This design comes from an exercise in tuning for small area on the open sky130 flow, not from production work.
RTL that was checked went through simulation tests only; none was proved equivalent to the original.
Not every run is shown, and edits may drop behaviour that the tests do not exercise.
Only the layout flow was run in runs 2 and 4 to 7; the RTL was not checked for function there.
No activity file was given, so power comes from the tool's default toggle rates.

==> design.v <==
module ALU (
    input Clk,
    input Reset,
    input [7:0] operand_A, operand_B,
    input [3:0] Sel,
    output [7:0] Out,
    output [3:0] Flag);
    reg [7:0] Result;
    reg [3:0] FlagCpy;
    reg [7:0] nResult;
    reg [3:0] nFlag;
    reg [8:0] extendResult;
    reg [15:0] extendResult1;
    assign Out = Result;
    assign Flag = FlagCpy;
    always @(*)
    begin
        nResult = Result;
        nFlag = FlagCpy;
        extendResult = 9'd0;
        extendResult1 = 16'd0;
        case(Sel)
            4'h0:
                begin
                    extendResult = operand_A + operand_B;
                    if(extendResult >> 8 == 1)
                        nFlag = nFlag | 4'b0010;
                    else
                        nResult = extendResult[7:0];
                end
            4'h1:
                begin
                    if(operand_A < operand_B)
                        nFlag = nFlag | 4'b1000;
                    else
                        nResult = operand_A - operand_B;
                end
            4'h2:
                begin
                    extendResult1 = operand_A * operand_B;
                    if(extendResult1 >> 8 != 0)
                        nFlag = nFlag | 4'b0100;
                    else
                        nResult = operand_A * operand_B;
                    if(nResult == 0)
                        nFlag = nFlag | 4'b0001;
                end
            4'h3:
                begin
                    if(operand_A < operand_B)
                        nFlag = nFlag | 4'b1000;
                    else if(operand_B == 0)
                        nResult = 8'hFF;
                    else
                        nResult = operand_A / operand_B;
                    if(nResult == 0)
                        nFlag = nFlag | 4'b0001;
                end
            4'h4:
                begin
                extendResult1 = operand_A << operand_B;
                if(operand_B > 8 || (operand_A==1&&operand_B==8))
                    nFlag = nFlag | 4'b0010;
                else
                    begin
                    extendResult1 = operand_A << operand_B;
                    if(extendResult1 << 8 != 0)
                        nFlag = nFlag | 4'b0010;
                    else
                        nResult = operand_A << operand_B;
                    end
                if(nResult == 0)
                    nFlag = nFlag | 4'b0001;
                end
            4'h5:
                begin
                nResult = operand_A >> operand_B;
                if(nResult == 0)
                    nFlag = nFlag | 4'b0001;
                if(operand_B > 8 || (operand_B == 8 && operand_A==1) || (operand_B==7&&(operand_A == 2 || operand_A==3)) || operand_B==6&&(operand_A<=7&&operand_A>=4) || operand_B==5&&(operand_A<=15&&operand_A>=8) || operand_B==4&&(operand_A<=31&&operand_A>=16))
                    nFlag = nFlag | 4'b1000;
                end
            4'h6:
                begin
                nResult = operand_A & operand_B;
                if(nResult == 0)
                    nFlag = nFlag | 1;
                end
            4'h7:
                begin
                nResult = operand_A | operand_B;
                if(nResult == 0)
                    nFlag = nFlag | 1;
                end
            4'h8:
                begin
                nResult = operand_A ^ operand_B;
                if(nResult == 0)
                    nFlag = nFlag | 1;
                end
            4'h9:
                begin
                nResult = ~(operand_A ^ operand_B);
                if(nResult == 0)
                    nFlag = nFlag | 1;
                end
            4'hA:
                begin
                nResult = ~(operand_A & operand_B);
                if(nResult == 0)
                    nFlag = nFlag | 1;
                end
            4'hB:
                begin
                nResult = ~(operand_A | operand_B);
                if(nResult == 0)
                    nFlag = nFlag | 1;
                end
            default:
                nResult = 8'h00;
        endcase
    end
    always @(posedge Clk, posedge Reset)
    begin
        if(Reset) begin
            Result <= 8'h00;
            FlagCpy <= 4'b0000;
        end else begin
            Result <= nResult;
            FlagCpy <= nFlag;
        end
    end
endmodule
==> run.sh <==
#!/bin/bash
# synth_recipe.tcl (not shown) runs the flow's synth.tcl, then flattens the netlist and writes it again
# the make line also repeats each setting of config.mk as NAME=value (left out here)
make -C /OpenROAD-flow-scripts/flow DESIGN_CONFIG=/design/flow/config.mk WORK_HOME=/design/flow/orfs CLKGATE_MAP_FILE= SYNTH_SCRIPT=/design/flow/synth_recipe.tcl finish
==> config.mk <==
export PLATFORM = sky130hd
export DESIGN_NAME = ALU
export DESIGN_NICKNAME = ALU
export VERILOG_FILES = /design/flow/design.v
export SDC_FILE = /design/flow/constraint.sdc
export NUM_CORES = 4
export LEC_CHECK = 0
export CAP_MARGIN = 20
export CORE_MARGIN = 2
export CORE_UTILIZATION = 40
export SLEW_MARGIN = 20
==> constraint.sdc <==
create_clock -name core_clock -period 13.5 [get_ports {Clk}]
set_input_delay 2.7000 -clock core_clock [delete_from_list [all_inputs] [get_ports {Clk}]]
set_output_delay 2.7000 -clock core_clock [all_outputs]
set_load 0.01 [all_outputs]
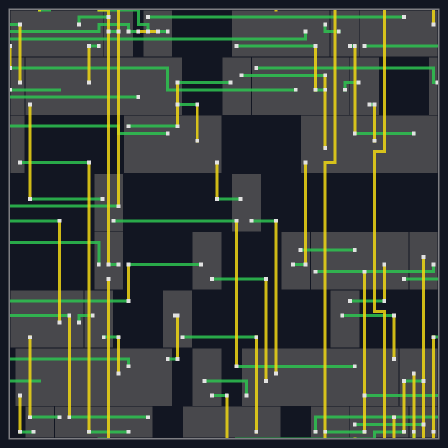
Fig. 1. A small window of the routed layout (run 1).
Window x 89 to 109, y 23 to 43 um. Cells in grey, sequential cells in the stronger grey; small squares are vias.
metal 1 -> green
metal 2 -> yellow
sequential cells in the window = 0
most frequent = inv_1 (12), ha_1 (9), nor2_1 (5)
cells with their middle in the window = 33

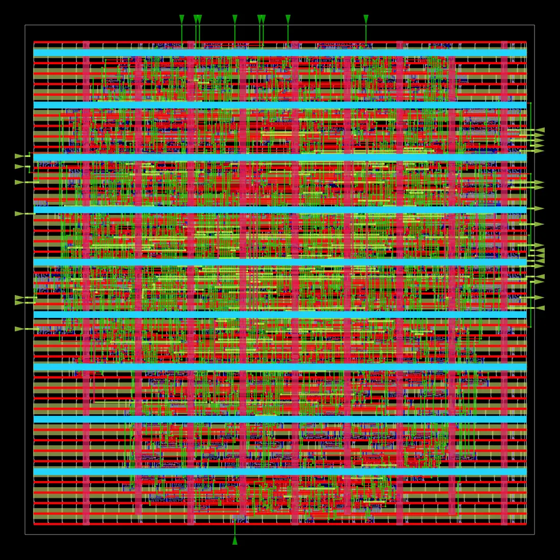
Fig. 2. Finished layout with every layer on (run 1).
fin util: 0.471
FP Rows: 46
full die area: 0.0175 mm^2
I/O Pins: 34

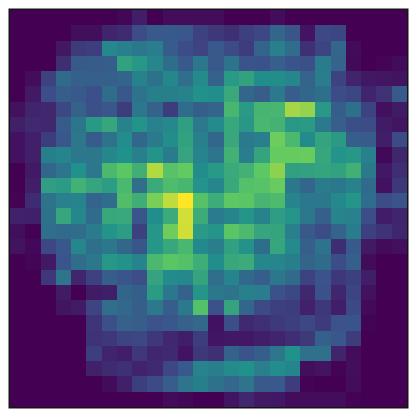
Fig. 3. Signal metal coverage by tile (run 1).
(3 px per um) The die is cut into 26 by 26 equal tiles; dark purple is low, yellow is high, scaled to the fullest tile. Values are wire area over tile area, all layers added.
densest ninth of the die = middle
tiles over half the peak = 18%
fullest tile = 0.75
Routed Wire Length: 22600 um
DR WL/cell: 20.0 um
Total Routing Usage GR: 0.251
via count: 6806

==> flow_summary.toml, run 1 <==
[outcome]
status = "finished clean"

[hold_path]
worstHoldStart = "FlagCpy[2]"
hold_path_end = "FlagCpy[2]"
worstHoldPathType = "flip-flop to flip-flop"

[floorplanning]
die_width_um = 132
start_util = 0.412
taps = 216
die_y_um = 132

[synth]
ys_ff_latch = 12
synth_top_area_cell = "ha_1"
synthArstFlopShare = 1.00
yosys-top-cells-count = "nor2_1, ha_1, inv_1"
synth_top_family_by_area = "adder cells"
ys.warnings.count = 1
yosysSeqAreaShare = 0.0456
synth_edf_count = 0
syn_area_mm2 = 0.00659
synthesis.nets = 1041
syn_avg_cell_area_um2 = 7.47
synth_xor_area_frac = 0.0346

[finish]
areaGrowthSynthToFinish_pct = 14.3
reg_top3 = "Result (8), FlagCpy (4)"
fin_cells = 1128
seqCellArea_um2 = 300
multi_input_area_mm2 = 0.00590
seq_share = 0.0399
nonClockInverterCount = 90
nets = 1074
final_cell_mix = "nor2_1, ha_1, inv_1"
diodes = 0
drive_gt1_frac = 0.106
regMostFlops = "Result"
n_fill_cell = 1683

[power]
power_uw = 635
powerSeq_uw = 48.0
clkPwrFrac = 0.081
seqPwrFrac = 0.076
p_leak_nw = 3.34

[setup_path]
end_kind = "flip-flop"
critical_path.top_delay_family = "compound AO/OA/AOI/OAI gates"
cp_max_fo = 5
critPathLaunchType = "primary input"
rrSetupSlack_ns = 11.88
cp.arrival_ns = 12.99
endpoint = "Result[0]"
reg2reg_to = "FlagCpy[0]"
r2r_start = "Result[5]"
critPathMaxStageDelay_ns = 0.54
crit_type = "primary input to flip-flop"
cp_num_cells = 45

[timing]
hold_slack_ns = 0.466
finalHoldViolCount = 0
max_slew_margin = 0.263
slew_viol_final = 0
fin_skew_ns = 0.00173

[routing]
dr_wl_met2_um = 9760
drt_iter0_drc = 536
drtAntennaViolNets = 0
wl_met3_um = 1670

[grt]
antenna_found_initial = 0
met3_usage = 0.0373
met2_usage = 0.388

[flow_run]
max_cap_violations = 0

[clocking]
tritoncts = "done"
cts_resized = 6
cts.sinks = 12
cts-hold-fix-buffers = 0
clk_latency_ns = 0.23
cts_buffers = 3
clk_path_buf_depth = 2
cts.clk_slew.worst_paths_ns = 0.04

[placement]
port_buffers = 33
placed_area_mm2 = 0.00726
hpwlAfterDp_um = 17500
post-place-ws_ns = -0.326
--- run 2 (diff from run 1) ---
==> design.v (replaced) <==
module ALU (
    input Clk,
    input Reset,
    input [7:0] operand_A, operand_B,
    input [3:0] Sel,
    output [7:0] Out,
    output [3:0] Flag);
    reg [7:0] Result;
    reg [3:0] FlagCpy;
    reg [7:0] nResult;
    reg [3:0] nFlag;
    assign Out = Result;
    assign Flag = FlagCpy;
    wire [7:0] A = operand_A;
    wire [7:0] B = operand_B;
    wire s_add = (Sel == 4'h0);
    wire s_sub = (Sel == 4'h1);
    wire s_mul = (Sel == 4'h2);
    wire s_div = (Sel == 4'h3);
    wire sub = Sel[0];               
    wire [7:0] Bx = B ^ {8{sub}};
    wire [7:0] hz;
    assign hz[0] = 1'b1;
    genvar g;
    generate
        for (g = 1; g < 8; g = g + 1) begin : g_hz
            assign hz[g] = ~|B[7:8-g];
        end
    endgenerate
    wire [7:0] X [0:8];
    wire [7:0] en;                   
    wire [7:0] co;                   
    wire [7:0] T0;                   
    assign X[8] = s_mul ? 8'h00 : A;
    generate
        for (g = 7; g >= 0; g = g - 1) begin : g_row
            wire [8-g:0] t = {1'b0, X[g+1][7:g]} + {1'b0, Bx[7-g:0]} + sub;
            assign co[g] = t[8-g];
            if (g == 0) begin : g_last
                assign T0 = t[7:0];
                assign en[0] = s_mul ? A[0] : (s_div ? co[0] : 1'b1);
                assign X[0] = en[0] ? t[7:0] : X[1];
            end else begin : g_mid
                assign en[g] = s_mul ? A[g] : (s_div & hz[g] & co[g]);
                if (g == 0)
                    assign X[g] = en[g] ? t[7:0] : X[g+1];
                else
                    assign X[g] = {en[g] ? t[7-g:0] : X[g+1][7:g], X[g+1][g-1:0]};
            end
        end
    endgenerate
    wire mul_ovf = |(A & (co | ~hz));
    wire [7:0] shr = hz[5] ? (A >> B[2:0]) : 8'h00;
    wire f5 = (B > 8) || (B == 8 && A == 1) || (B == 7 && (A == 2 || A == 3)) ||
              (B == 6 && (A <= 7 && A >= 4)) || (B == 5 && (A <= 15 && A >= 8)) ||
              (B == 4 && (A <= 31 && A >= 16));
    always @(*)
    begin
        nResult = Result;
        nFlag = FlagCpy;
        case(Sel)
            4'h0:
                if (co[0]) nFlag[1] = 1'b1;
                else nResult = X[0];
            4'h1:
                if (!co[0]) nFlag[3] = 1'b1;
                else nResult = X[0];
            4'h2:
                if (mul_ovf) nFlag[2] = 1'b1;
                else nResult = X[0];
            4'h3:
                if (en == 8'h00) nFlag[3] = 1'b1;
                else nResult = en;
            4'h4:
                if (A != 0 || B > 8) nFlag[1] = 1'b1;
                else nResult = 8'h00;
            4'h5:
                begin
                    nResult = shr;
                    if (f5) nFlag[3] = 1'b1;
                end
            4'h6: nResult = A & B;
            4'h7: nResult = A | B;
            4'h8: nResult = A ^ B;
            4'h9: nResult = ~(A ^ B);
            4'hA: nResult = ~(A & B);
            4'hB: nResult = ~(A | B);
            default: nResult = 8'h00;
        endcase
        if (Sel >= 4'h2 && Sel <= 4'hB && nResult == 8'h00)
            nFlag[0] = 1'b1;
    end
    always @(posedge Clk, posedge Reset)
    begin
        if(Reset) begin
            Result <= 8'h00;
            FlagCpy <= 4'b0000;
        end else begin
            Result <= nResult;
            FlagCpy <= nFlag;
        end
    end
endmodule
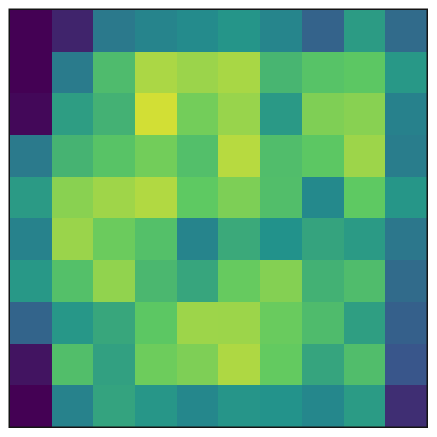
Fig. 4. Local utilization (run 2).
(4 px per um) The die is cut into 10 by 10 equal tiles; dark purple is low, yellow is high, 0 to 100% covered.
tiles over 75% full = 28%
mean over tiles = 59%
nearly empty tiles = 3.0%
emptiest ninth of the die = top left
fin util: 0.674
Initial Utilization: 0.411

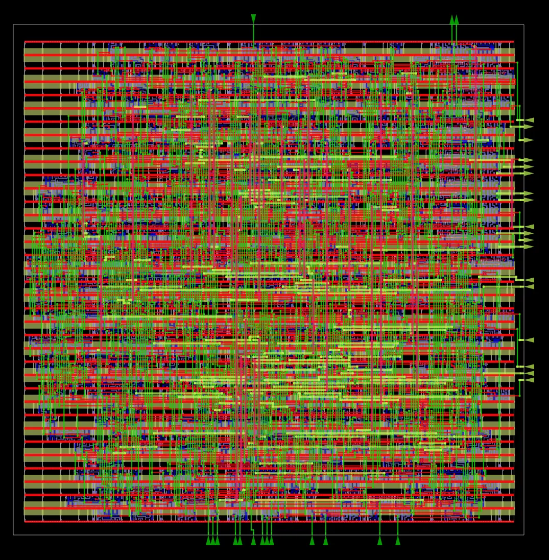
Fig. 5. The routed nets (run 2).
Routed Wire Length: 17800 um
met2 wire length: 8500 um

==> run 2 against run 1 <==
  * Now fails the layout checks on setup timing
  * First-iteration DRC count down 23%
  * Setup slack lost 0.84 ns
  * Power decreased by 27%
  * Non-clock buffer count is 160 higher
  * Via count shrank 23%
  * Largest cell class unchanged
  * Largest power group unchanged
==> flow_summary.toml, run 2 <==
[placement]
hpwlAfterDp_um = 13200
post-place-ws_ns = -1.33
port_buffers = 33
place_inst = 842
placed_area_mm2 = 0.00584

[power]
cellPowerDensity_mw_per_mm2 = 70.6
comb_power_uw = 383
vdd_ir_drop_max_uv = 53.5
clkPwrFrac = 0.083
comb_power_share = 0.823
seqPwrFrac = 0.094
power_uw = 465
powerSeq_uw = 43.9
intPower_uw = 263
p_leak_nw = 2.98

[finish]
largest_register_ffs = 8
seqCellArea_um2 = 300
n_all_buffers = 233
clk_share = 0.00836
final_cell_mix = "buf_4, nor2_1, inv_1"
nonClockInverterCount = 44
reg_top3 = "Result (8), FlagCpy (4)"
n_fill_cell = 835
multi_input_area_mm2 = 0.00405
clkbuf_count = 4
seq_share = 0.0456
diodes = 0
nets = 828
final_cell_area_mm2 = 0.00659
mostFrequentLayoutCell = "buf_4"
regMostFlops = "Result"
areaGrowthSynthToFinish_pct = 64.1
drive_gt1_frac = 0.428

[clocking]
cts_resized = 45
cts-hold-fix-buffers = 0
cts.sinks = 12
h-tree-depth = 1
clk_path_buf_depth = 2
tritoncts = "done"
clk_latency_ns = 0.24
cts_buffers = 3
cts.clk_slew.worst_paths_ns = 0.05

[outcome]
check.faults = "setup timing"
status = "failed layout checks"

[timing]
setup_violations = 1
fin_ws_ns = -0.217
slew_viol_final = 0
hold_slack_ns = 0.478
finalHoldViolCount = 0
fin_skew_ns = 0.00141
max_slew_margin = 0.398
post-route-period-util = 1.02

[synth]
syn_avg_cell_area_um2 = 7.35
synth_xor_area_frac = 0.0677
synthesis.nets = 618
ys.warnings.count = 1
synth_compound_area_frac = 0.299
synth_top_family_by_area = "compound AO/OA/AOI/OAI gates"
synth_edf_count = 0
yosys-top-cells-count = "nor2_1, ha_1, inv_1"
synthArstFlopShare = 1.00
synth_top_cells_by_area = "ha_1, dfrtp_1, mux2i_1"
syn_area_mm2 = 0.00401
synth_top_area_cell = "ha_1"
synth.top_cell.area_share = 0.134
synth_fa_ha_area_frac = 0.169
ys_ff_latch = 12
yosysSeqAreaShare = 0.0748

[hold_path]
hold_path_end = "FlagCpy[0]"
worstHoldPathType = "flip-flop to flip-flop"
worstHoldStart = "FlagCpy[0]"

[floorplanning]
taps = 133
fp-row-count = 36
ioPinCount = 34

[grt]
grt_pass1_vias = 5261
met2_usage = 0.547
antenna_found_initial = 0
met3_usage = 0.0401
grt_remaining_overflow = 0

[routing]
drt_iter0_drc = 415
wl_met3_um = 1270
drc_errors = 0
wl_met1_um = 7220
dr.pass1.iters = 5
viasPerCell = 5.92
drtAntennaViolNets = 0

[setup_path]
critical_path.top_delay_family = "simple AND/OR/NAND/NOR gates"
rrSetupSlack_ns = 11.71
endpoint = "FlagCpy[0]"
cp_slowest_cell = "or4b_4"
required_ns = 13.64
r2r_start = "Result[1]"
critPathMaxStageDelay_ns = 0.56
critPathLaunchType = "primary input"
crit_type = "primary input to flip-flop"
end_kind = "flip-flop"
cp_num_cells = 51
cp_max_fo = 6
reg2reg_to = "FlagCpy[0]"
cp.arrival_ns = 13.86

[flow_run]
max_cap_violations = 0
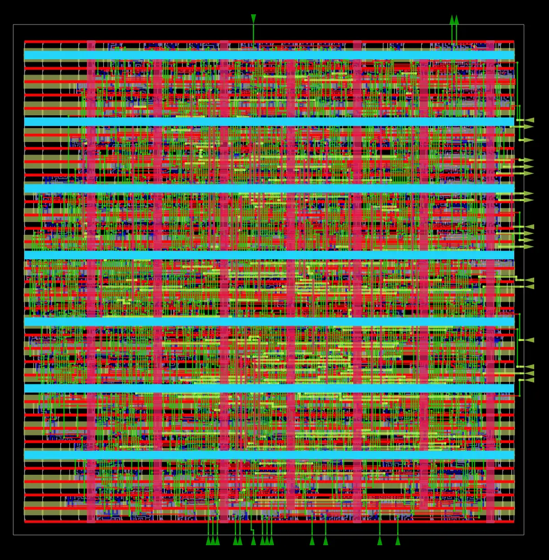
Fig. 6. Finished layout with every layer on (run 2).
Die Ht: 104 um
Die W: 104 um
fin cells: 888
full die area: 0.0108 mm^2

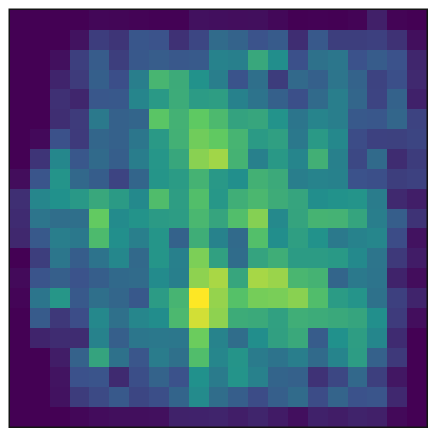
Fig. 7. Signal metal coverage by tile (run 2).
(4 px per um) The die is cut into 21 by 21 equal tiles; dark purple is low, yellow is high, scaled to the fullest tile. Values are wire area over tile area, all layers added.
tiles over half the peak = 26%
nearly empty tiles = 11%
mean over tiles = 0.27
densest ninth of the die = middle
fullest tile = 0.80
Total Routing Usage GR: 0.312
via count: 5253
DR WL/cell: 20.1 um

--- run 3 (diff from run 2) ---
==> design.v (replaced) <==
module ALU (
    input Clk,
    input Reset,
    input [7:0] operand_A, operand_B,
    input [3:0] Sel,
    output [7:0] Out,
    output [3:0] Flag);
    reg [7:0] Result;
    reg [3:0] FlagCpy;
    reg [7:0] nResult;
    reg [3:0] nFlag;
    assign Out = Result;
    assign Flag = FlagCpy;
    wire [7:0] A = operand_A;
    wire [7:0] B = operand_B;
    wire s_mul = (Sel == 4'h2);
    wire s_div = (Sel == 4'h3);
    wire sub = Sel[0];               
    wire [7:0] Bx = B ^ {8{sub}};
    wire [7:0] hz;
    assign hz[0] = 1'b1;
    genvar g, k;
    generate
        for (g = 1; g < 8; g = g + 1) begin : g_hz
            assign hz[g] = ~|B[7:8-g];
        end
    endgenerate
    wire [7:0] X [0:8];
    wire [7:0] en;                   
    wire [7:0] co;                   
    assign X[8] = s_mul ? 8'h00 : A;
    generate
        for (g = 7; g >= 0; g = g - 1) begin : g_row
            wire [8-g:0] c;
            wire [7-g:0] t;
            assign c[0] = sub;
            for (k = 0; k <= 7 - g; k = k + 1) begin : g_bit
                wire x = X[g+1][g+k];
                wire y = Bx[k];
                assign t[k] = y ^ c[k];    
                assign c[k+1] = (x & y) | (c[k] & (x ^ y));
            end
            assign co[g] = c[8-g];
            if (g == 0) begin : g_last
                assign en[0] = s_mul ? A[0] : (s_div ? co[0] : 1'b1);
                assign X[0] = X[1] ^ ({8{en[0]}} & t);
            end else begin : g_mid
                assign en[g] = s_mul ? A[g] : (s_div & hz[g] & co[g]);
                assign X[g] = {X[g+1][7:g] ^ ({(8-g){en[g]}} & t), X[g+1][g-1:0]};
            end
        end
    endgenerate
    wire mul_ovf = |(A & (co | ~hz));
    wire lt = A < B;
    wire r0 = (Result == 8'h00);
    wire a0 = (A == 8'h00);
    wire b0 = (B == 8'h00);
    wire big = (B > 8);
    wire [7:0] shr = hz[5] ? (A >> B[2:0]) : 8'h00;
    wire f5 = big || (B == 8 && A == 1) || (B == 7 && (A == 2 || A == 3)) ||
              (B == 6 && (A <= 7 && A >= 4)) || (B == 5 && (A <= 15 && A >= 8)) ||
              (B == 4 && (A <= 31 && A >= 16));
    reg [7:0] lg;
    always @(*)
    begin
        case (Sel[1:0])
            2'b10: lg = A & B;       
            2'b11: lg = A | B;       
            2'b00: lg = A ^ B;       
            default: lg = A ^ B;     
        endcase
    end
    wire [7:0] lgo = (Sel == 4'h6 || Sel == 4'h7 || Sel == 4'h8) ? lg : ~lg;
    always @(*)
    begin
        nResult = Result;
        nFlag = FlagCpy;
        case(Sel)
            4'h0:
                if (co[0]) nFlag[1] = 1'b1;
                else nResult = X[0];
            4'h1:
                if (!co[0]) nFlag[3] = 1'b1;
                else nResult = X[0];
            4'h2:
                begin
                    if (mul_ovf) nFlag[2] = 1'b1;
                    else nResult = X[0];
                    if (a0 || b0 || (mul_ovf && r0)) nFlag[0] = 1'b1;
                end
            4'h3:
                begin
                    if (lt) nFlag[3] = 1'b1;
                    else nResult = en;
                    if (lt && r0) nFlag[0] = 1'b1;
                end
            4'h4:
                begin
                    if (!a0 || big) nFlag[1] = 1'b1;
                    else nResult = 8'h00;
                    if (r0 || (a0 && !big)) nFlag[0] = 1'b1;
                end
            4'h5:
                begin
                    nResult = shr;
                    if (f5) nFlag[3] = 1'b1;
                    if (shr == 8'h00) nFlag[0] = 1'b1;
                end
            4'h6, 4'h7, 4'h8, 4'h9, 4'hA, 4'hB:
                begin
                    nResult = lgo;
                    if (lgo == 8'h00) nFlag[0] = 1'b1;
                end
            default: nResult = 8'h00;
        endcase
    end
    always @(posedge Clk, posedge Reset)
    begin
        if(Reset) begin
            Result <= 8'h00;
            FlagCpy <= 4'b0000;
        end else begin
            Result <= nResult;
            FlagCpy <= nFlag;
        end
    end
endmodule
--- a/config.mk
+++ b/config.mk
@@ -7,5 +7,7 @@
 export LEC_CHECK = 0
+export ABC_AREA = 1
 export CAP_MARGIN = 20
 export CORE_MARGIN = 2
-export CORE_UTILIZATION = 40
+export CORE_UTILIZATION = 45
+export GPL_TIMING_DRIVEN = 0
 export SLEW_MARGIN = 20
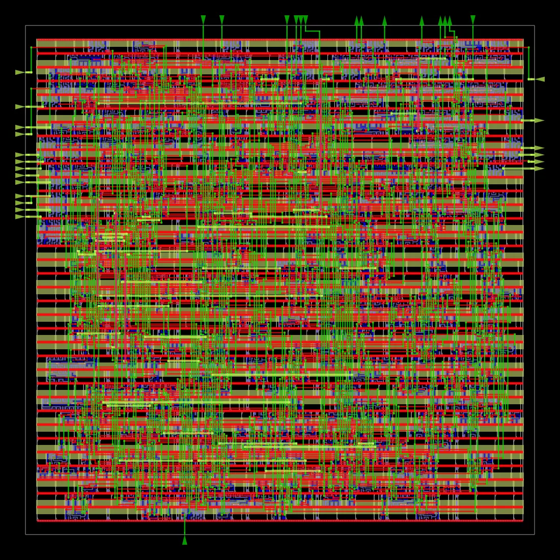
Fig. 8. The routed nets (run 3).
Total Routing Usage GR: 0.271
met3 WL: 514 um
M1 wire length: 6200 um
Routed Wire Length: 13400 um
DR WL/cell: 15.8 um

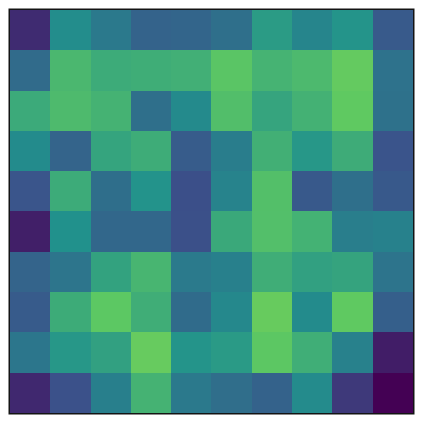
Fig. 9. Local utilization (run 3).
(4 px per um) The die is cut into 10 by 10 equal tiles; dark purple is low, yellow is high, 0 to 100% covered.
nearly empty tiles = 1.0%
fullest tile = 77%
tiles over 75% full = 5.0%
Initial Utilization: 0.460
Core ar.: 0.00915 mm^2
fin util: 0.542

==> run 3 against run 2 <==
  * Core utilization fell by 13 points
  * Synthesized cell count increased by 25%
  * Critical endpoint is now Result[0]
  * Via count fell by 13%
  * Now clean on timing, DRC and antenna
  * Combinational power down 46%
  * Fmax is 9.6% higher
  * Sequential cell count did not move
  * Clock skew is 0.0039 ns higher
  * Sequential power decreased by 3%
==> flow_summary.toml, run 3 <==
[synth]
ys_ff_latch = 12
synthArstFlopShare = 1.00
synth_fa_ha_area_frac = 0.152
synth.top_cell.area_share = 0.163
ys.warnings.count = 1
synth_xor_area_frac = 0.110
synth_edf_count = 0
synth_top_family_by_area = "simple AND/OR/NAND/NOR gates"

[floorplanning]
ioPinCount = 34
fp-row-count = 35

[finish]
fin_cells = 848
areaGrowthSynthToFinish_pct = 17.9
largest_register_ffs = 8
seqCellArea_um2 = 300
reg_top3 = "Result (8), FlagCpy (4)"
drive_gt1_frac = 0.175
mostFrequentLayoutCell = "nand2_1"
seq_share = 0.0605
n_fill_cell = 968

[power]
power_uw = 280
seqPwrFrac = 0.152
comb_power_share = 0.737
cellPowerDensity_mw_per_mm2 = 56.3
intPower_uw = 140

[setup_path]
cp.arrival_ns = 12.69
critPathMaxStageDelay_ns = 0.46
end_kind = "flip-flop"
endpoint = "Result[0]"
cp_num_cells = 92
cp_slowest_cell = "clkdlybuf4s50_1"
required_ns = 13.67

[grt]
met2_usage = 0.493
grt_pass1_vias = 4329

[clocking]
cts_buffers = 3
clk_latency_ns = 0.24
cts.sinks = 12
cts_resized = 0
h-tree-depth = 1
clk_path_buf_depth = 2
tritoncts = "done"

[placement]
hpwlAfterDp_um = 11000

[hold_path]
worstHoldPathType = "flip-flop to flip-flop"
worstHoldStart = "FlagCpy[1]"

[timing]
finalHoldViolCount = 0

[routing]
dr.pass1.iters = 4
drc_errors = 0
drt_iter0_drc = 170

[outcome]
status = "finished clean"
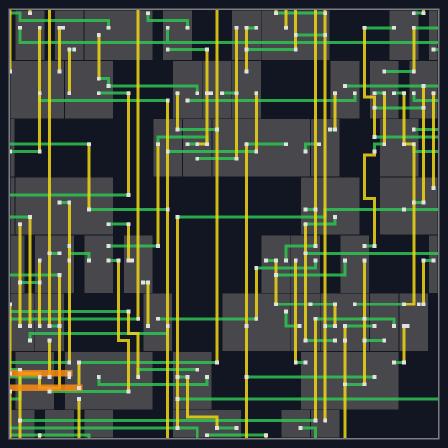
Fig. 10. A small window of the routed layout (run 3).
Window x 66 to 86, y 15 to 35 um. Cells in grey, sequential cells in the stronger grey; small squares are vias.
metal 2 -> yellow
metal 3 -> orange
metal 1 -> green
most frequent = nand2_1 (14), inv_1 (6)
sequential cells in the window = 0
cells with their middle in the window = 41

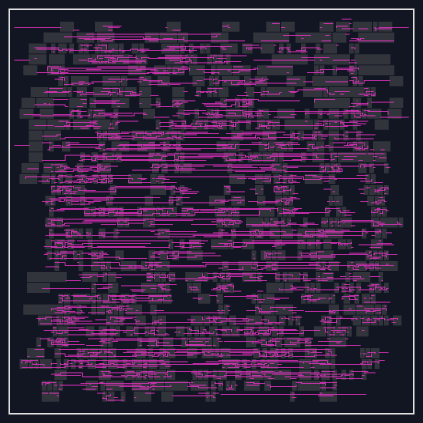
Fig. 11. Signal wires on met1 (run 3).
(4 px per um)
longest straight run = 49.7 um
wire length on this layer = 6200 um
main direction = horizontal
share of all routed wire = 46%
nets with wire on the layer = 746
via count: 4567
grt met1 use: 0.361

--- run 4 (diff from run 3) ---
--- a/design.v
+++ b/design.v
@@ -16,5 +16,8 @@
     wire s_mul = (Sel == 4'h2);
-    wire s_div = (Sel == 4'h3);
-    wire sub = Sel[0];               
-    wire [7:0] Bx = B ^ {8{sub}};
+    wire s_shr = (Sel == 4'h5);
+    wire s_quo = (Sel == 4'h3) || s_shr;     
+    wire sub = (Sel == 4'h1) || s_quo;       
+    wire b_lo = ~|B[7:3];                    
+    wire [7:0] Y = s_shr ? (8'h01 << B[2:0]) : B;
+    wire [7:0] Yx = Y ^ {8{sub}};
     wire [7:0] hz;
@@ -24,3 +27,3 @@
         for (g = 1; g < 8; g = g + 1) begin : g_hz
-            assign hz[g] = ~|B[7:8-g];
+            assign hz[g] = ~|Y[7:8-g];
         end
@@ -30,3 +33,3 @@
     wire [7:0] co;                   
-    assign X[8] = s_mul ? 8'h00 : A;
+    assign X[8] = (s_mul || (s_shr && !b_lo)) ? 8'h00 : A;
     generate
@@ -38,4 +41,4 @@
                 wire x = X[g+1][g+k];
-                wire y = Bx[k];
-                assign t[k] = y ^ c[k];    
+                wire y = Yx[k];
+                assign t[k] = y ^ c[k];
                 assign c[k+1] = (x & y) | (c[k] & (x ^ y));
@@ -44,6 +47,6 @@
             if (g == 0) begin : g_last
-                assign en[0] = s_mul ? A[0] : (s_div ? co[0] : 1'b1);
+                assign en[0] = s_mul ? A[0] : (s_quo ? co[0] : 1'b1);
                 assign X[0] = X[1] ^ ({8{en[0]}} & t);
             end else begin : g_mid
-                assign en[g] = s_mul ? A[g] : (s_div & hz[g] & co[g]);
+                assign en[g] = s_mul ? A[g] : (s_quo & hz[g] & co[g]);
                 assign X[g] = {X[g+1][7:g] ^ ({(8-g){en[g]}} & t), X[g+1][g-1:0]};
@@ -53,3 +56,3 @@
     wire mul_ovf = |(A & (co | ~hz));
-    wire lt = A < B;
+    wire lt = A < Y;                 
     wire r0 = (Result == 8'h00);
@@ -58,3 +61,2 @@
     wire big = (B > 8);
-    wire [7:0] shr = hz[5] ? (A >> B[2:0]) : 8'h00;
     wire f5 = big || (B == 8 && A == 1) || (B == 7 && (A == 2 || A == 3)) ||
@@ -62,13 +64,15 @@
               (B == 4 && (A <= 31 && A >= 16));
-    reg [7:0] lg;
+    reg t_n, t_p, t_g;
     always @(*)
     begin
-        case (Sel[1:0])
-            2'b10: lg = A & B;       
-            2'b11: lg = A | B;       
-            2'b00: lg = A ^ B;       
-            default: lg = A ^ B;     
+        case (Sel)
+            4'h6: {t_n, t_p, t_g} = 3'b001;      
+            4'h7: {t_n, t_p, t_g} = 3'b011;      
+            4'h8: {t_n, t_p, t_g} = 3'b010;      
+            4'h9: {t_n, t_p, t_g} = 3'b101;      
+            4'hA: {t_n, t_p, t_g} = 3'b110;      
+            default: {t_n, t_p, t_g} = 3'b100;   
         endcase
     end
-    wire [7:0] lgo = (Sel == 4'h6 || Sel == 4'h7 || Sel == 4'h8) ? lg : ~lg;
+    wire [7:0] lg = ({8{t_n}} & ~(A | B)) | ({8{t_p}} & (A ^ B)) | ({8{t_g}} & (A & B));
     always @(*)
@@ -104,5 +108,5 @@
                 begin
-                    nResult = shr;
+                    nResult = en;
                     if (f5) nFlag[3] = 1'b1;
-                    if (shr == 8'h00) nFlag[0] = 1'b1;
+                    if (!b_lo || lt) nFlag[0] = 1'b1;
                 end
@@ -110,4 +114,4 @@
                 begin
-                    nResult = lgo;
-                    if (lgo == 8'h00) nFlag[0] = 1'b1;
+                    nResult = lg;
+                    if (lg == 8'h00) nFlag[0] = 1'b1;
                 end
--- a/config.mk
+++ b/config.mk
@@ -10,3 +10,3 @@
 export CORE_MARGIN = 2
-export CORE_UTILIZATION = 45
+export CORE_UTILIZATION = 70
 export GPL_TIMING_DRIVEN = 0
==> run 4 against run 3 <==
  * The flow now stops in 5_1_grt
  * Area after synthesis fell by 7.8%
  * Synthesized cell count down 6.9%
==> flow_summary.toml, run 4 <==
[clocking]
cts-hold-fix-buffers = 0
cts.sinks = 12
cts_buffers = 3
h-tree-depth = 1
cts_resized = 102
clockRootBuffer = "clkbuf_8"
cts_setup_buffers = 60
clk_path_buf_depth = 2

[synth]
syn_area_mm2 = 0.00388
synth_top_family_by_area = "simple AND/OR/NAND/NOR gates"
syn_avg_cell_area_um2 = 6.10
synth_top_area_cell = "nand2_1"
synth_xor_area_frac = 0.101
ys_ff_latch = 12
synth_top_cells_by_area = "nand2_1, ha_1, inv_1"
yosys-top-cells-count = "nand2_1, inv_1, nand3_1"
synth.top_cell.area_share = 0.189
yosys.area_share.simple = 0.416
ys.flop_type = "dfrtp_1"
synth_compound_area_frac = 0.147
yosysMostFrequentCell = "nand2_1"
synthesis.nets = 709
synthArstFlopShare = 1.00
syn_inst = 637
synth.area.mux_share = 0
yosysSeqAreaShare = 0.0773
ys.warnings.count = 1
synth_fa_ha_area_frac = 0.161
synth.distinct_cells = 56
synth_edf_count = 0

[placement]
hpwlAfterDp_um = 9100
finalWeightedCongestion = 1.03
port_buffers = 33
place_inst = 742
post-place-ws_ns = -1.84
placed_area_mm2 = 0.00431

[floorplanning]
ioPinCount = 34
die_width_um = 78.5
die_y_um = 78.5
start_util = 0.714
fp-row-count = 27

[outcome]
status = "aborted with a tool error"
haltStage = "5_1_grt"
tool.error = "[ERROR DPL-0038] Utilization greater than 100%, impossible to legalize"

[grt]
grt_max_degree = 13

[timing]
worst_endpoint_kind = "register input"
crit_endpoint = "Result[0]$_DFFE_PP0P_/D"
--- run 5 (diff from run 4) ---
--- a/config.mk
+++ b/config.mk
@@ -10,3 +10,3 @@
 export CORE_MARGIN = 2
-export CORE_UTILIZATION = 70
+export CORE_UTILIZATION = 45
 export GPL_TIMING_DRIVEN = 0
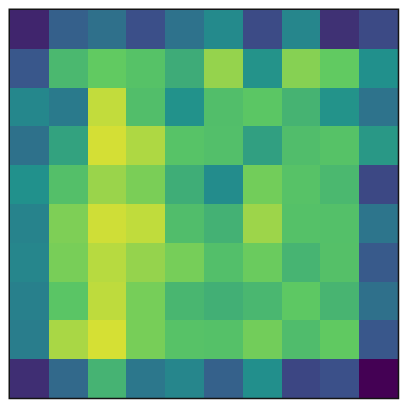
Fig. 12. Local utilization (run 5).
(4 px per um) The die is cut into 10 by 10 equal tiles; dark purple is low, yellow is high, 0 to 100% covered.
mean over tiles = 59%
tiles over 75% full = 26%
nearly empty tiles = 1.0%
fullest tile = 94%
fin util: 0.685
Initial Utilization: 0.468

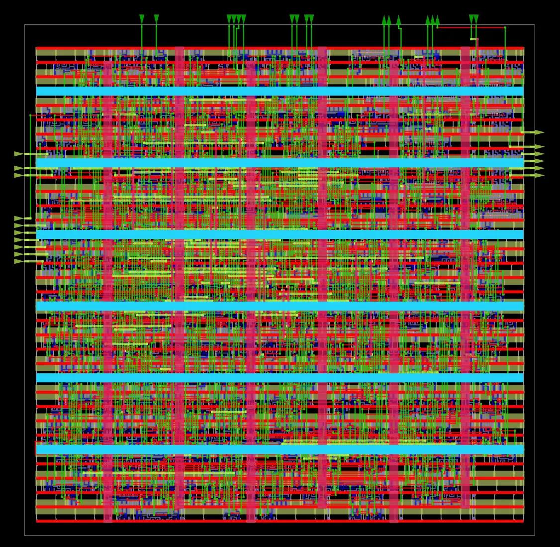
Fig. 13. Finished layout with every layer on (run 5).
Die Ht: 96.9 um
Routed Wire Length: 13600 um
post-route cell area: 0.00568 mm^2
FP Rows: 33

==> run 5 against run 4 <==
  * Now clean on timing, DRC and antenna
  * Area after synthesis stayed put
  * Synthesized cell count is the same
==> flow_summary.toml, run 5 <==
[outcome]
status = "finished clean"

[synth]
synth_fa_ha_area_frac = 0.161
ys_ff_latch = 12
synth.area.mux_share = 0
synth_top_family_by_area = "simple AND/OR/NAND/NOR gates"
ys.flop_type = "dfrtp_1"
yosys-top-cells-count = "nand2_1, inv_1, nand3_1"
yosys.area_share.simple = 0.416
synth_top_cells_by_area = "nand2_1, ha_1, inv_1"

[finish]
fin_cells = 869
areaGrowthSynthToFinish_pct = 46.3
seqCellArea_um2 = 300
largest_register_ffs = 8
reg_top3 = "Result (8), FlagCpy (4)"
diodes = 0
mostFrequentLayoutCell = "nand2_1"
final_cell_mix = "nand2_1, buf_4, inv_1"
n_all_buffers = 127

[grt]
grt_use_met1 = 0.349
met3_usage = 0.0202
met2_usage = 0.464
grt_remaining_overflow = 0
grt_pass1_vias = 4305

[clocking]
h-tree-depth = 1
clockRootBuffer = "clkbuf_8"
clk_latency_ns = 0.24
clk_path_buf_depth = 2
cts_setup_buffers = 34
cts-hold-fix-buffers = 0

[routing]
wl_met3_um = 823
dr.pass1.iters = 5
wl_met1_um = 5740
dr_wl_met2_um = 6660
drt_iter0_drc = 235

[setup_path]
critPathMaxStageDelay_ns = 0.30
cp.arrival_ns = 13.43
reg2reg_to = "FlagCpy[0]"
end_kind = "flip-flop"
required_ns = 13.67
cp_num_cells = 93
cp_slowest_cell = "ha_1"
critPathLaunchType = "primary input"
cp_max_fo = 8

[placement]
placed_area_mm2 = 0.00435
place_inst = 775
hpwlAfterDp_um = 9690
post-place-ws_ns = -2.04

[timing]
max_slew_margin = 0.373
setup_violations = 0
slew_viol_final = 0
fin_ws_ns = 0.250
hold_slack_ns = 0.464

[hold_path]
worstHoldPathType = "flip-flop to flip-flop"
worstHoldStart = "FlagCpy[3]"

[power]
comb_power_share = 0.787
power_uw = 346

[floorplanning]
ioPinCount = 34
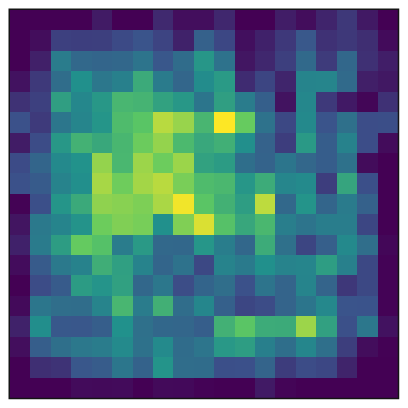
Fig. 14. Signal metal coverage by tile (run 5).
(4 px per um) The die is cut into 19 by 19 equal tiles; dark purple is low, yellow is high, scaled to the fullest tile. Values are wire area over tile area, all layers added.
nearly empty tiles = 11%
densest ninth of the die = middle
fullest tile = 0.67
tiles over half the peak = 25%
Total Routing Usage GR: 0.263
via count: 4735

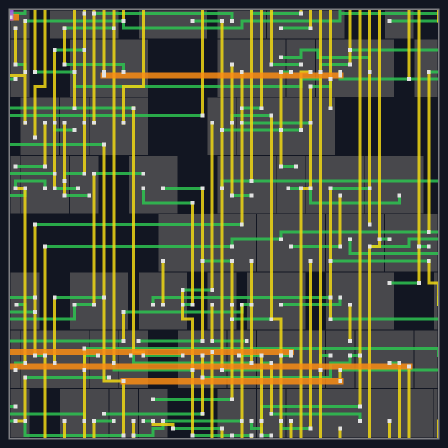
Fig. 15. A small window of the routed layout (run 5).
Window x 63 to 83, y 14 to 34 um. Cells in grey, sequential cells in the stronger grey; small squares are vias.
metal 4 -> purple
metal 2 -> yellow
metal 1 -> green
metal 3 -> orange
most frequent = nand2_1 (8), buf_4 (7)
sequential cells in the window = 0
cells with their middle in the window = 41

## Run 6: files that changed since run 5, shown whole
==> design.v <==
module ALU (
    input Clk,
    input Reset,
    input [7:0] operand_A, operand_B,
    input [3:0] Sel,
    output [7:0] Out,
    output [3:0] Flag);
    reg [7:0] Result;
    reg [3:0] FlagCpy;
    wire [7:0] nResult;
    reg [3:0] nFlag;
    assign Out = Result;
    assign Flag = FlagCpy;
    wire [7:0] A = operand_A;
    wire [7:0] B = operand_B;
    wire s_add = (Sel == 4'h0);
    wire s_sub = (Sel == 4'h1);
    wire s_mul = (Sel == 4'h2);
    wire s_div = (Sel == 4'h3);
    wire s_shl = (Sel == 4'h4);
    wire s_shr = (Sel == 4'h5);
    wire s_lgc = (Sel >= 4'h6) && (Sel <= 4'hB);
    wire s_quo = s_div || s_shr;             
    wire sub = s_sub || s_quo;               
    wire b_lo = ~|B[7:3];                    
    wire [7:0] Y = s_shr ? (8'h01 << B[2:0]) : B;
    wire [7:0] Yx = Y ^ {8{sub}};
    wire [7:0] hz;
    assign hz[0] = 1'b1;
    genvar g, k;
    generate
        for (g = 1; g < 8; g = g + 1) begin : g_hz
            assign hz[g] = ~|Y[7:8-g];
        end
    endgenerate
    wire [7:0] m = {8{s_mul}} & A;
    wire [7:0] qz = {8{s_quo}} & hz;
    wire [7:0] X [0:8];
    wire [7:0] q;                    
    wire [7:0] co;                   
    wire [7:0] pr0, gr0;             
    assign X[8] = (s_mul || (s_shr && !b_lo)) ? 8'h00 : A;
    generate
        for (g = 7; g >= 0; g = g - 1) begin : g_row
            wire [8-g:0] c;
            wire [7-g:0] xo;
            wire e;                  
            assign c[0] = sub;
            for (k = 0; k <= 7 - g; k = k + 1) begin : g_bit
                wire p, q2;
                if (k % 2 == 0) begin : g_even
                    ALU_pg  u_pg (.x(X[g+1][g+k]), .y(Yx[k]), .p(p), .g(q2));
                    ALU_ce  u_c  (.p(p), .g(q2), .c(c[k]), .cn(c[k+1]));
                    if (g == 0) begin : g_r0
                        assign pr0[k] = p;
                        assign gr0[k] = q2;
                    end
                end else begin : g_odd
                    ALU_pgn u_pg (.x(X[g+1][g+k]), .y(Yx[k]), .pn(p), .gn(q2));
                    ALU_co  u_c  (.pn(p), .gn(q2), .cn(c[k]), .c(c[k+1]));
                    if (g == 0) begin : g_r0
                        assign pr0[k] = ~p;
                        assign gr0[k] = ~q2;
                    end
                end
                if (g == 0 || (8 - g) % 2 == 1) begin : g_st
                    if (k % 2 == 0) begin : g_c
                        ALU_sel_tt u_s (.x(X[g+1][g+k]), .y(Yx[k]), .c(c[k]), .e(e), .xo(xo[k]));
                    end else begin : g_cn
                        ALU_sel_nt u_s (.x(X[g+1][g+k]), .y(Yx[k]), .c(c[k]), .e(e), .xo(xo[k]));
                    end
                end else begin : g_sn
                    if (k % 2 == 0) begin : g_c
                        ALU_sel_tn u_s (.x(X[g+1][g+k]), .y(Yx[k]), .c(c[k]), .e(e), .xo(xo[k]));
                    end else begin : g_cn
                        ALU_sel_nn u_s (.x(X[g+1][g+k]), .y(Yx[k]), .c(c[k]), .e(e), .xo(xo[k]));
                    end
                end
            end
            if ((8 - g) % 2 == 0) begin : g_co_t
                assign co[g] = c[8-g];
            end else begin : g_co_n
                assign co[g] = ~c[8-g];
            end
            if (g == 0) begin : g_last
                assign e = ~s_mul | A[0];
                assign q[0] = co[0];
                assign X[0] = xo;
            end else begin : g_mid
                if ((8 - g) % 2 == 0) begin : g_en_n
                    ALU_en_t u_en (.m(m[g]), .qz(qz[g]), .co(c[8-g]), .en_n(e));
                    assign q[g] = ~e;
                end else begin : g_en_t
                    ALU_en_n u_en (.mn(~m[g]), .qzn(~qz[g]), .con(c[8-g]), .en(e));
                    assign q[g] = e;
                end
                assign X[g] = {xo, X[g+1][g-1:0]};
            end
        end
    endgenerate
    wire mul_ovf = |(A & (co | ~hz));
    wire lt = A < Y;                 
    wire r0 = (Result == 8'h00);
    wire a0 = (A == 8'h00);
    wire b0 = (B == 8'h00);
    wire big = (B > 8);
    wire f5 = big || (B == 8 && A == 1) || (B == 7 && (A == 2 || A == 3)) ||
              (B == 6 && (A <= 7 && A >= 4)) || (B == 5 && (A <= 15 && A >= 8)) ||
              (B == 4 && (A <= 31 && A >= 16));
    wire hold = (s_add && co[0]) || (s_sub && !co[0]) || (s_mul && mul_ovf) ||
                (s_div && lt) || (s_shl && (!a0 || big));
    wire sX = (s_add || s_sub || s_mul) && !hold;    
    wire sQ = s_quo && !hold;                        
    reg T0, T1, T3;
    always @(*)
    begin
        case (Sel)
            4'h6: {T0, T1, T3} = 3'b001;      
            4'h7: {T0, T1, T3} = 3'b011;      
            4'h8: {T0, T1, T3} = 3'b010;      
            4'h9: {T0, T1, T3} = 3'b101;      
            4'hA: {T0, T1, T3} = 3'b110;      
            4'hB: {T0, T1, T3} = 3'b100;      
            default: {T0, T1, T3} = 3'b000;
        endcase
    end
    wire [7:0] lg;
    generate
        for (k = 0; k < 8; k = k + 1) begin : g_res
            ALU_lgb u_l (.p(pr0[k]), .g(gr0[k]), .T0(T0), .T1(T1), .T3(T3), .y(lg[k]));
            ALU_res u_r (.r(Result[k]), .x(X[0][k]), .q(q[k]), .l(lg[k]),
                         .hold(hold), .sx(sX), .sq(sQ), .y(nResult[k]));
        end
    endgenerate
    wire z = (s_mul && (a0 || b0 || (mul_ovf && r0))) ||
             (s_div && lt && r0) ||
             (s_shl && (r0 || (a0 && !big))) ||
             (s_shr && (!b_lo || lt)) ||
             (s_lgc && lg == 8'h00);
    always @(*)
    begin
        nFlag[0] = FlagCpy[0] || z;
        nFlag[1] = FlagCpy[1] || (s_add && co[0]) || (s_shl && (!a0 || big));
        nFlag[2] = FlagCpy[2] || (s_mul && mul_ovf);
        nFlag[3] = FlagCpy[3] || (s_sub && !co[0]) || (s_div && lt) || (s_shr && f5);
    end
    always @(posedge Clk, posedge Reset)
    begin
        if(Reset) begin
            Result <= 8'h00;
            FlagCpy <= 4'b0000;
        end else begin
            Result <= nResult;
            FlagCpy <= nFlag;
        end
    end
endmodule
module ALU_pg (input x, y, output p, g);
    assign p = x | y;
    assign g = x & y;
endmodule
module ALU_pgn (input x, y, output pn, gn);
    assign pn = ~(x | y);
    assign gn = ~(x & y);
endmodule
module ALU_ce (input p, g, c, output cn);
    assign cn = ~(g | (p & c));
endmodule
module ALU_co (input pn, gn, cn, output c);
    assign c = ~(gn & (pn | cn));
endmodule
module ALU_en_t (input m, qz, co, output en_n);
    assign en_n = ~(m | (qz & co));
endmodule
module ALU_en_n (input mn, qzn, con, output en);
    assign en = ~(mn & (qzn | con));
endmodule
module ALU_sel_tt (input x, y, c, e, output xo);
    assign xo = x ^ (e & (y ^ c));
endmodule
module ALU_sel_nt (input x, y, c, e, output xo);
    assign xo = x ^ (e & ~(y ^ c));
endmodule
module ALU_sel_tn (input x, y, c, e, output xo);
    assign xo = x ^ (~e & (y ^ c));
endmodule
module ALU_sel_nn (input x, y, c, e, output xo);
    assign xo = x ^ (~e & ~(y ^ c));
endmodule
module ALU_lgb (input p, g, T0, T1, T3, output y);
    assign y = g ? T3 : (p ? T1 : T0);
endmodule
module ALU_res (input r, x, q, l, hold, sx, sq, output y);
    assign y = (hold & r) | (sx & x) | (sq & q) | l;
endmodule
==> config.mk <==
export PLATFORM = sky130hd
export DESIGN_NAME = ALU
export DESIGN_NICKNAME = ALU
export VERILOG_FILES = /design/flow/design.v
export SDC_FILE = /design/flow/constraint.sdc
export NUM_CORES = 4
export LEC_CHECK = 0
export ABC_AREA = 0
export CAP_MARGIN = 20
export CORE_MARGIN = 2
export CORE_UTILIZATION = 45
export GPL_TIMING_DRIVEN = 0
export SLEW_MARGIN = 20
export SYNTH_HIERARCHICAL = 1
export SYNTH_MINIMUM_KEEP_SIZE = 0
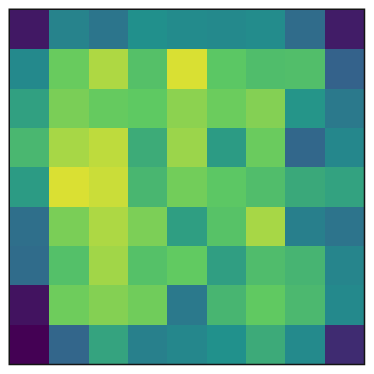
Fig. 16. Local utilization (run 6).
(4 px per um) The die is cut into 9 by 9 equal tiles; dark purple is low, yellow is high, 0 to 100% covered.
nearly empty tiles = 1.2%
mean over tiles = 60%
tiles over 75% full = 31%
fin util: 0.704
Core ar.: 0.00683 mm^2
Initial Utilization: 0.470

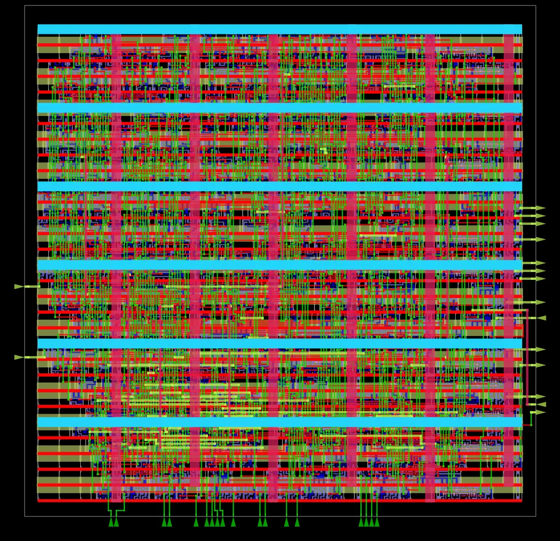
Fig. 17. Finished layout with every layer on (run 6).
Die Ht: 88.4 um
full die area: 0.00782 mm^2

==> run 6 against run 5 <==
  * Area after synthesis shrank 17%
  * Clock skew decreased by 0.0011 ns
  * Sequential power is 15% higher
  * First-iteration DRC count down 29%
  * Largest power group unchanged
==> flow_summary.toml, run 6 <==
[outcome]
status = "finished clean"

[synth]
synth.distinct_cells = 58
ys_ff_latch = 12
synth_compound_area_frac = 0.242
synth_top_cells_by_area = "xnor2_1, dfrtp_1, xor2_1"
ys.warnings.count = 7
synth_edf_count = 0
synthesis.nets = 500

[setup_path]
critPathMaxStageDelay_ns = 0.40
crit_type = "primary input to flip-flop"
cp_max_fo = 8
end_kind = "flip-flop"
endpoint = "Result[7]"

[power]
comb_power_share = 0.775
comb_power_uw = 273
intPower_uw = 194
cellPowerDensity_mw_per_mm2 = 73.2
clkPwrFrac = 0.089

[routing]
wl_met3_um = 434
dr_wl_met2_um = 5430
drtAntennaViolNets = 0
drc_errors = 0

[hold_path]
worstHoldPathType = "flip-flop to flip-flop"

[grt]
met2_usage = 0.474
grt_remaining_overflow = 0

[finish]
fin_cells = 672
seq_share = 0.0624
nonClockInverterCount = 18
multi_input_area_mm2 = 0.00334
n_all_buffers = 110
clk_share = 0.00858
areaGrowthSynthToFinish_pct = 50.0
regMostFlops = "Result"
final_cell_mix = "buf_4, nand2_1, xnor2_1"
clkbuf_count = 3

[clocking]
clockRootBuffer = "clkbuf_8"
cts_setup_buffers = 41
cts_buffers = 3

[placement]
finalWeightedCongestion = 0.921
place_inst = 599

[floorplanning]
ioPinCount = 34
taps = 96
fp-row-count = 30
die_width_um = 88.4

[flow_run]
max_cap_violations = 0

[timing]
hold_slack_ns = 0.463
post-route-period-util = 0.969
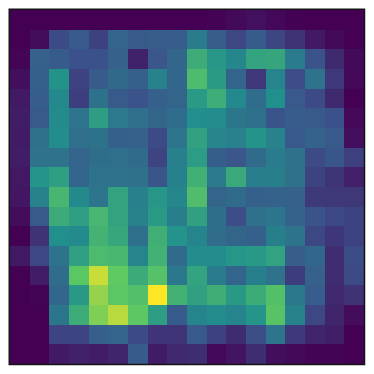
Fig. 18. Signal metal coverage by tile (run 6).
(4 px per um) The die is cut into 18 by 18 equal tiles; dark purple is low, yellow is high, scaled to the fullest tile. Values are wire area over tile area, all layers added.
mean over tiles = 0.21
nearly empty tiles = 10%
fullest tile = 0.68
tiles over half the peak = 19%
via count: 3710
Routed Wire Length: 10600 um

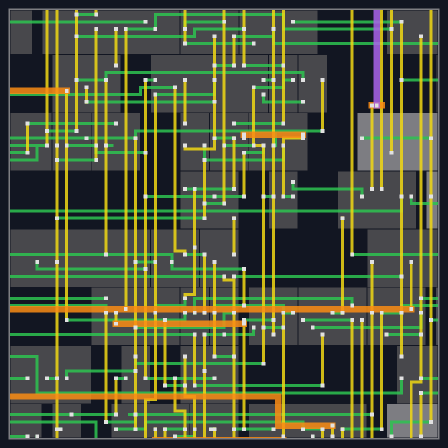
Fig. 19. A small window of the routed layout (run 6).
Window x 56 to 76, y 12 to 32 um. Cells in grey, sequential cells in the stronger grey; small squares are vias.
metal 4 -> purple
metal 2 -> yellow
metal 3 -> orange
metal 1 -> green
sequential cells in the window = 0
cells with their middle in the window = 35
most frequent = nor2_1 (4), nand2b_1 (3), nand2_1 (3)

--- run 7 (diff from run 6) ---
--- a/design.v
+++ b/design.v
@@ -100,4 +100,21 @@
     endgenerate
-    wire mul_ovf = |(A & (co | ~hz));
-    wire lt = A < Y;                 
+    wire mul_ovf_e = |(A[7:1] & (co[7:1] | ~hz[7:1]));
+    wire mco = s_mul && A[0] && co[0];
+    wire mul_ovf = mul_ovf_e || mco;
+    wire [8:0] cc;
+    assign cc[0] = sub;
+    generate
+        for (k = 0; k < 8; k = k + 1) begin : g_cmp
+            wire p, q2;
+            if (k % 2 == 0) begin : g_even
+                ALU_pg  u_pg (.x(A[k]), .y(Yx[k]), .p(p), .g(q2));
+                ALU_ce  u_c  (.p(p), .g(q2), .c(cc[k]), .cn(cc[k+1]));
+            end else begin : g_odd
+                ALU_pgn u_pg (.x(A[k]), .y(Yx[k]), .pn(p), .gn(q2));
+                ALU_co  u_c  (.pn(p), .gn(q2), .cn(cc[k]), .c(cc[k+1]));
+            end
+        end
+    endgenerate
+    wire ge = cc[8];
+    wire lt = !ge;
     wire r0 = (Result == 8'h00);
@@ -109,6 +126,6 @@
               (B == 4 && (A <= 31 && A >= 16));
-    wire hold = (s_add && co[0]) || (s_sub && !co[0]) || (s_mul && mul_ovf) ||
-                (s_div && lt) || (s_shl && (!a0 || big));
-    wire sX = (s_add || s_sub || s_mul) && !hold;    
-    wire sQ = s_quo && !hold;                        
+    wire hold_e = (s_add && ge) || (s_sub && lt) || (s_mul && mul_ovf_e) ||
+                  (s_div && lt) || (s_shl && (!a0 || big));
+    wire sX = (s_add || s_sub || s_mul) && !hold_e;  
+    wire sQ = s_quo && !hold_e;                      
     reg T0, T1, T3;
@@ -131,3 +148,3 @@
             ALU_res u_r (.r(Result[k]), .x(X[0][k]), .q(q[k]), .l(lg[k]),
-                         .hold(hold), .sx(sX), .sq(sQ), .y(nResult[k]));
+                         .hold(hold_e), .sx(sX), .sq(sQ), .mco(mco), .y(nResult[k]));
         end
@@ -142,5 +159,5 @@
         nFlag[0] = FlagCpy[0] || z;
-        nFlag[1] = FlagCpy[1] || (s_add && co[0]) || (s_shl && (!a0 || big));
+        nFlag[1] = FlagCpy[1] || (s_add && ge) || (s_shl && (!a0 || big));
         nFlag[2] = FlagCpy[2] || (s_mul && mul_ovf);
-        nFlag[3] = FlagCpy[3] || (s_sub && !co[0]) || (s_div && lt) || (s_shr && f5);
+        nFlag[3] = FlagCpy[3] || (s_sub && lt) || (s_div && lt) || (s_shr && f5);
     end
@@ -192,4 +209,4 @@
 endmodule
-module ALU_res (input r, x, q, l, hold, sx, sq, output y);
-    assign y = (hold & r) | (sx & x) | (sq & q) | l;
-endmodule
+module ALU_res (input r, x, q, l, hold, sx, sq, mco, output y);
+    assign y = mco ? r : ((hold & r) | (sx & x) | (sq & q) | l);
+endmodule
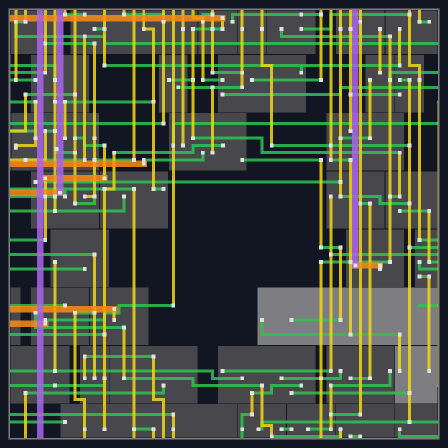
Fig. 20. A small window of the routed layout (run 7).
Window x 57 to 77, y 12 to 32 um. Cells in grey, sequential cells in the stronger grey; small squares are vias.
metal 3 -> orange
metal 2 -> yellow
metal 4 -> purple
metal 1 -> green
most frequent = buf_4 (6), nor2_1 (4), buf_6 (3)
netlist names of flops here include = FlagCpy (1)
cells with their middle in the window = 34
sequential cells in the window = 1

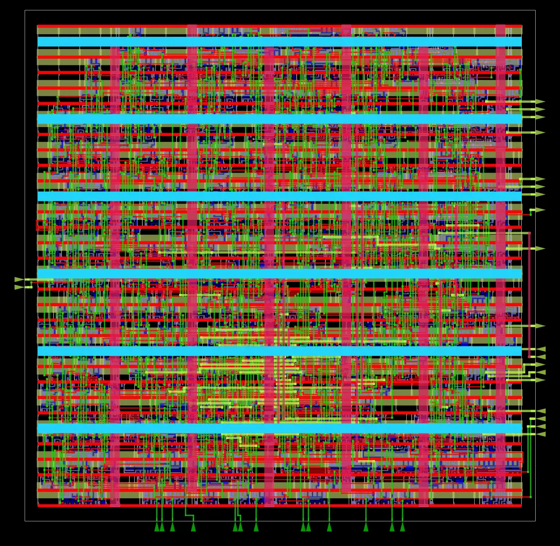
Fig. 21. Finished layout with every layer on (run 7).
fin cells: 691
fin util: 0.669
Die Ht: 89.9 um

==> run 7 against run 6 <==
  * Count of clock-buffer cells in the layout grew 1
  * Synthesized cell count grew 3.4%
  * Sequential cell count is the same
  * Global-route usage shrank 0.68 points
  * Clock power grew 26%
  * First-iteration DRC count grew 37%
  * Final cell count grew 2.8%
  * Clock skew grew 0.00096 ns
  * Design area shrank 0.26%
  * Via count grew 1.6%
  * Combinational power shrank 8.4%
  * Critical path type unchanged
  * Highest routed layer unchanged
==> flow_summary.toml, run 7 <==
[outcome]
status = "finished clean"

[clocking]
tritoncts = "done"
cts-hold-fix-buffers = 0
cts.clk_slew.worst_paths_ns = 0.06
cts_resized = 30
cts.sinks = 12
cts_setup_buffers = 36
cts_buffers = 3
clockRootBuffer = "clkbuf_8"

[timing]
finalHoldViolCount = 0
slew_viol_final = 0
hold_slack_ns = 0.465
fin_skew_ns = 0.00192
post-route-period-util = 0.962
setup_violations = 0
max_slew_margin = 0.310

[setup_path]
critical_path.top_delay_family = "compound AO/OA/AOI/OAI gates"
r2r_start = "Result[1]"
rrSetupSlack_ns = 12.18
end_kind = "flip-flop"
cp_slowest_cell = "or4_4"
endpoint = "FlagCpy[0]"
critPathMaxStageDelay_ns = 0.52
required_ns = 13.62
cp_max_fo = 8
critPathLaunchType = "primary input"
cp.arrival_ns = 13.11
reg2reg_to = "FlagCpy[0]"

[synth]
yosysSeqAreaShare = 0.0905
synthesis.nets = 509
ys_ff_latch = 12
synth_fa_ha_area_frac = 0
synth_compound_area_frac = 0.285
syn_area_mm2 = 0.00332
ys.flop_type = "dfrtp_1"
yosysMostFrequentCell = "nand2_1"
synthArstFlopShare = 1.00
yosys-top-cells-count = "nand2_1, nor2_1, xnor2_1"
synth_top_cells_by_area = "xnor2_1, dfrtp_1, xor2_1"
synth_top_family_by_area = "simple AND/OR/NAND/NOR gates"
synth_edf_count = 0
syn_inst = 487

[power]
clkPwrFrac = 0.119
seqPwrFrac = 0.135
p_leak_nw = 2.02
powerSeq_uw = 45.1
intPower_uw = 190
cellPowerDensity_mw_per_mm2 = 69.7
comb_power_uw = 250
vdd_ir_drop_max_uv = 26.7
power_uw = 335

[grt]
antenna_found_initial = 0
met2_usage = 0.453
grt_max_degree = 24
grt_remaining_overflow = 0
met3_usage = 0.0243
grt_use_met1 = 0.323

[routing]
drtAntennaViolNets = 0
wl_met3_um = 510
drc_errors = 0
num_vias = 3769
dr_wl_met2_um = 5180
wl_met1_um = 4690
drt_iter0_drc = 227
viasPerCell = 5.45

[finish]
n_fill_cell = 649
seq_share = 0.0626
nonClockInverterCount = 20
areaGrowthSynthToFinish_pct = 44.7
clkbuf_count = 4
reg_top3 = "Result (8), FlagCpy (4)"
final_cell_mix = "buf_4, nand2_1, nor2_1"
seqCellArea_um2 = 300
mostFrequentLayoutCell = "buf_4"
nets = 615
n_all_buffers = 113

[floorplanning]
ioPinCount = 34
taps = 99
fp-row-count = 31
die-area_mm2 = 0.00807

[hold_path]
hold_path_end = "FlagCpy[1]"
worstHoldPathType = "flip-flop to flip-flop"

[placement]
port_buffers = 31
post-place-ws_ns = -3.03
finalWeightedCongestion = 1.01
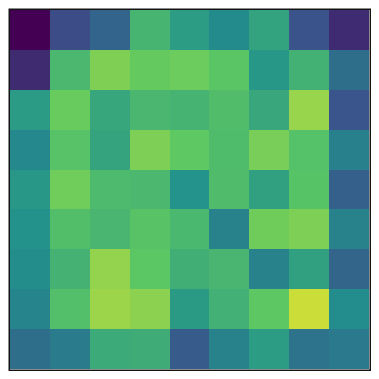
Fig. 22. Local utilization (run 7).
(4 px per um) The die is cut into 9 by 9 equal tiles; dark purple is low, yellow is high, 0 to 100% covered.
nearly empty tiles = 1.2%
fullest tile = 92%
tiles over 75% full = 17%
Initial Utilization: 0.462
Core ar.: 0.00718 mm^2

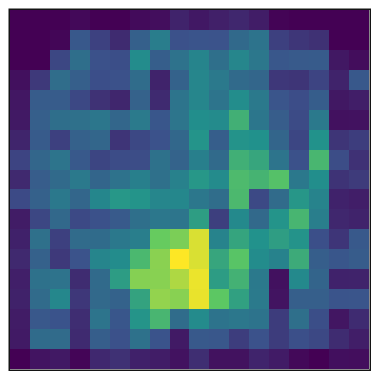
Fig. 23. Signal metal coverage by tile (run 7).
(4 px per um) The die is cut into 18 by 18 equal tiles; dark purple is low, yellow is high, scaled to the fullest tile. Values are wire area over tile area, all layers added.
nearly empty tiles = 6.2%
fullest tile = 0.68
mean over tiles = 0.21
Routed Wire Length: 10600 um
Total Routing Usage GR: 0.252
DR WL/cell: 15.3 um

--- run 8 (diff from run 7) ---
--- a/design.v
+++ b/design.v
@@ -38,2 +38,3 @@
     wire [7:0] X [0:8];
+    wire [7:0] xn0;
     wire [7:0] q;                    
@@ -47,2 +48,3 @@
             wire e;                  
+            localparam ET = (g == 0 || (8 - g) % 2 == 1);    
             assign c[0] = sub;
@@ -50,28 +52,53 @@
                 wire p, q2;
-                if (k % 2 == 0) begin : g_even
-                    ALU_pg  u_pg (.x(X[g+1][g+k]), .y(Yx[k]), .p(p), .g(q2));
-                    ALU_ce  u_c  (.p(p), .g(q2), .c(c[k]), .cn(c[k+1]));
+                if (k == 0) begin : g_k0
+                    ALU_pg  u_pg (.x(X[g+1][g]), .y(Yx[0]), .p(p), .g(q2));
+                    ALU_ce  u_c  (.p(p), .g(q2), .c(c[0]), .cn(c[1]));
                     if (g == 0) begin : g_r0
-                        assign pr0[k] = p;
-                        assign gr0[k] = q2;
-                    end
-                end else begin : g_odd
-                    ALU_pgn u_pg (.x(X[g+1][g+k]), .y(Yx[k]), .pn(p), .gn(q2));
-                    ALU_co  u_c  (.pn(p), .gn(q2), .cn(c[k]), .c(c[k+1]));
+                        assign pr0[0] = p;
+                        assign gr0[0] = q2;
+                        ALU_sel0 u_s (.x(X[1][0]), .t(Y[0]), .e(e), .xo(xo[0]));
+                    end else if (ET) begin : g_st
+                        ALU_sel0n_t u_s (.x(X[g+1][g]), .t(Y[0]), .e(e), .xn(xn0[g]));
+                    end else begin : g_sn
+                        ALU_sel0n_n u_s (.x(X[g+1][g]), .t(Y[0]), .e(e), .xn(xn0[g]));
+                    end
+                end else if (k == 1) begin : g_k1
+                    ALU_k1pre u_pre (.y(Yx[1]), .cn(c[1]), .pyn(p), .gyn(q2));
+                    ALU_co    u_c   (.pn(p), .gn(q2), .cn(xn0[g+1]), .c(c[2]));
+                    if (ET) begin : g_st
+                        ALU_sel1_t u_s (.xn(xn0[g+1]), .y(Yx[1]), .c(c[1]), .e(e), .xo(xo[1]));
+                    end else begin : g_sn
+                        ALU_sel1_n u_s (.xn(xn0[g+1]), .y(Yx[1]), .c(c[1]), .e(e), .xo(xo[1]));
+                    end
                     if (g == 0) begin : g_r0
-                        assign pr0[k] = ~p;
-                        assign gr0[k] = ~q2;
-                    end
-                end
-                if (g == 0 || (8 - g) % 2 == 1) begin : g_st
-                    if (k % 2 == 0) begin : g_c
-                        ALU_sel_tt u_s (.x(X[g+1][g+k]), .y(Yx[k]), .c(c[k]), .e(e), .xo(xo[k]));
-                    end else begin : g_cn
-                        ALU_sel_nt u_s (.x(X[g+1][g+k]), .y(Yx[k]), .c(c[k]), .e(e), .xo(xo[k]));
-                    end
-                end else begin : g_sn
-                    if (k % 2 == 0) begin : g_c
-                        ALU_sel_tn u_s (.x(X[g+1][g+k]), .y(Yx[k]), .c(c[k]), .e(e), .xo(xo[k]));
-                    end else begin : g_cn
-                        ALU_sel_nn u_s (.x(X[g+1][g+k]), .y(Yx[k]), .c(c[k]), .e(e), .xo(xo[k]));
+                        ALU_pg u_pg (.x(A[1]), .y(Yx[1]), .p(pr0[1]), .g(gr0[1]));
+                    end
+                end else begin : g_kn
+                    if (k % 2 == 0) begin : g_even
+                        ALU_pg  u_pg (.x(X[g+1][g+k]), .y(Yx[k]), .p(p), .g(q2));
+                        ALU_ce  u_c  (.p(p), .g(q2), .c(c[k]), .cn(c[k+1]));
+                        if (g == 0) begin : g_r0
+                            assign pr0[k] = p;
+                            assign gr0[k] = q2;
+                        end
+                    end else begin : g_odd
+                        ALU_pgn u_pg (.x(X[g+1][g+k]), .y(Yx[k]), .pn(p), .gn(q2));
+                        ALU_co  u_c  (.pn(p), .gn(q2), .cn(c[k]), .c(c[k+1]));
+                        if (g == 0) begin : g_r0
+                            assign pr0[k] = ~p;
+                            assign gr0[k] = ~q2;
+                        end
+                    end
+                    if (ET) begin : g_st
+                        if (k % 2 == 0) begin : g_c
+                            ALU_sel_tt u_s (.x(X[g+1][g+k]), .y(Yx[k]), .c(c[k]), .e(e), .xo(xo[k]));
+                        end else begin : g_cn
+                            ALU_sel_nt u_s (.x(X[g+1][g+k]), .y(Yx[k]), .c(c[k]), .e(e), .xo(xo[k]));
+                        end
+                    end else begin : g_sn
+                        if (k % 2 == 0) begin : g_c
+                            ALU_sel_tn u_s (.x(X[g+1][g+k]), .y(Yx[k]), .c(c[k]), .e(e), .xo(xo[k]));
+                        end else begin : g_cn
+                            ALU_sel_nn u_s (.x(X[g+1][g+k]), .y(Yx[k]), .c(c[k]), .e(e), .xo(xo[k]));
+                        end
                     end
@@ -88,2 +115,3 @@
                 assign X[0] = xo;
+                assign xn0[0] = ~xo[0];
             end else begin : g_mid
@@ -96,3 +124,7 @@
                 end
-                assign X[g] = {xo, X[g+1][g-1:0]};
+                if (g == 7) begin : g_top
+                    assign X[g] = {~xn0[g], X[g+1][g-1:0]};
+                end else begin : g_rest
+                    assign X[g] = {xo[7-g:1], ~xn0[g], X[g+1][g-1:0]};
+                end
             end
@@ -194,2 +226,21 @@
 endmodule
+module ALU_sel0 (input x, t, e, output xo);
+    assign xo = x ^ (e & t);
+endmodule
+module ALU_sel0n_t (input x, t, e, output xn);
+    assign xn = ~(e ? (x ^ t) : x);
+endmodule
+module ALU_sel0n_n (input x, t, e, output xn);
+    assign xn = ~(e ? x : (x ^ t));
+endmodule
+module ALU_k1pre (input y, cn, output pyn, gyn);
+    assign pyn = ~y & cn;
+    assign gyn = ~y | cn;
+endmodule
+module ALU_sel1_t (input xn, y, c, e, output xo);
+    assign xo = ~xn ^ (e & ~(y ^ c));
+endmodule
+module ALU_sel1_n (input xn, y, c, e, output xo);
+    assign xo = ~xn ^ (~e & ~(y ^ c));
+endmodule
 module ALU_sel_tt (input x, y, c, e, output xo);
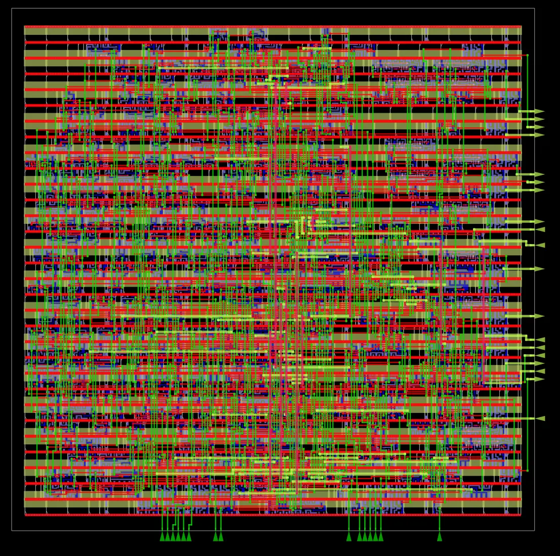
Fig. 24. The routed nets (run 8).
DR WL/cell: 16.2 um
met3 WL: 604 um
Top Layer Used: met4
met2 wire length: 4880 um

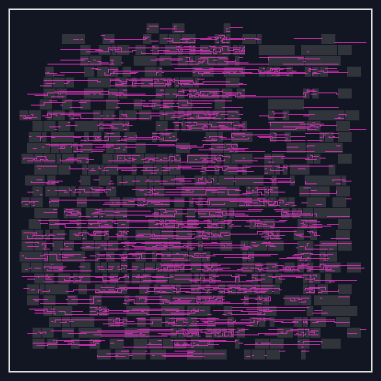
Fig. 25. Signal wires on met1 (run 8).
(4 px per um)
share of all routed wire = 45%
longest straight run = 33.1 um
nets with wire on the layer = 526
wire length on this layer = 4680 um
Routed Wire Length: 10400 um
grt met1 use: 0.341
via count: 3645

==> run 8 against run 7 <==
  * First-iteration DRC count is 1.8% higher
  * Critical path depth is 4 lower
  * Die area is 0.83% higher
  * Sequential share of layout area is 0.61 points higher
  * Largest power group unchanged
  * Combinational power is 9.2% lower
  * Via count is 3.3% lower
  * Routed wire length is 1.6% lower
  * Design area is 8.9% lower
==> flow_summary.toml, run 8 <==
[power]
intPower_uw = 169
seqPwrFrac = 0.147
clkPwrFrac = 0.123
comb_power_uw = 227
cellPowerDensity_mw_per_mm2 = 71.2
vdd_ir_drop_max_uv = 28.2
power_uw = 311
p_leak_nw = 1.66
comb_power_share = 0.730
switchingPower_uw = 142

[timing]
fin_skew_ns = 0.000548
setup_violations = 0
period_needed_ns = 12.99
hold_slack_ns = 0.455
post-route-period-util = 0.963
fin_ws_ns = 0.506
max_slew_margin = 0.263
slew_viol_final = 0
finalHoldViolCount = 0

[setup_path]
critPathLaunchType = "primary input"
required_ns = 13.61
endpoint = "FlagCpy[0]"
reg2reg_to = "FlagCpy[0]"
cp_num_cells = 61
cp_max_fo = 5
crit_type = "primary input to flip-flop"
cp.arrival_ns = 13.10
end_kind = "flip-flop"
cp_slowest_cell = "or4_4"
rrSetupSlack_ns = 12.01
critPathMaxStageDelay_ns = 0.59
r2r_start = "Result[1]"

[finish]
clkbuf_count = 4
diodes = 0
mostFrequentLayoutCell = "nand2_1"
fin_cells = 644
nonClockInverterCount = 19
clk_share = 0.0126
n_all_buffers = 70
reg_top3 = "Result (8), FlagCpy (4)"
seqCellArea_um2 = 300
regMostFlops = "Result"
n_fill_cell = 690
final_cell_mix = "nand2_1, nor2_1, xnor2_1"
multi_input_area_mm2 = 0.00323
seq_share = 0.0687
final_cell_area_mm2 = 0.00437
nets = 568
largest_register_ffs = 8
areaGrowthSynthToFinish_pct = 30.6

[placement]
port_buffers = 28
hpwlAfterDp_um = 7450
finalWeightedCongestion = 0.869

[clocking]
cts-hold-fix-buffers = 0
cts.clk_slew.worst_paths_ns = 0.05
clk_path_buf_depth = 2
cts.sinks = 12
h-tree-depth = 1
cts_resized = 40
clk_latency_ns = 0.23
cts_buffers = 3
tritoncts = "done"
cts_setup_buffers = 12

[hold_path]
hold_path_end = "FlagCpy[1]"
worstHoldStart = "FlagCpy[1]"

[grt]
met2_usage = 0.419
grt_remaining_overflow = 0
grt_pass1_vias = 3314
grt_max_degree = 26
antenna_found_initial = 0
met3_usage = 0.0201

[synth]
ys_ff_latch = 12
synth_top_area_cell = "xor2_1"
synthesis.nets = 506
synth_top_family_by_area = "simple AND/OR/NAND/NOR gates"
ys.warnings.count = 7
syn_avg_cell_area_um2 = 6.91
synth.area.mux_share = 0.0269
synth.distinct_cells = 60
yosysSeqAreaShare = 0.0898
yosys.area_share.simple = 0.375
synth.top_cell.area_share = 0.0942
synthArstFlopShare = 1.00
synth_compound_area_frac = 0.282
yosysMostFrequentCell = "nand2_1"
synth_edf_count = 0
ys.flop_type = "dfrtp_1"
yosys-top-cells-count = "nand2_1, o21ai_1, xor2_1"
synth_fa_ha_area_frac = 0
syn_area_mm2 = 0.00335
syn_inst = 484

[floorplanning]
die_width_um = 90.2
ioPinCount = 34
fp-row-count = 31
die_y_um = 90.2
die-area_mm2 = 0.00814
taps = 99

[outcome]
status = "finished clean"

[routing]
drtAntennaViolNets = 0
drc_errors = 0
dr.pass1.iters = 5
wl_met1_um = 4680
drt_iter0_drc = 231
viasPerCell = 5.66

[flow_run]
max_cap_violations = 0
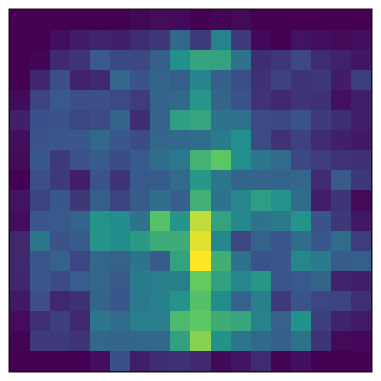
Fig. 26. Signal metal coverage by tile (run 8).
(4 px per um) The die is cut into 18 by 18 equal tiles; dark purple is low, yellow is high, scaled to the fullest tile. Values are wire area over tile area, all layers added.
tiles over half the peak = 12%
fullest tile = 0.79
nearly empty tiles = 9.9%
Total Routing Usage GR: 0.248

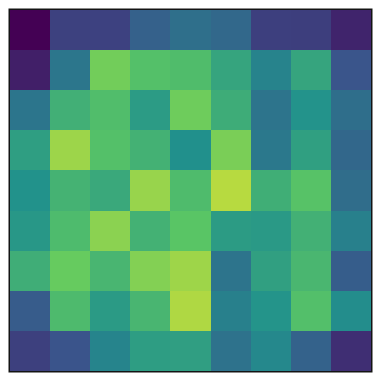
Fig. 27. Local utilization (run 8).
(4 px per um) The die is cut into 9 by 9 equal tiles; dark purple is low, yellow is high, 0 to 100% covered.
mean over tiles = 52%
fullest tile = 89%
nearly empty tiles = 1.2%
tiles over 75% full = 14%
Initial Utilization: 0.464
fin util: 0.606
Core ar.: 0.00721 mm^2

--- run 9 (changed files replaced; the others as in run 8) ---
==> design.v <==
module ALU (
    input Clk,
    input Reset,
    input [7:0] operand_A, operand_B,
    input [3:0] Sel,
    output [7:0] Out,
    output [3:0] Flag);
    reg [7:0] Result;
    reg [3:0] FlagCpy;
    wire [7:0] nResult;
    wire [3:0] nFlag;
    assign Out = Result;
    assign Flag = FlagCpy;
    wire [7:0] A = operand_A;
    wire [7:0] B = operand_B;
    wire s_add = (Sel == 4'h0);
    wire s_sub = (Sel == 4'h1);
    wire s_mul = (Sel == 4'h2);
    wire s_div = (Sel == 4'h3);
    wire s_shl = (Sel == 4'h4);
    wire s_shr = (Sel == 4'h5);
    wire s_lgc = (Sel >= 4'h6) && (Sel <= 4'hB);
    wire s_quo = s_div || s_shr;             
    wire sub = s_sub || s_quo;               
    wire b_lo = ~|B[7:3];                    
    wire [7:0] Y = s_shr ? (8'h01 << B[2:0]) : B;
    wire [7:0] Yx = Y ^ {8{sub}};            
    wire [7:0] Yn = ~Yx;
    wire [7:0] hz;
    assign hz[0] = 1'b1;
    genvar g, k;
    generate
        for (g = 1; g < 8; g = g + 1) begin : g_hz
            assign hz[g] = ~|Y[7:8-g];
        end
    endgenerate
    wire [7:0] qz = {8{s_quo}} & hz;         
    wire [7:0] xs_n = ~((s_mul || (s_shr && !b_lo)) ? 8'h00 : A);
    wire [7:0] xn0;                  
    wire [7:0] X0;                   
    wire [7:0] q;                    
    wire [7:0] co;                   
    wire [7:0] pr0, gr0;             
    generate
        for (g = 7; g >= 0; g = g - 1) begin : g_row
            wire [8-g:0] c;
            wire [7-g:0] xi, xo;
            wire e;                  
            localparam ET = (g == 0 || (8 - g) % 2 == 1);
            assign c[0] = sub;
            for (k = 0; k <= 7 - g; k = k + 1) begin : g_bit
                wire p, q2;
                if (k == 0) begin : g_k0
                    assign xi[0] = xs_n[g];
                    ALU_pge u_pg (.xn(xi[0]), .yn(Yn[0]), .p(p), .g(q2));
                    ALU_ce  u_c  (.p(p), .g(q2), .c(c[0]), .cn(c[1]));
                    if (g == 0) begin : g_r0
                        assign pr0[0] = p;
                        assign gr0[0] = q2;
                        ALU_sel0_r u_s (.xn(xi[0]), .t(Y[0]), .e(e), .xo(xo[0]));
                    end else if (ET) begin : g_st
                        ALU_sel0_t u_s (.xn(xi[0]), .t(Y[0]), .e(e), .xon(xo[0]));
                    end else begin : g_sn
                        ALU_sel0_n u_s (.xn(xi[0]), .t(Y[0]), .e(e), .xon(xo[0]));
                    end
                end else if (k == 1) begin : g_k1
                    assign xi[1] = xn0[g+1];
                    ALU_k1pre u_pre (.y(Yx[1]), .cn(c[1]), .pyn(p), .gyn(q2));
                    ALU_co    u_c   (.pn(p), .gn(q2), .cn(xi[1]), .c(c[2]));
                    if (g == 0) begin : g_r0
                        ALU_sel1_r u_s (.xn(xi[1]), .y(Yx[1]), .cn(c[1]), .e(e), .xo(xo[1]));
                        ALU_pge u_pg (.xn(~A[1]), .yn(Yn[1]), .p(pr0[1]), .g(gr0[1]));
                    end else if (ET) begin : g_st
                        ALU_sel1_t u_s (.xn(xi[1]), .y(Yx[1]), .cn(c[1]), .e(e), .xon(xo[1]));
                    end else begin : g_sn
                        ALU_sel1_n u_s (.xn(xi[1]), .y(Yx[1]), .cn(c[1]), .e(e), .xon(xo[1]));
                    end
                end else if (k % 2 == 0) begin : g_ke
                    assign xi[k] = g_row[g+1].xo[k-1];
                    ALU_pge u_pg (.xn(xi[k]), .yn(Yn[k]), .p(p), .g(q2));
                    ALU_ce  u_c  (.p(p), .g(q2), .c(c[k]), .cn(c[k+1]));
                    if (g == 0) begin : g_r0
                        assign pr0[k] = p;
                        assign gr0[k] = q2;
                    end
                    if (ET) begin : g_st
                        ALU_selE_t u_s (.xn(xi[k]), .yn(Yn[k]), .c(c[k]), .e(e), .xo(xo[k]));
                    end else begin : g_sn
                        ALU_selE_n u_s (.xn(xi[k]), .yn(Yn[k]), .c(c[k]), .e(e), .xo(xo[k]));
                    end
                end else begin : g_ko
                    assign xi[k] = g_row[g+1].xo[k-1];
                    ALU_pgo u_pg (.x(xi[k]), .y(Yx[k]), .pn(p), .gn(q2));
                    ALU_co  u_c  (.pn(p), .gn(q2), .cn(c[k]), .c(c[k+1]));
                    if (g == 0) begin : g_r0
                        assign pr0[k] = ~p;
                        assign gr0[k] = ~q2;
                        ALU_selO_r u_s (.x(xi[k]), .y(Yx[k]), .cn(c[k]), .e(e), .xo(xo[k]));
                    end else if (ET) begin : g_st
                        ALU_selO_t u_s (.x(xi[k]), .y(Yx[k]), .cn(c[k]), .e(e), .xon(xo[k]));
                    end else begin : g_sn
                        ALU_selO_n u_s (.x(xi[k]), .y(Yx[k]), .cn(c[k]), .e(e), .xon(xo[k]));
                    end
                end
            end
            if ((8 - g) % 2 == 0) begin : g_co_t
                assign co[g] = c[8-g];
            end else begin : g_co_n
                assign co[g] = ~c[8-g];
            end
            if (g == 0) begin : g_last
                assign e = ~s_mul | A[0];
                assign q[0] = co[0];
                assign X0 = xo;
            end else begin : g_mid
                assign xn0[g] = xo[0];
                if (ET) begin : g_en_t
                    ALU_en_t u_en (.s_mul(s_mul), .a(A[g]), .qzn(~qz[g]), .con(c[8-g]), .en(e));
                    assign q[g] = e;
                end else begin : g_en_n
                    ALU_en_n u_en (.s_mul(s_mul), .a(A[g]), .qz(qz[g]), .co(c[8-g]), .en_n(e));
                    assign q[g] = ~e;
                end
            end
        end
    endgenerate
    assign xn0[0] = ~X0[0];
    wire [8:0] cc;
    assign cc[0] = sub;
    generate
        for (k = 0; k < 8; k = k + 1) begin : g_cmp
            wire p, q2;
            if (k % 2 == 0) begin : g_even
                ALU_pge u_pg (.xn(~A[k]), .yn(Yn[k]), .p(p), .g(q2));
                ALU_ce  u_c  (.p(p), .g(q2), .c(cc[k]), .cn(cc[k+1]));
            end else begin : g_odd
                ALU_pgo u_pg (.x(A[k]), .y(Yx[k]), .pn(p), .gn(q2));
                ALU_co  u_c  (.pn(p), .gn(q2), .cn(cc[k]), .c(cc[k+1]));
            end
        end
    endgenerate
    wire ge = cc[8];
    wire lt = !ge;
    wire mul_ovf_e = |(A[7:1] & (co[7:1] | ~hz[7:1]));
    wire m0 = s_mul && A[0];         
    wire mco = m0 && co[0];
    wire r0 = (Result == 8'h00);
    wire a0 = (A == 8'h00);
    wire b0 = (B == 8'h00);
    wire big = (B > 8);
    wire f5 = big || (B == 8 && A == 1) || (B == 7 && (A == 2 || A == 3)) ||
              (B == 6 && (A <= 7 && A >= 4)) || (B == 5 && (A <= 15 && A >= 8)) ||
              (B == 4 && (A <= 31 && A >= 16));
    wire hold_e = (s_add && ge) || (s_sub && lt) || (s_mul && mul_ovf_e) ||
                  (s_div && lt) || (s_shl && (!a0 || big));
    wire sX = (s_add || s_sub || s_mul) && !hold_e;  
    wire sQ = s_quo && !hold_e;                      
    reg T0, T1, T3;
    always @(*)
    begin
        case (Sel)
            4'h6: {T0, T1, T3} = 3'b001;      
            4'h7: {T0, T1, T3} = 3'b011;      
            4'h8: {T0, T1, T3} = 3'b010;      
            4'h9: {T0, T1, T3} = 3'b101;      
            4'hA: {T0, T1, T3} = 3'b110;      
            4'hB: {T0, T1, T3} = 3'b100;      
            default: {T0, T1, T3} = 3'b000;
        endcase
    end
    wire [7:0] lg;
    generate
        for (k = 0; k < 8; k = k + 1) begin : g_res
            ALU_lgb u_l (.p(pr0[k]), .g(gr0[k]), .T0(T0), .T1(T1), .T3(T3), .y(lg[k]));
            ALU_res u_r (.r(Result[k]), .x(X0[k]), .q(q[k]), .l(lg[k]),
                         .hold(hold_e), .sx(sX), .sq(sQ), .mco(mco),
                         .y(nResult[k]));
        end
    endgenerate
    wire z_e = (s_mul && (a0 || b0 || (mul_ovf_e && r0))) ||
               (s_div && lt && r0) ||
               (s_shl && (r0 || (a0 && !big))) ||
               (s_shr && (!b_lo || lt)) ||
               (s_lgc && lg == 8'h00);
    wire f0_e = FlagCpy[0] || z_e;
    wire f2_e = FlagCpy[2] || (s_mul && mul_ovf_e);
    ALU_late u_f0 (.e(f0_e), .k(m0 && r0), .co0(co[0]), .y(nFlag[0]));
    ALU_late u_f2 (.e(f2_e), .k(m0), .co0(co[0]), .y(nFlag[2]));
    assign nFlag[1] = FlagCpy[1] || (s_add && ge) || (s_shl && (!a0 || big));
    assign nFlag[3] = FlagCpy[3] || (s_sub && lt) || (s_div && lt) || (s_shr && f5);
    always @(posedge Clk, posedge Reset)
    begin
        if(Reset) begin
            Result <= 8'h00;
            FlagCpy <= 4'b0000;
        end else begin
            Result <= nResult;
            FlagCpy <= nFlag;
        end
    end
endmodule
module ALU_pge (input xn, yn, output p, g);
    assign p = ~(xn & yn);
    assign g = ~(xn | yn);
endmodule
module ALU_pgo (input x, y, output pn, gn);
    assign pn = ~(x | y);
    assign gn = ~(x & y);
endmodule
module ALU_ce (input p, g, c, output cn);
    assign cn = ~(g | (p & c));
endmodule
module ALU_co (input pn, gn, cn, output c);
    assign c = ~(gn & (pn | cn));
endmodule
module ALU_k1pre (input y, cn, output pyn, gyn);
    assign pyn = ~y & cn;
    assign gyn = ~y | cn;
endmodule
module ALU_en_t (input s_mul, a, qzn, con, output en);
    assign en = (s_mul & a) | (~qzn & ~con);
endmodule
module ALU_en_n (input s_mul, a, qz, co, output en_n);
    assign en_n = ~((s_mul & a) | (qz & co));
endmodule
module ALU_sel0_t (input xn, t, e, output xon);
    assign xon = xn ^ (e & t);
endmodule
module ALU_sel0_n (input xn, t, e, output xon);
    assign xon = xn ^ (~e & t);
endmodule
module ALU_sel0_r (input xn, t, e, output xo);
    assign xo = ~xn ^ (e & t);
endmodule
module ALU_sel1_t (input xn, y, cn, e, output xon);
    assign xon = xn ^ (e & ~(y ^ cn));
endmodule
module ALU_sel1_n (input xn, y, cn, e, output xon);
    assign xon = xn ^ (~e & ~(y ^ cn));
endmodule
module ALU_sel1_r (input xn, y, cn, e, output xo);
    assign xo = ~xn ^ (e & ~(y ^ cn));
endmodule
module ALU_selE_t (input xn, yn, c, e, output xo);
    assign xo = ~xn ^ (e & ~(yn ^ c));
endmodule
module ALU_selE_n (input xn, yn, c, e, output xo);
    assign xo = ~xn ^ (~e & ~(yn ^ c));
endmodule
module ALU_selO_t (input x, y, cn, e, output xon);
    assign xon = ~(x ^ (e & ~(y ^ cn)));
endmodule
module ALU_selO_n (input x, y, cn, e, output xon);
    assign xon = ~(x ^ (~e & ~(y ^ cn)));
endmodule
module ALU_selO_r (input x, y, cn, e, output xo);
    assign xo = x ^ (e & ~(y ^ cn));
endmodule
module ALU_lgb (input p, g, T0, T1, T3, output y);
    assign y = g ? T3 : (p ? T1 : T0);
endmodule
module ALU_res (input r, x, q, l, hold, sx, sq, mco, output y);
    assign y = mco ? r : ((hold & r) | (sx & x) | (sq & q) | l);
endmodule
module ALU_late (input e, k, co0, output y);
    assign y = e | (k & co0);
endmodule
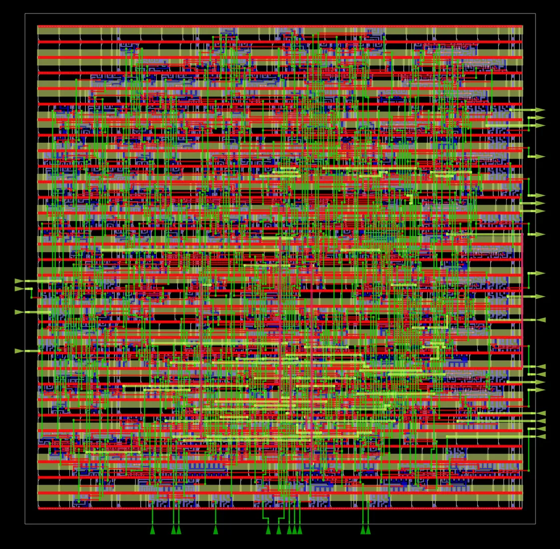
Fig. 28. The routed nets (run 9).
M1 wire length: 4510 um
Total Routing Usage GR: 0.253
met2 wire length: 4770 um
via count: 3533

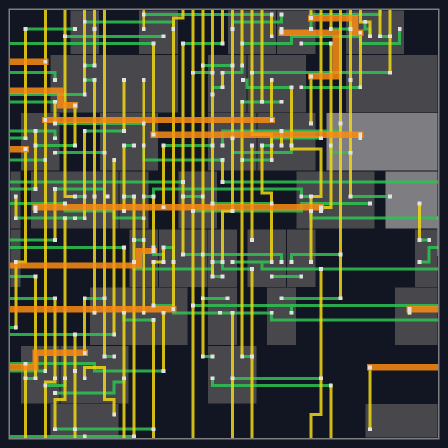
Fig. 29. A small window of the routed layout (run 9).
Window x 57 to 77, y 12 to 32 um. Cells in grey, sequential cells in the stronger grey; small squares are vias.
metal 3 -> orange
metal 2 -> yellow
metal 1 -> green
sequential cells in the window = 1
netlist names of flops here include = FlagCpy (1)
most frequent = a21oi_1 (4), nor2_1 (3), nand2_1 (3)
cells with their middle in the window = 31

==> run 9 against run 8 <==
  * Power fell by 6.3%
  * Routed wire length fell by 4.3%
  * Area after synthesis fell by 2.2%
  * Critical endpoint is now Result[7]
  * Largest cell class unchanged
==> flow_summary.toml, run 9 <==
[clocking]
cts_buffers = 3
tritoncts = "done"
cts-hold-fix-buffers = 0
clk_path_buf_depth = 2
h-tree-depth = 1
clockRootBuffer = "clkbuf_8"
cts.sinks = 12

[finish]
largest_register_ffs = 8
drive_gt1_frac = 0.259
n_fill_cell = 711
multi_input_area_mm2 = 0.00304
reg_top3 = "Result (8), FlagCpy (4)"
nets = 555
fin_cells = 631
mostFrequentLayoutCell = "nand2_1"
n_all_buffers = 61
nonClockInverterCount = 21

[synth]
yosys-top-cells-count = "nand2_1, nor2_1, xnor2_1"
synth_xor_area_frac = 0.194
yosysMostFrequentCell = "nand2_1"
synth_top_area_cell = "nand2_1"
syn_avg_cell_area_um2 = 6.88
synth.area.mux_share = 0.0401
synth.top_cell.area_share = 0.112
syn_area_mm2 = 0.00327
synth_fa_ha_area_frac = 0

[timing]
period_needed_ns = 12.81
fin_skew_ns = 0.00417
slew_viol_final = 0
finalHoldViolCount = 0

[grt]
grt_pass1_vias = 3260
grt_use_met1 = 0.333
grt_remaining_overflow = 0
met2_usage = 0.439
antenna_found_initial = 0

[setup_path]
cp.arrival_ns = 12.92
cp_num_cells = 62
cp_max_fo = 8
r2r_start = "Result[1]"
end_kind = "flip-flop"
required_ns = 13.62

[routing]
drc_errors = 0
viasPerCell = 5.60

[floorplanning]
taps = 99
start_util = 0.459

[outcome]
status = "finished clean"

[placement]
post-place-ws_ns = -2.16
port_buffers = 30
hpwlAfterDp_um = 7380

[hold_path]
worstHoldPathType = "flip-flop to flip-flop"
hold_path_end = "FlagCpy[1]"

[power]
comb_power_share = 0.713
power_uw = 291
cellPowerDensity_mw_per_mm2 = 69.5
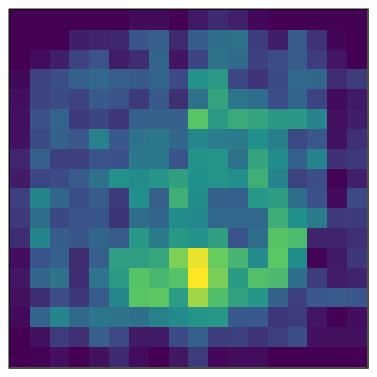
Fig. 30. Signal metal coverage by tile (run 9).
(4 px per um) The die is cut into 18 by 18 equal tiles; dark purple is low, yellow is high, scaled to the fullest tile. Values are wire area over tile area, all layers added.
nearly empty tiles = 9.9%
mean over tiles = 0.20
emptiest ninth of the die = top left
fullest tile = 0.71
Routed Wire Length: 9980 um
DR WL/cell: 15.8 um

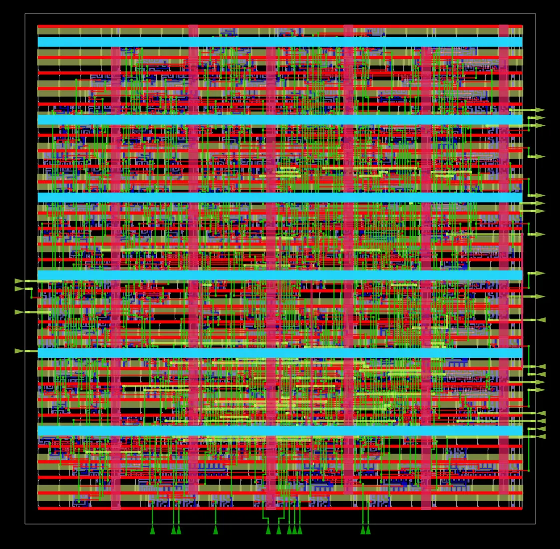
Fig. 31. Finished layout with every layer on (run 9).
Die Ht: 89.3 um
FP Rows: 31
full die area: 0.00797 mm^2
post-route cell area: 0.00419 mm^2

--- run 10 (diff from run 9) ---
==> flow/run.sh (new file) <==
#!/bin/bash
set -euo pipefail
export BUFFER_PORTS_ARGS="-buffer_cell sky130_fd_sc_hd__buf_1"
export RECOVER_POWER=100
bash standard.sh > standard.log 2>&1
==> standard.sh (new file) <==
#!/bin/bash
# synth_recipe.tcl (not shown) runs the flow's synth.tcl, then flattens the netlist and writes it again
# the make line also repeats each setting of config.mk as NAME=value (left out here)
make -C /OpenROAD-flow-scripts/flow DESIGN_CONFIG=/design/flow/config.mk WORK_HOME=/design/flow/orfs CLKGATE_MAP_FILE= SYNTH_SCRIPT=/design/flow/synth_recipe.tcl "${@:-finish}"
removed: run.sh
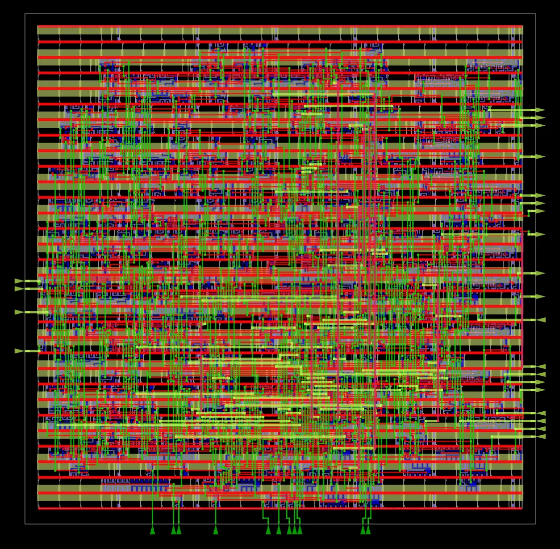
Fig. 32. The routed nets (run 10).
met2 wire length: 4550 um
via count: 3536
met3 WL: 644 um
Routed Wire Length: 9960 um

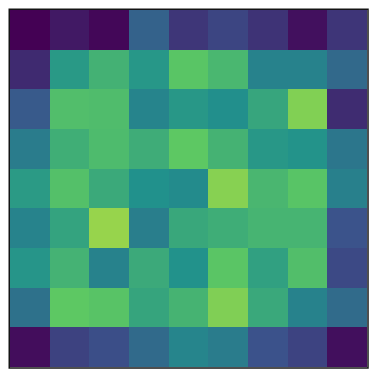
Fig. 33. Local utilization (run 10).
(4 px per um) The die is cut into 9 by 9 equal tiles; dark purple is low, yellow is high, 0 to 100% covered.
nearly empty tiles = 2.5%
tiles over 75% full = 4.9%
fullest tile = 84%
mean over tiles = 47%
fin util: 0.547
Core ar.: 0.00714 mm^2
Initial Utilization: 0.459

==> run 10 against run 9 <==
  * Still clean on timing, DRC and antenna
  * Non-clock buffer count shrank 4
  * Core utilization is 4.1 points lower
  * Worst hold slack better by 0.0064 ns
  * Area after synthesis did not move
  * Sequential share of layout area rose by 0.53 points
  * Design area decreased by 6.9%
  * Fmax fell by 0.21%
  * Routed wire length down 0.25%
  * Final cell count shrank 0.95%
  * Sequential power about the same
==> flow_summary.toml, run 10 <==
[finish]
final_cell_area_mm2 = 0.00390
n_fill_cell = 732
nonClockInverterCount = 21
seqCellArea_um2 = 300
clk_share = 0.0106
mostFrequentLayoutCell = "nand2_1"
multi_input_area_mm2 = 0.00298
reg_top3 = "Result (8), FlagCpy (4)"
largest_register_ffs = 8
fin_cells = 625
areaGrowthSynthToFinish_pct = 19.2

[setup_path]
cp_max_fo = 10
critical_path.top_delay_family = "compound AO/OA/AOI/OAI gates"
end_kind = "flip-flop"
required_ns = 13.61
r2r_start = "Result[1]"
rrSetupSlack_ns = 11.99
crit_type = "primary input to flip-flop"
endpoint = "Result[7]"

[power]
cellPowerDensity_mw_per_mm2 = 69.3
switchingPower_uw = 132
vdd_ir_drop_max_uv = 25.9

[clocking]
h-tree-depth = 1
cts.clk_slew.worst_paths_ns = 0.05
tritoncts = "done"
cts-hold-fix-buffers = 0
clk_latency_ns = 0.23
cts_setup_buffers = 5
clockRootBuffer = "clkbuf_8"
clk_path_buf_depth = 2
cts.sinks = 12

[hold_path]
worstHoldStart = "FlagCpy[1]"
worstHoldPathType = "flip-flop to flip-flop"

[synth]
ys.warnings.count = 7
syn_inst = 476
synth.area.mux_share = 0.0401
ys.flop_type = "dfrtp_1"
synthArstFlopShare = 1.00
synth.distinct_cells = 53
synth_top_cells_by_area = "nand2_1, xnor2_1, dfrtp_1"
synth_edf_count = 0
ys_ff_latch = 12
synth_top_family_by_area = "simple AND/OR/NAND/NOR gates"
yosysMostFrequentCell = "nand2_1"

[grt]
met3_usage = 0.0212
grt_usage = 0.255
met2_usage = 0.416
grt_pass1_vias = 3221
grt_remaining_overflow = 0

[floorplanning]
fp-row-count = 31
die-area_mm2 = 0.00797
die_y_um = 89.3
ioPinCount = 34
die_width_um = 89.3
taps = 99

[timing]
fin_ws_ns = 0.665
slew_viol_final = 0
finalHoldViolCount = 0
hold_slack_ns = 0.461
post-route-period-util = 0.951
setup_violations = 0

[outcome]
status = "finished clean"

[placement]
placed_area_mm2 = 0.00354

[flow_run]
max_cap_violations = 0

[routing]
dr.pass1.iters = 5
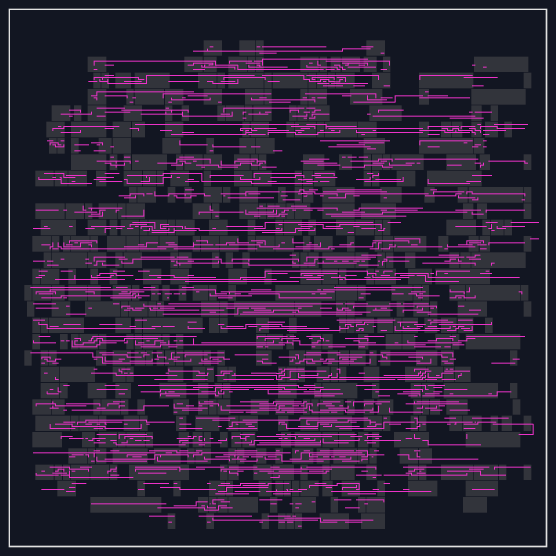
Fig. 34. Signal wires on met1 (run 10).
(6 px per um)
nets with wire on the layer = 496
share of all routed wire = 45%
grt met1 use: 0.351

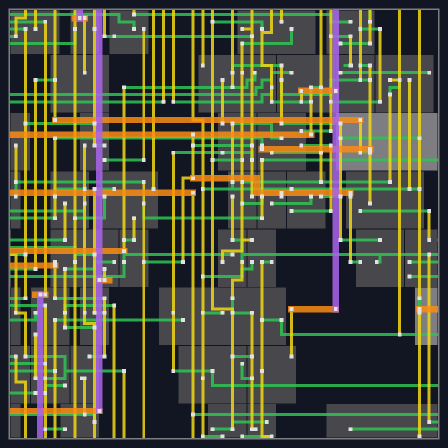
Fig. 35. A small window of the routed layout (run 10).
Window x 57 to 77, y 12 to 32 um. Cells in grey, sequential cells in the stronger grey; small squares are vias.
metal 2 -> yellow
metal 3 -> orange
metal 4 -> purple
metal 1 -> green
sequential cells in the window = 1
cells with their middle in the window = 36
netlist names of flops here include = FlagCpy (1)
most frequent = a21oi_1 (5), nor2_1 (4), nand2_1 (4)


## Gallery

Signal wires on met1.
shot_01.png
(6 px per um)
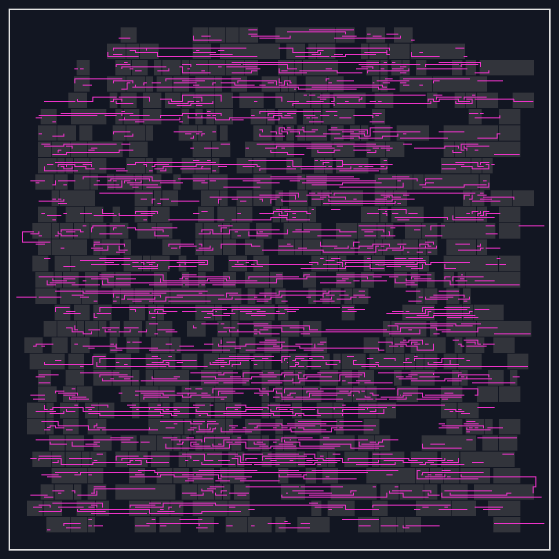
shot_02.png
(4 px per um)
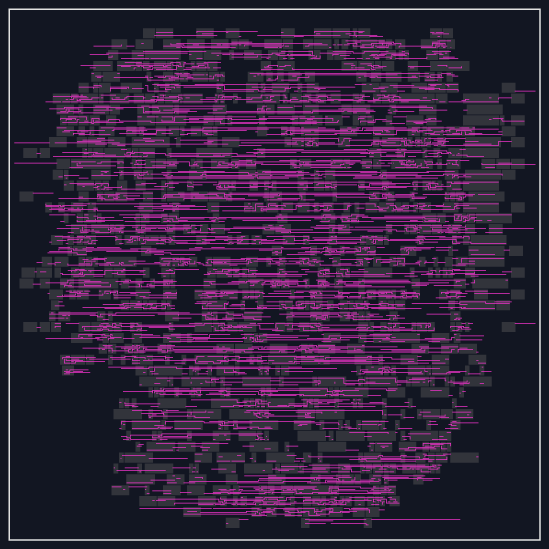
shot_03.png
(4 px per um)
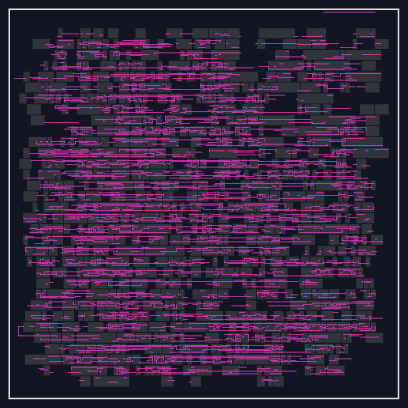
shot_04.png
(4 px per um)
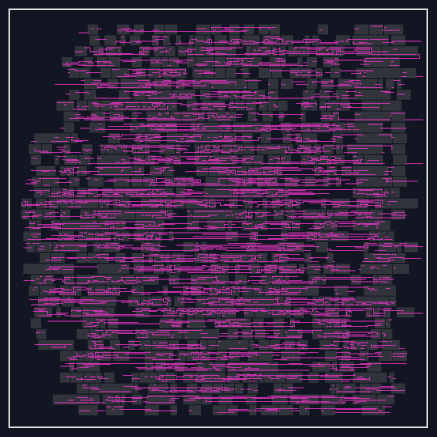
shot_05.png
(6 px per um)
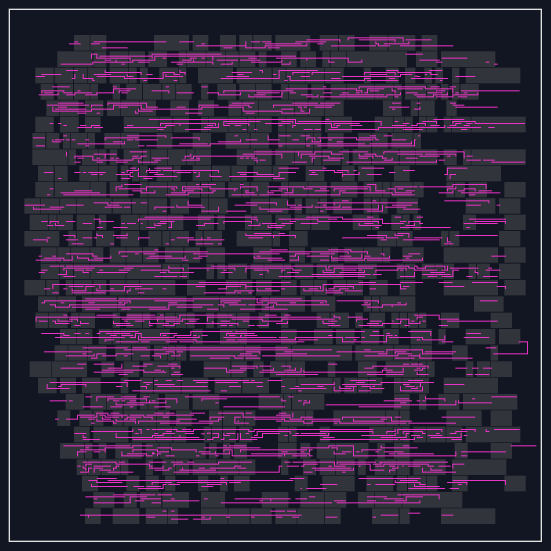
shot_04.png -> run 2
shot_05.png -> run 6
shot_03.png -> run 5
shot_02.png -> run 1
shot_01.png -> run 7

Key to shot_01.png:
wire length on this layer = 4690 um
main direction = horizontal
share of all routed wire = 44%
longest straight run = 40.0 um
nets with wire on the layer = 562


==> gallery <==
The routed nets.
(a)
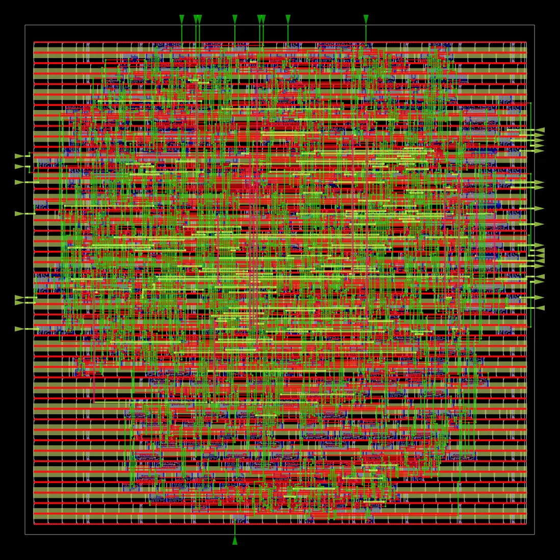
(b)
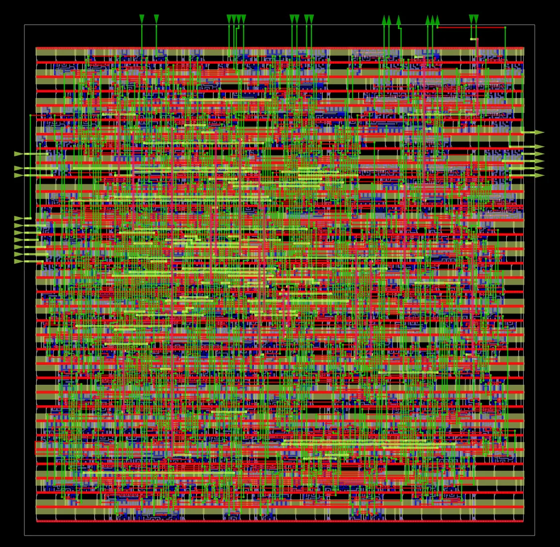
(c)
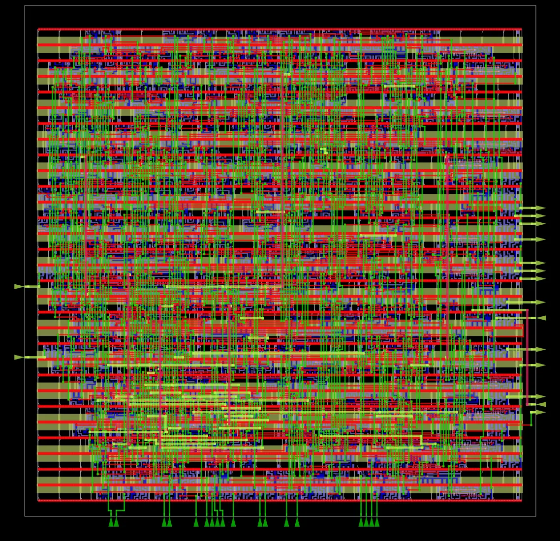
(d)
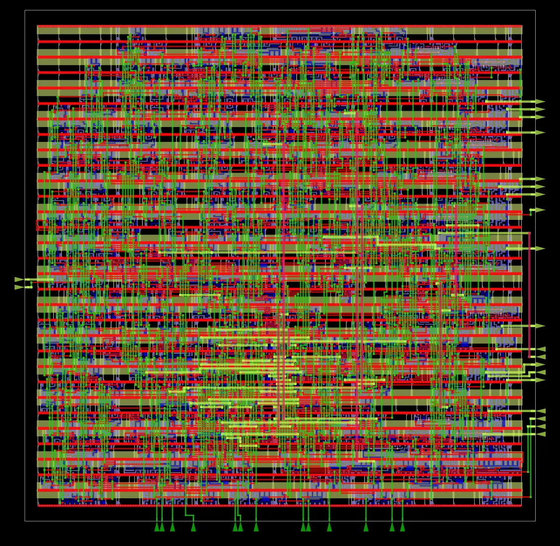
- most wire per cell: (a)
- most wire: (a)
run 1: (a)
run 7: (d)
run 6: (c)
run 5: (b)

## re-timing with driven ports
The flow's constraints put no driver on any port. The routed layouts listed below were extracted and timed again, unchanged, in two steps. Step 1 (the two cells are an assumption about what drives the block):
set clk [get_ports {Clk}]
set_driving_cell -lib_cell sky130_fd_sc_hd__clkbuf_16 $clk
set_driving_cell -lib_cell sky130_fd_sc_hd__buf_2 [delete_from_list [all_inputs] $clk]
Step 2 also shifts input and output timing later by t, the mid clock arrival at the registers, as if the neighbouring blocks saw the same clock. Three values: ideal, step 1, step 2; two values: the first two.
| run | shift t [ns] | setup WS [ns] | worst setup path after step 2 | worst register clock-pin slew, ns | worst slew at a driven data input, ns |
|---|---|---|---|---|---|
| run 1 | 0.261 | 0.621 / 0.625 / 0.364 | input to register | 0.04 / 0.04 | 0.04 |
| run 2 | 0.260 | -0.217 / -0.234 / -0.494 | input to register | 0.05 / 0.05 | 0.05 |
| run 3 | 0.255 | 0.987 / 0.987 / 0.732 | input to register | 0.05 / 0.05 | 0.03 |
| run 5 | 0.258 | 0.250 / 0.208 / -0.050 | input to register | 0.05 / 0.05 | 0.07 |
| run 6 | 0.254 | 0.416 / 0.405 / 0.151 | input to register | 0.05 / 0.05 | 0.04 |
| run 7 | 0.262 | 0.515 / 0.509 / 0.247 | input to register | 0.06 / 0.06 | 0.05 |
| run 8 | 0.259 | 0.506 / 0.511 / 0.252 | input to register | 0.05 / 0.05 | 0.04 |
| run 9 | 0.258 | 0.691 / 0.693 / 0.436 | input to register | 0.05 / 0.05 | 0.04 |
| run 10 | 0.256 | 0.665 / 0.666 / 0.411 | input to register | 0.05 / 0.05 | 0.05 |
With both steps, setup timing fails in run 5, where it was met with ideal ports. The setup slack of run 5, which loses most, moves by -0.042 ns with the drivers and by -0.300 ns with both steps.
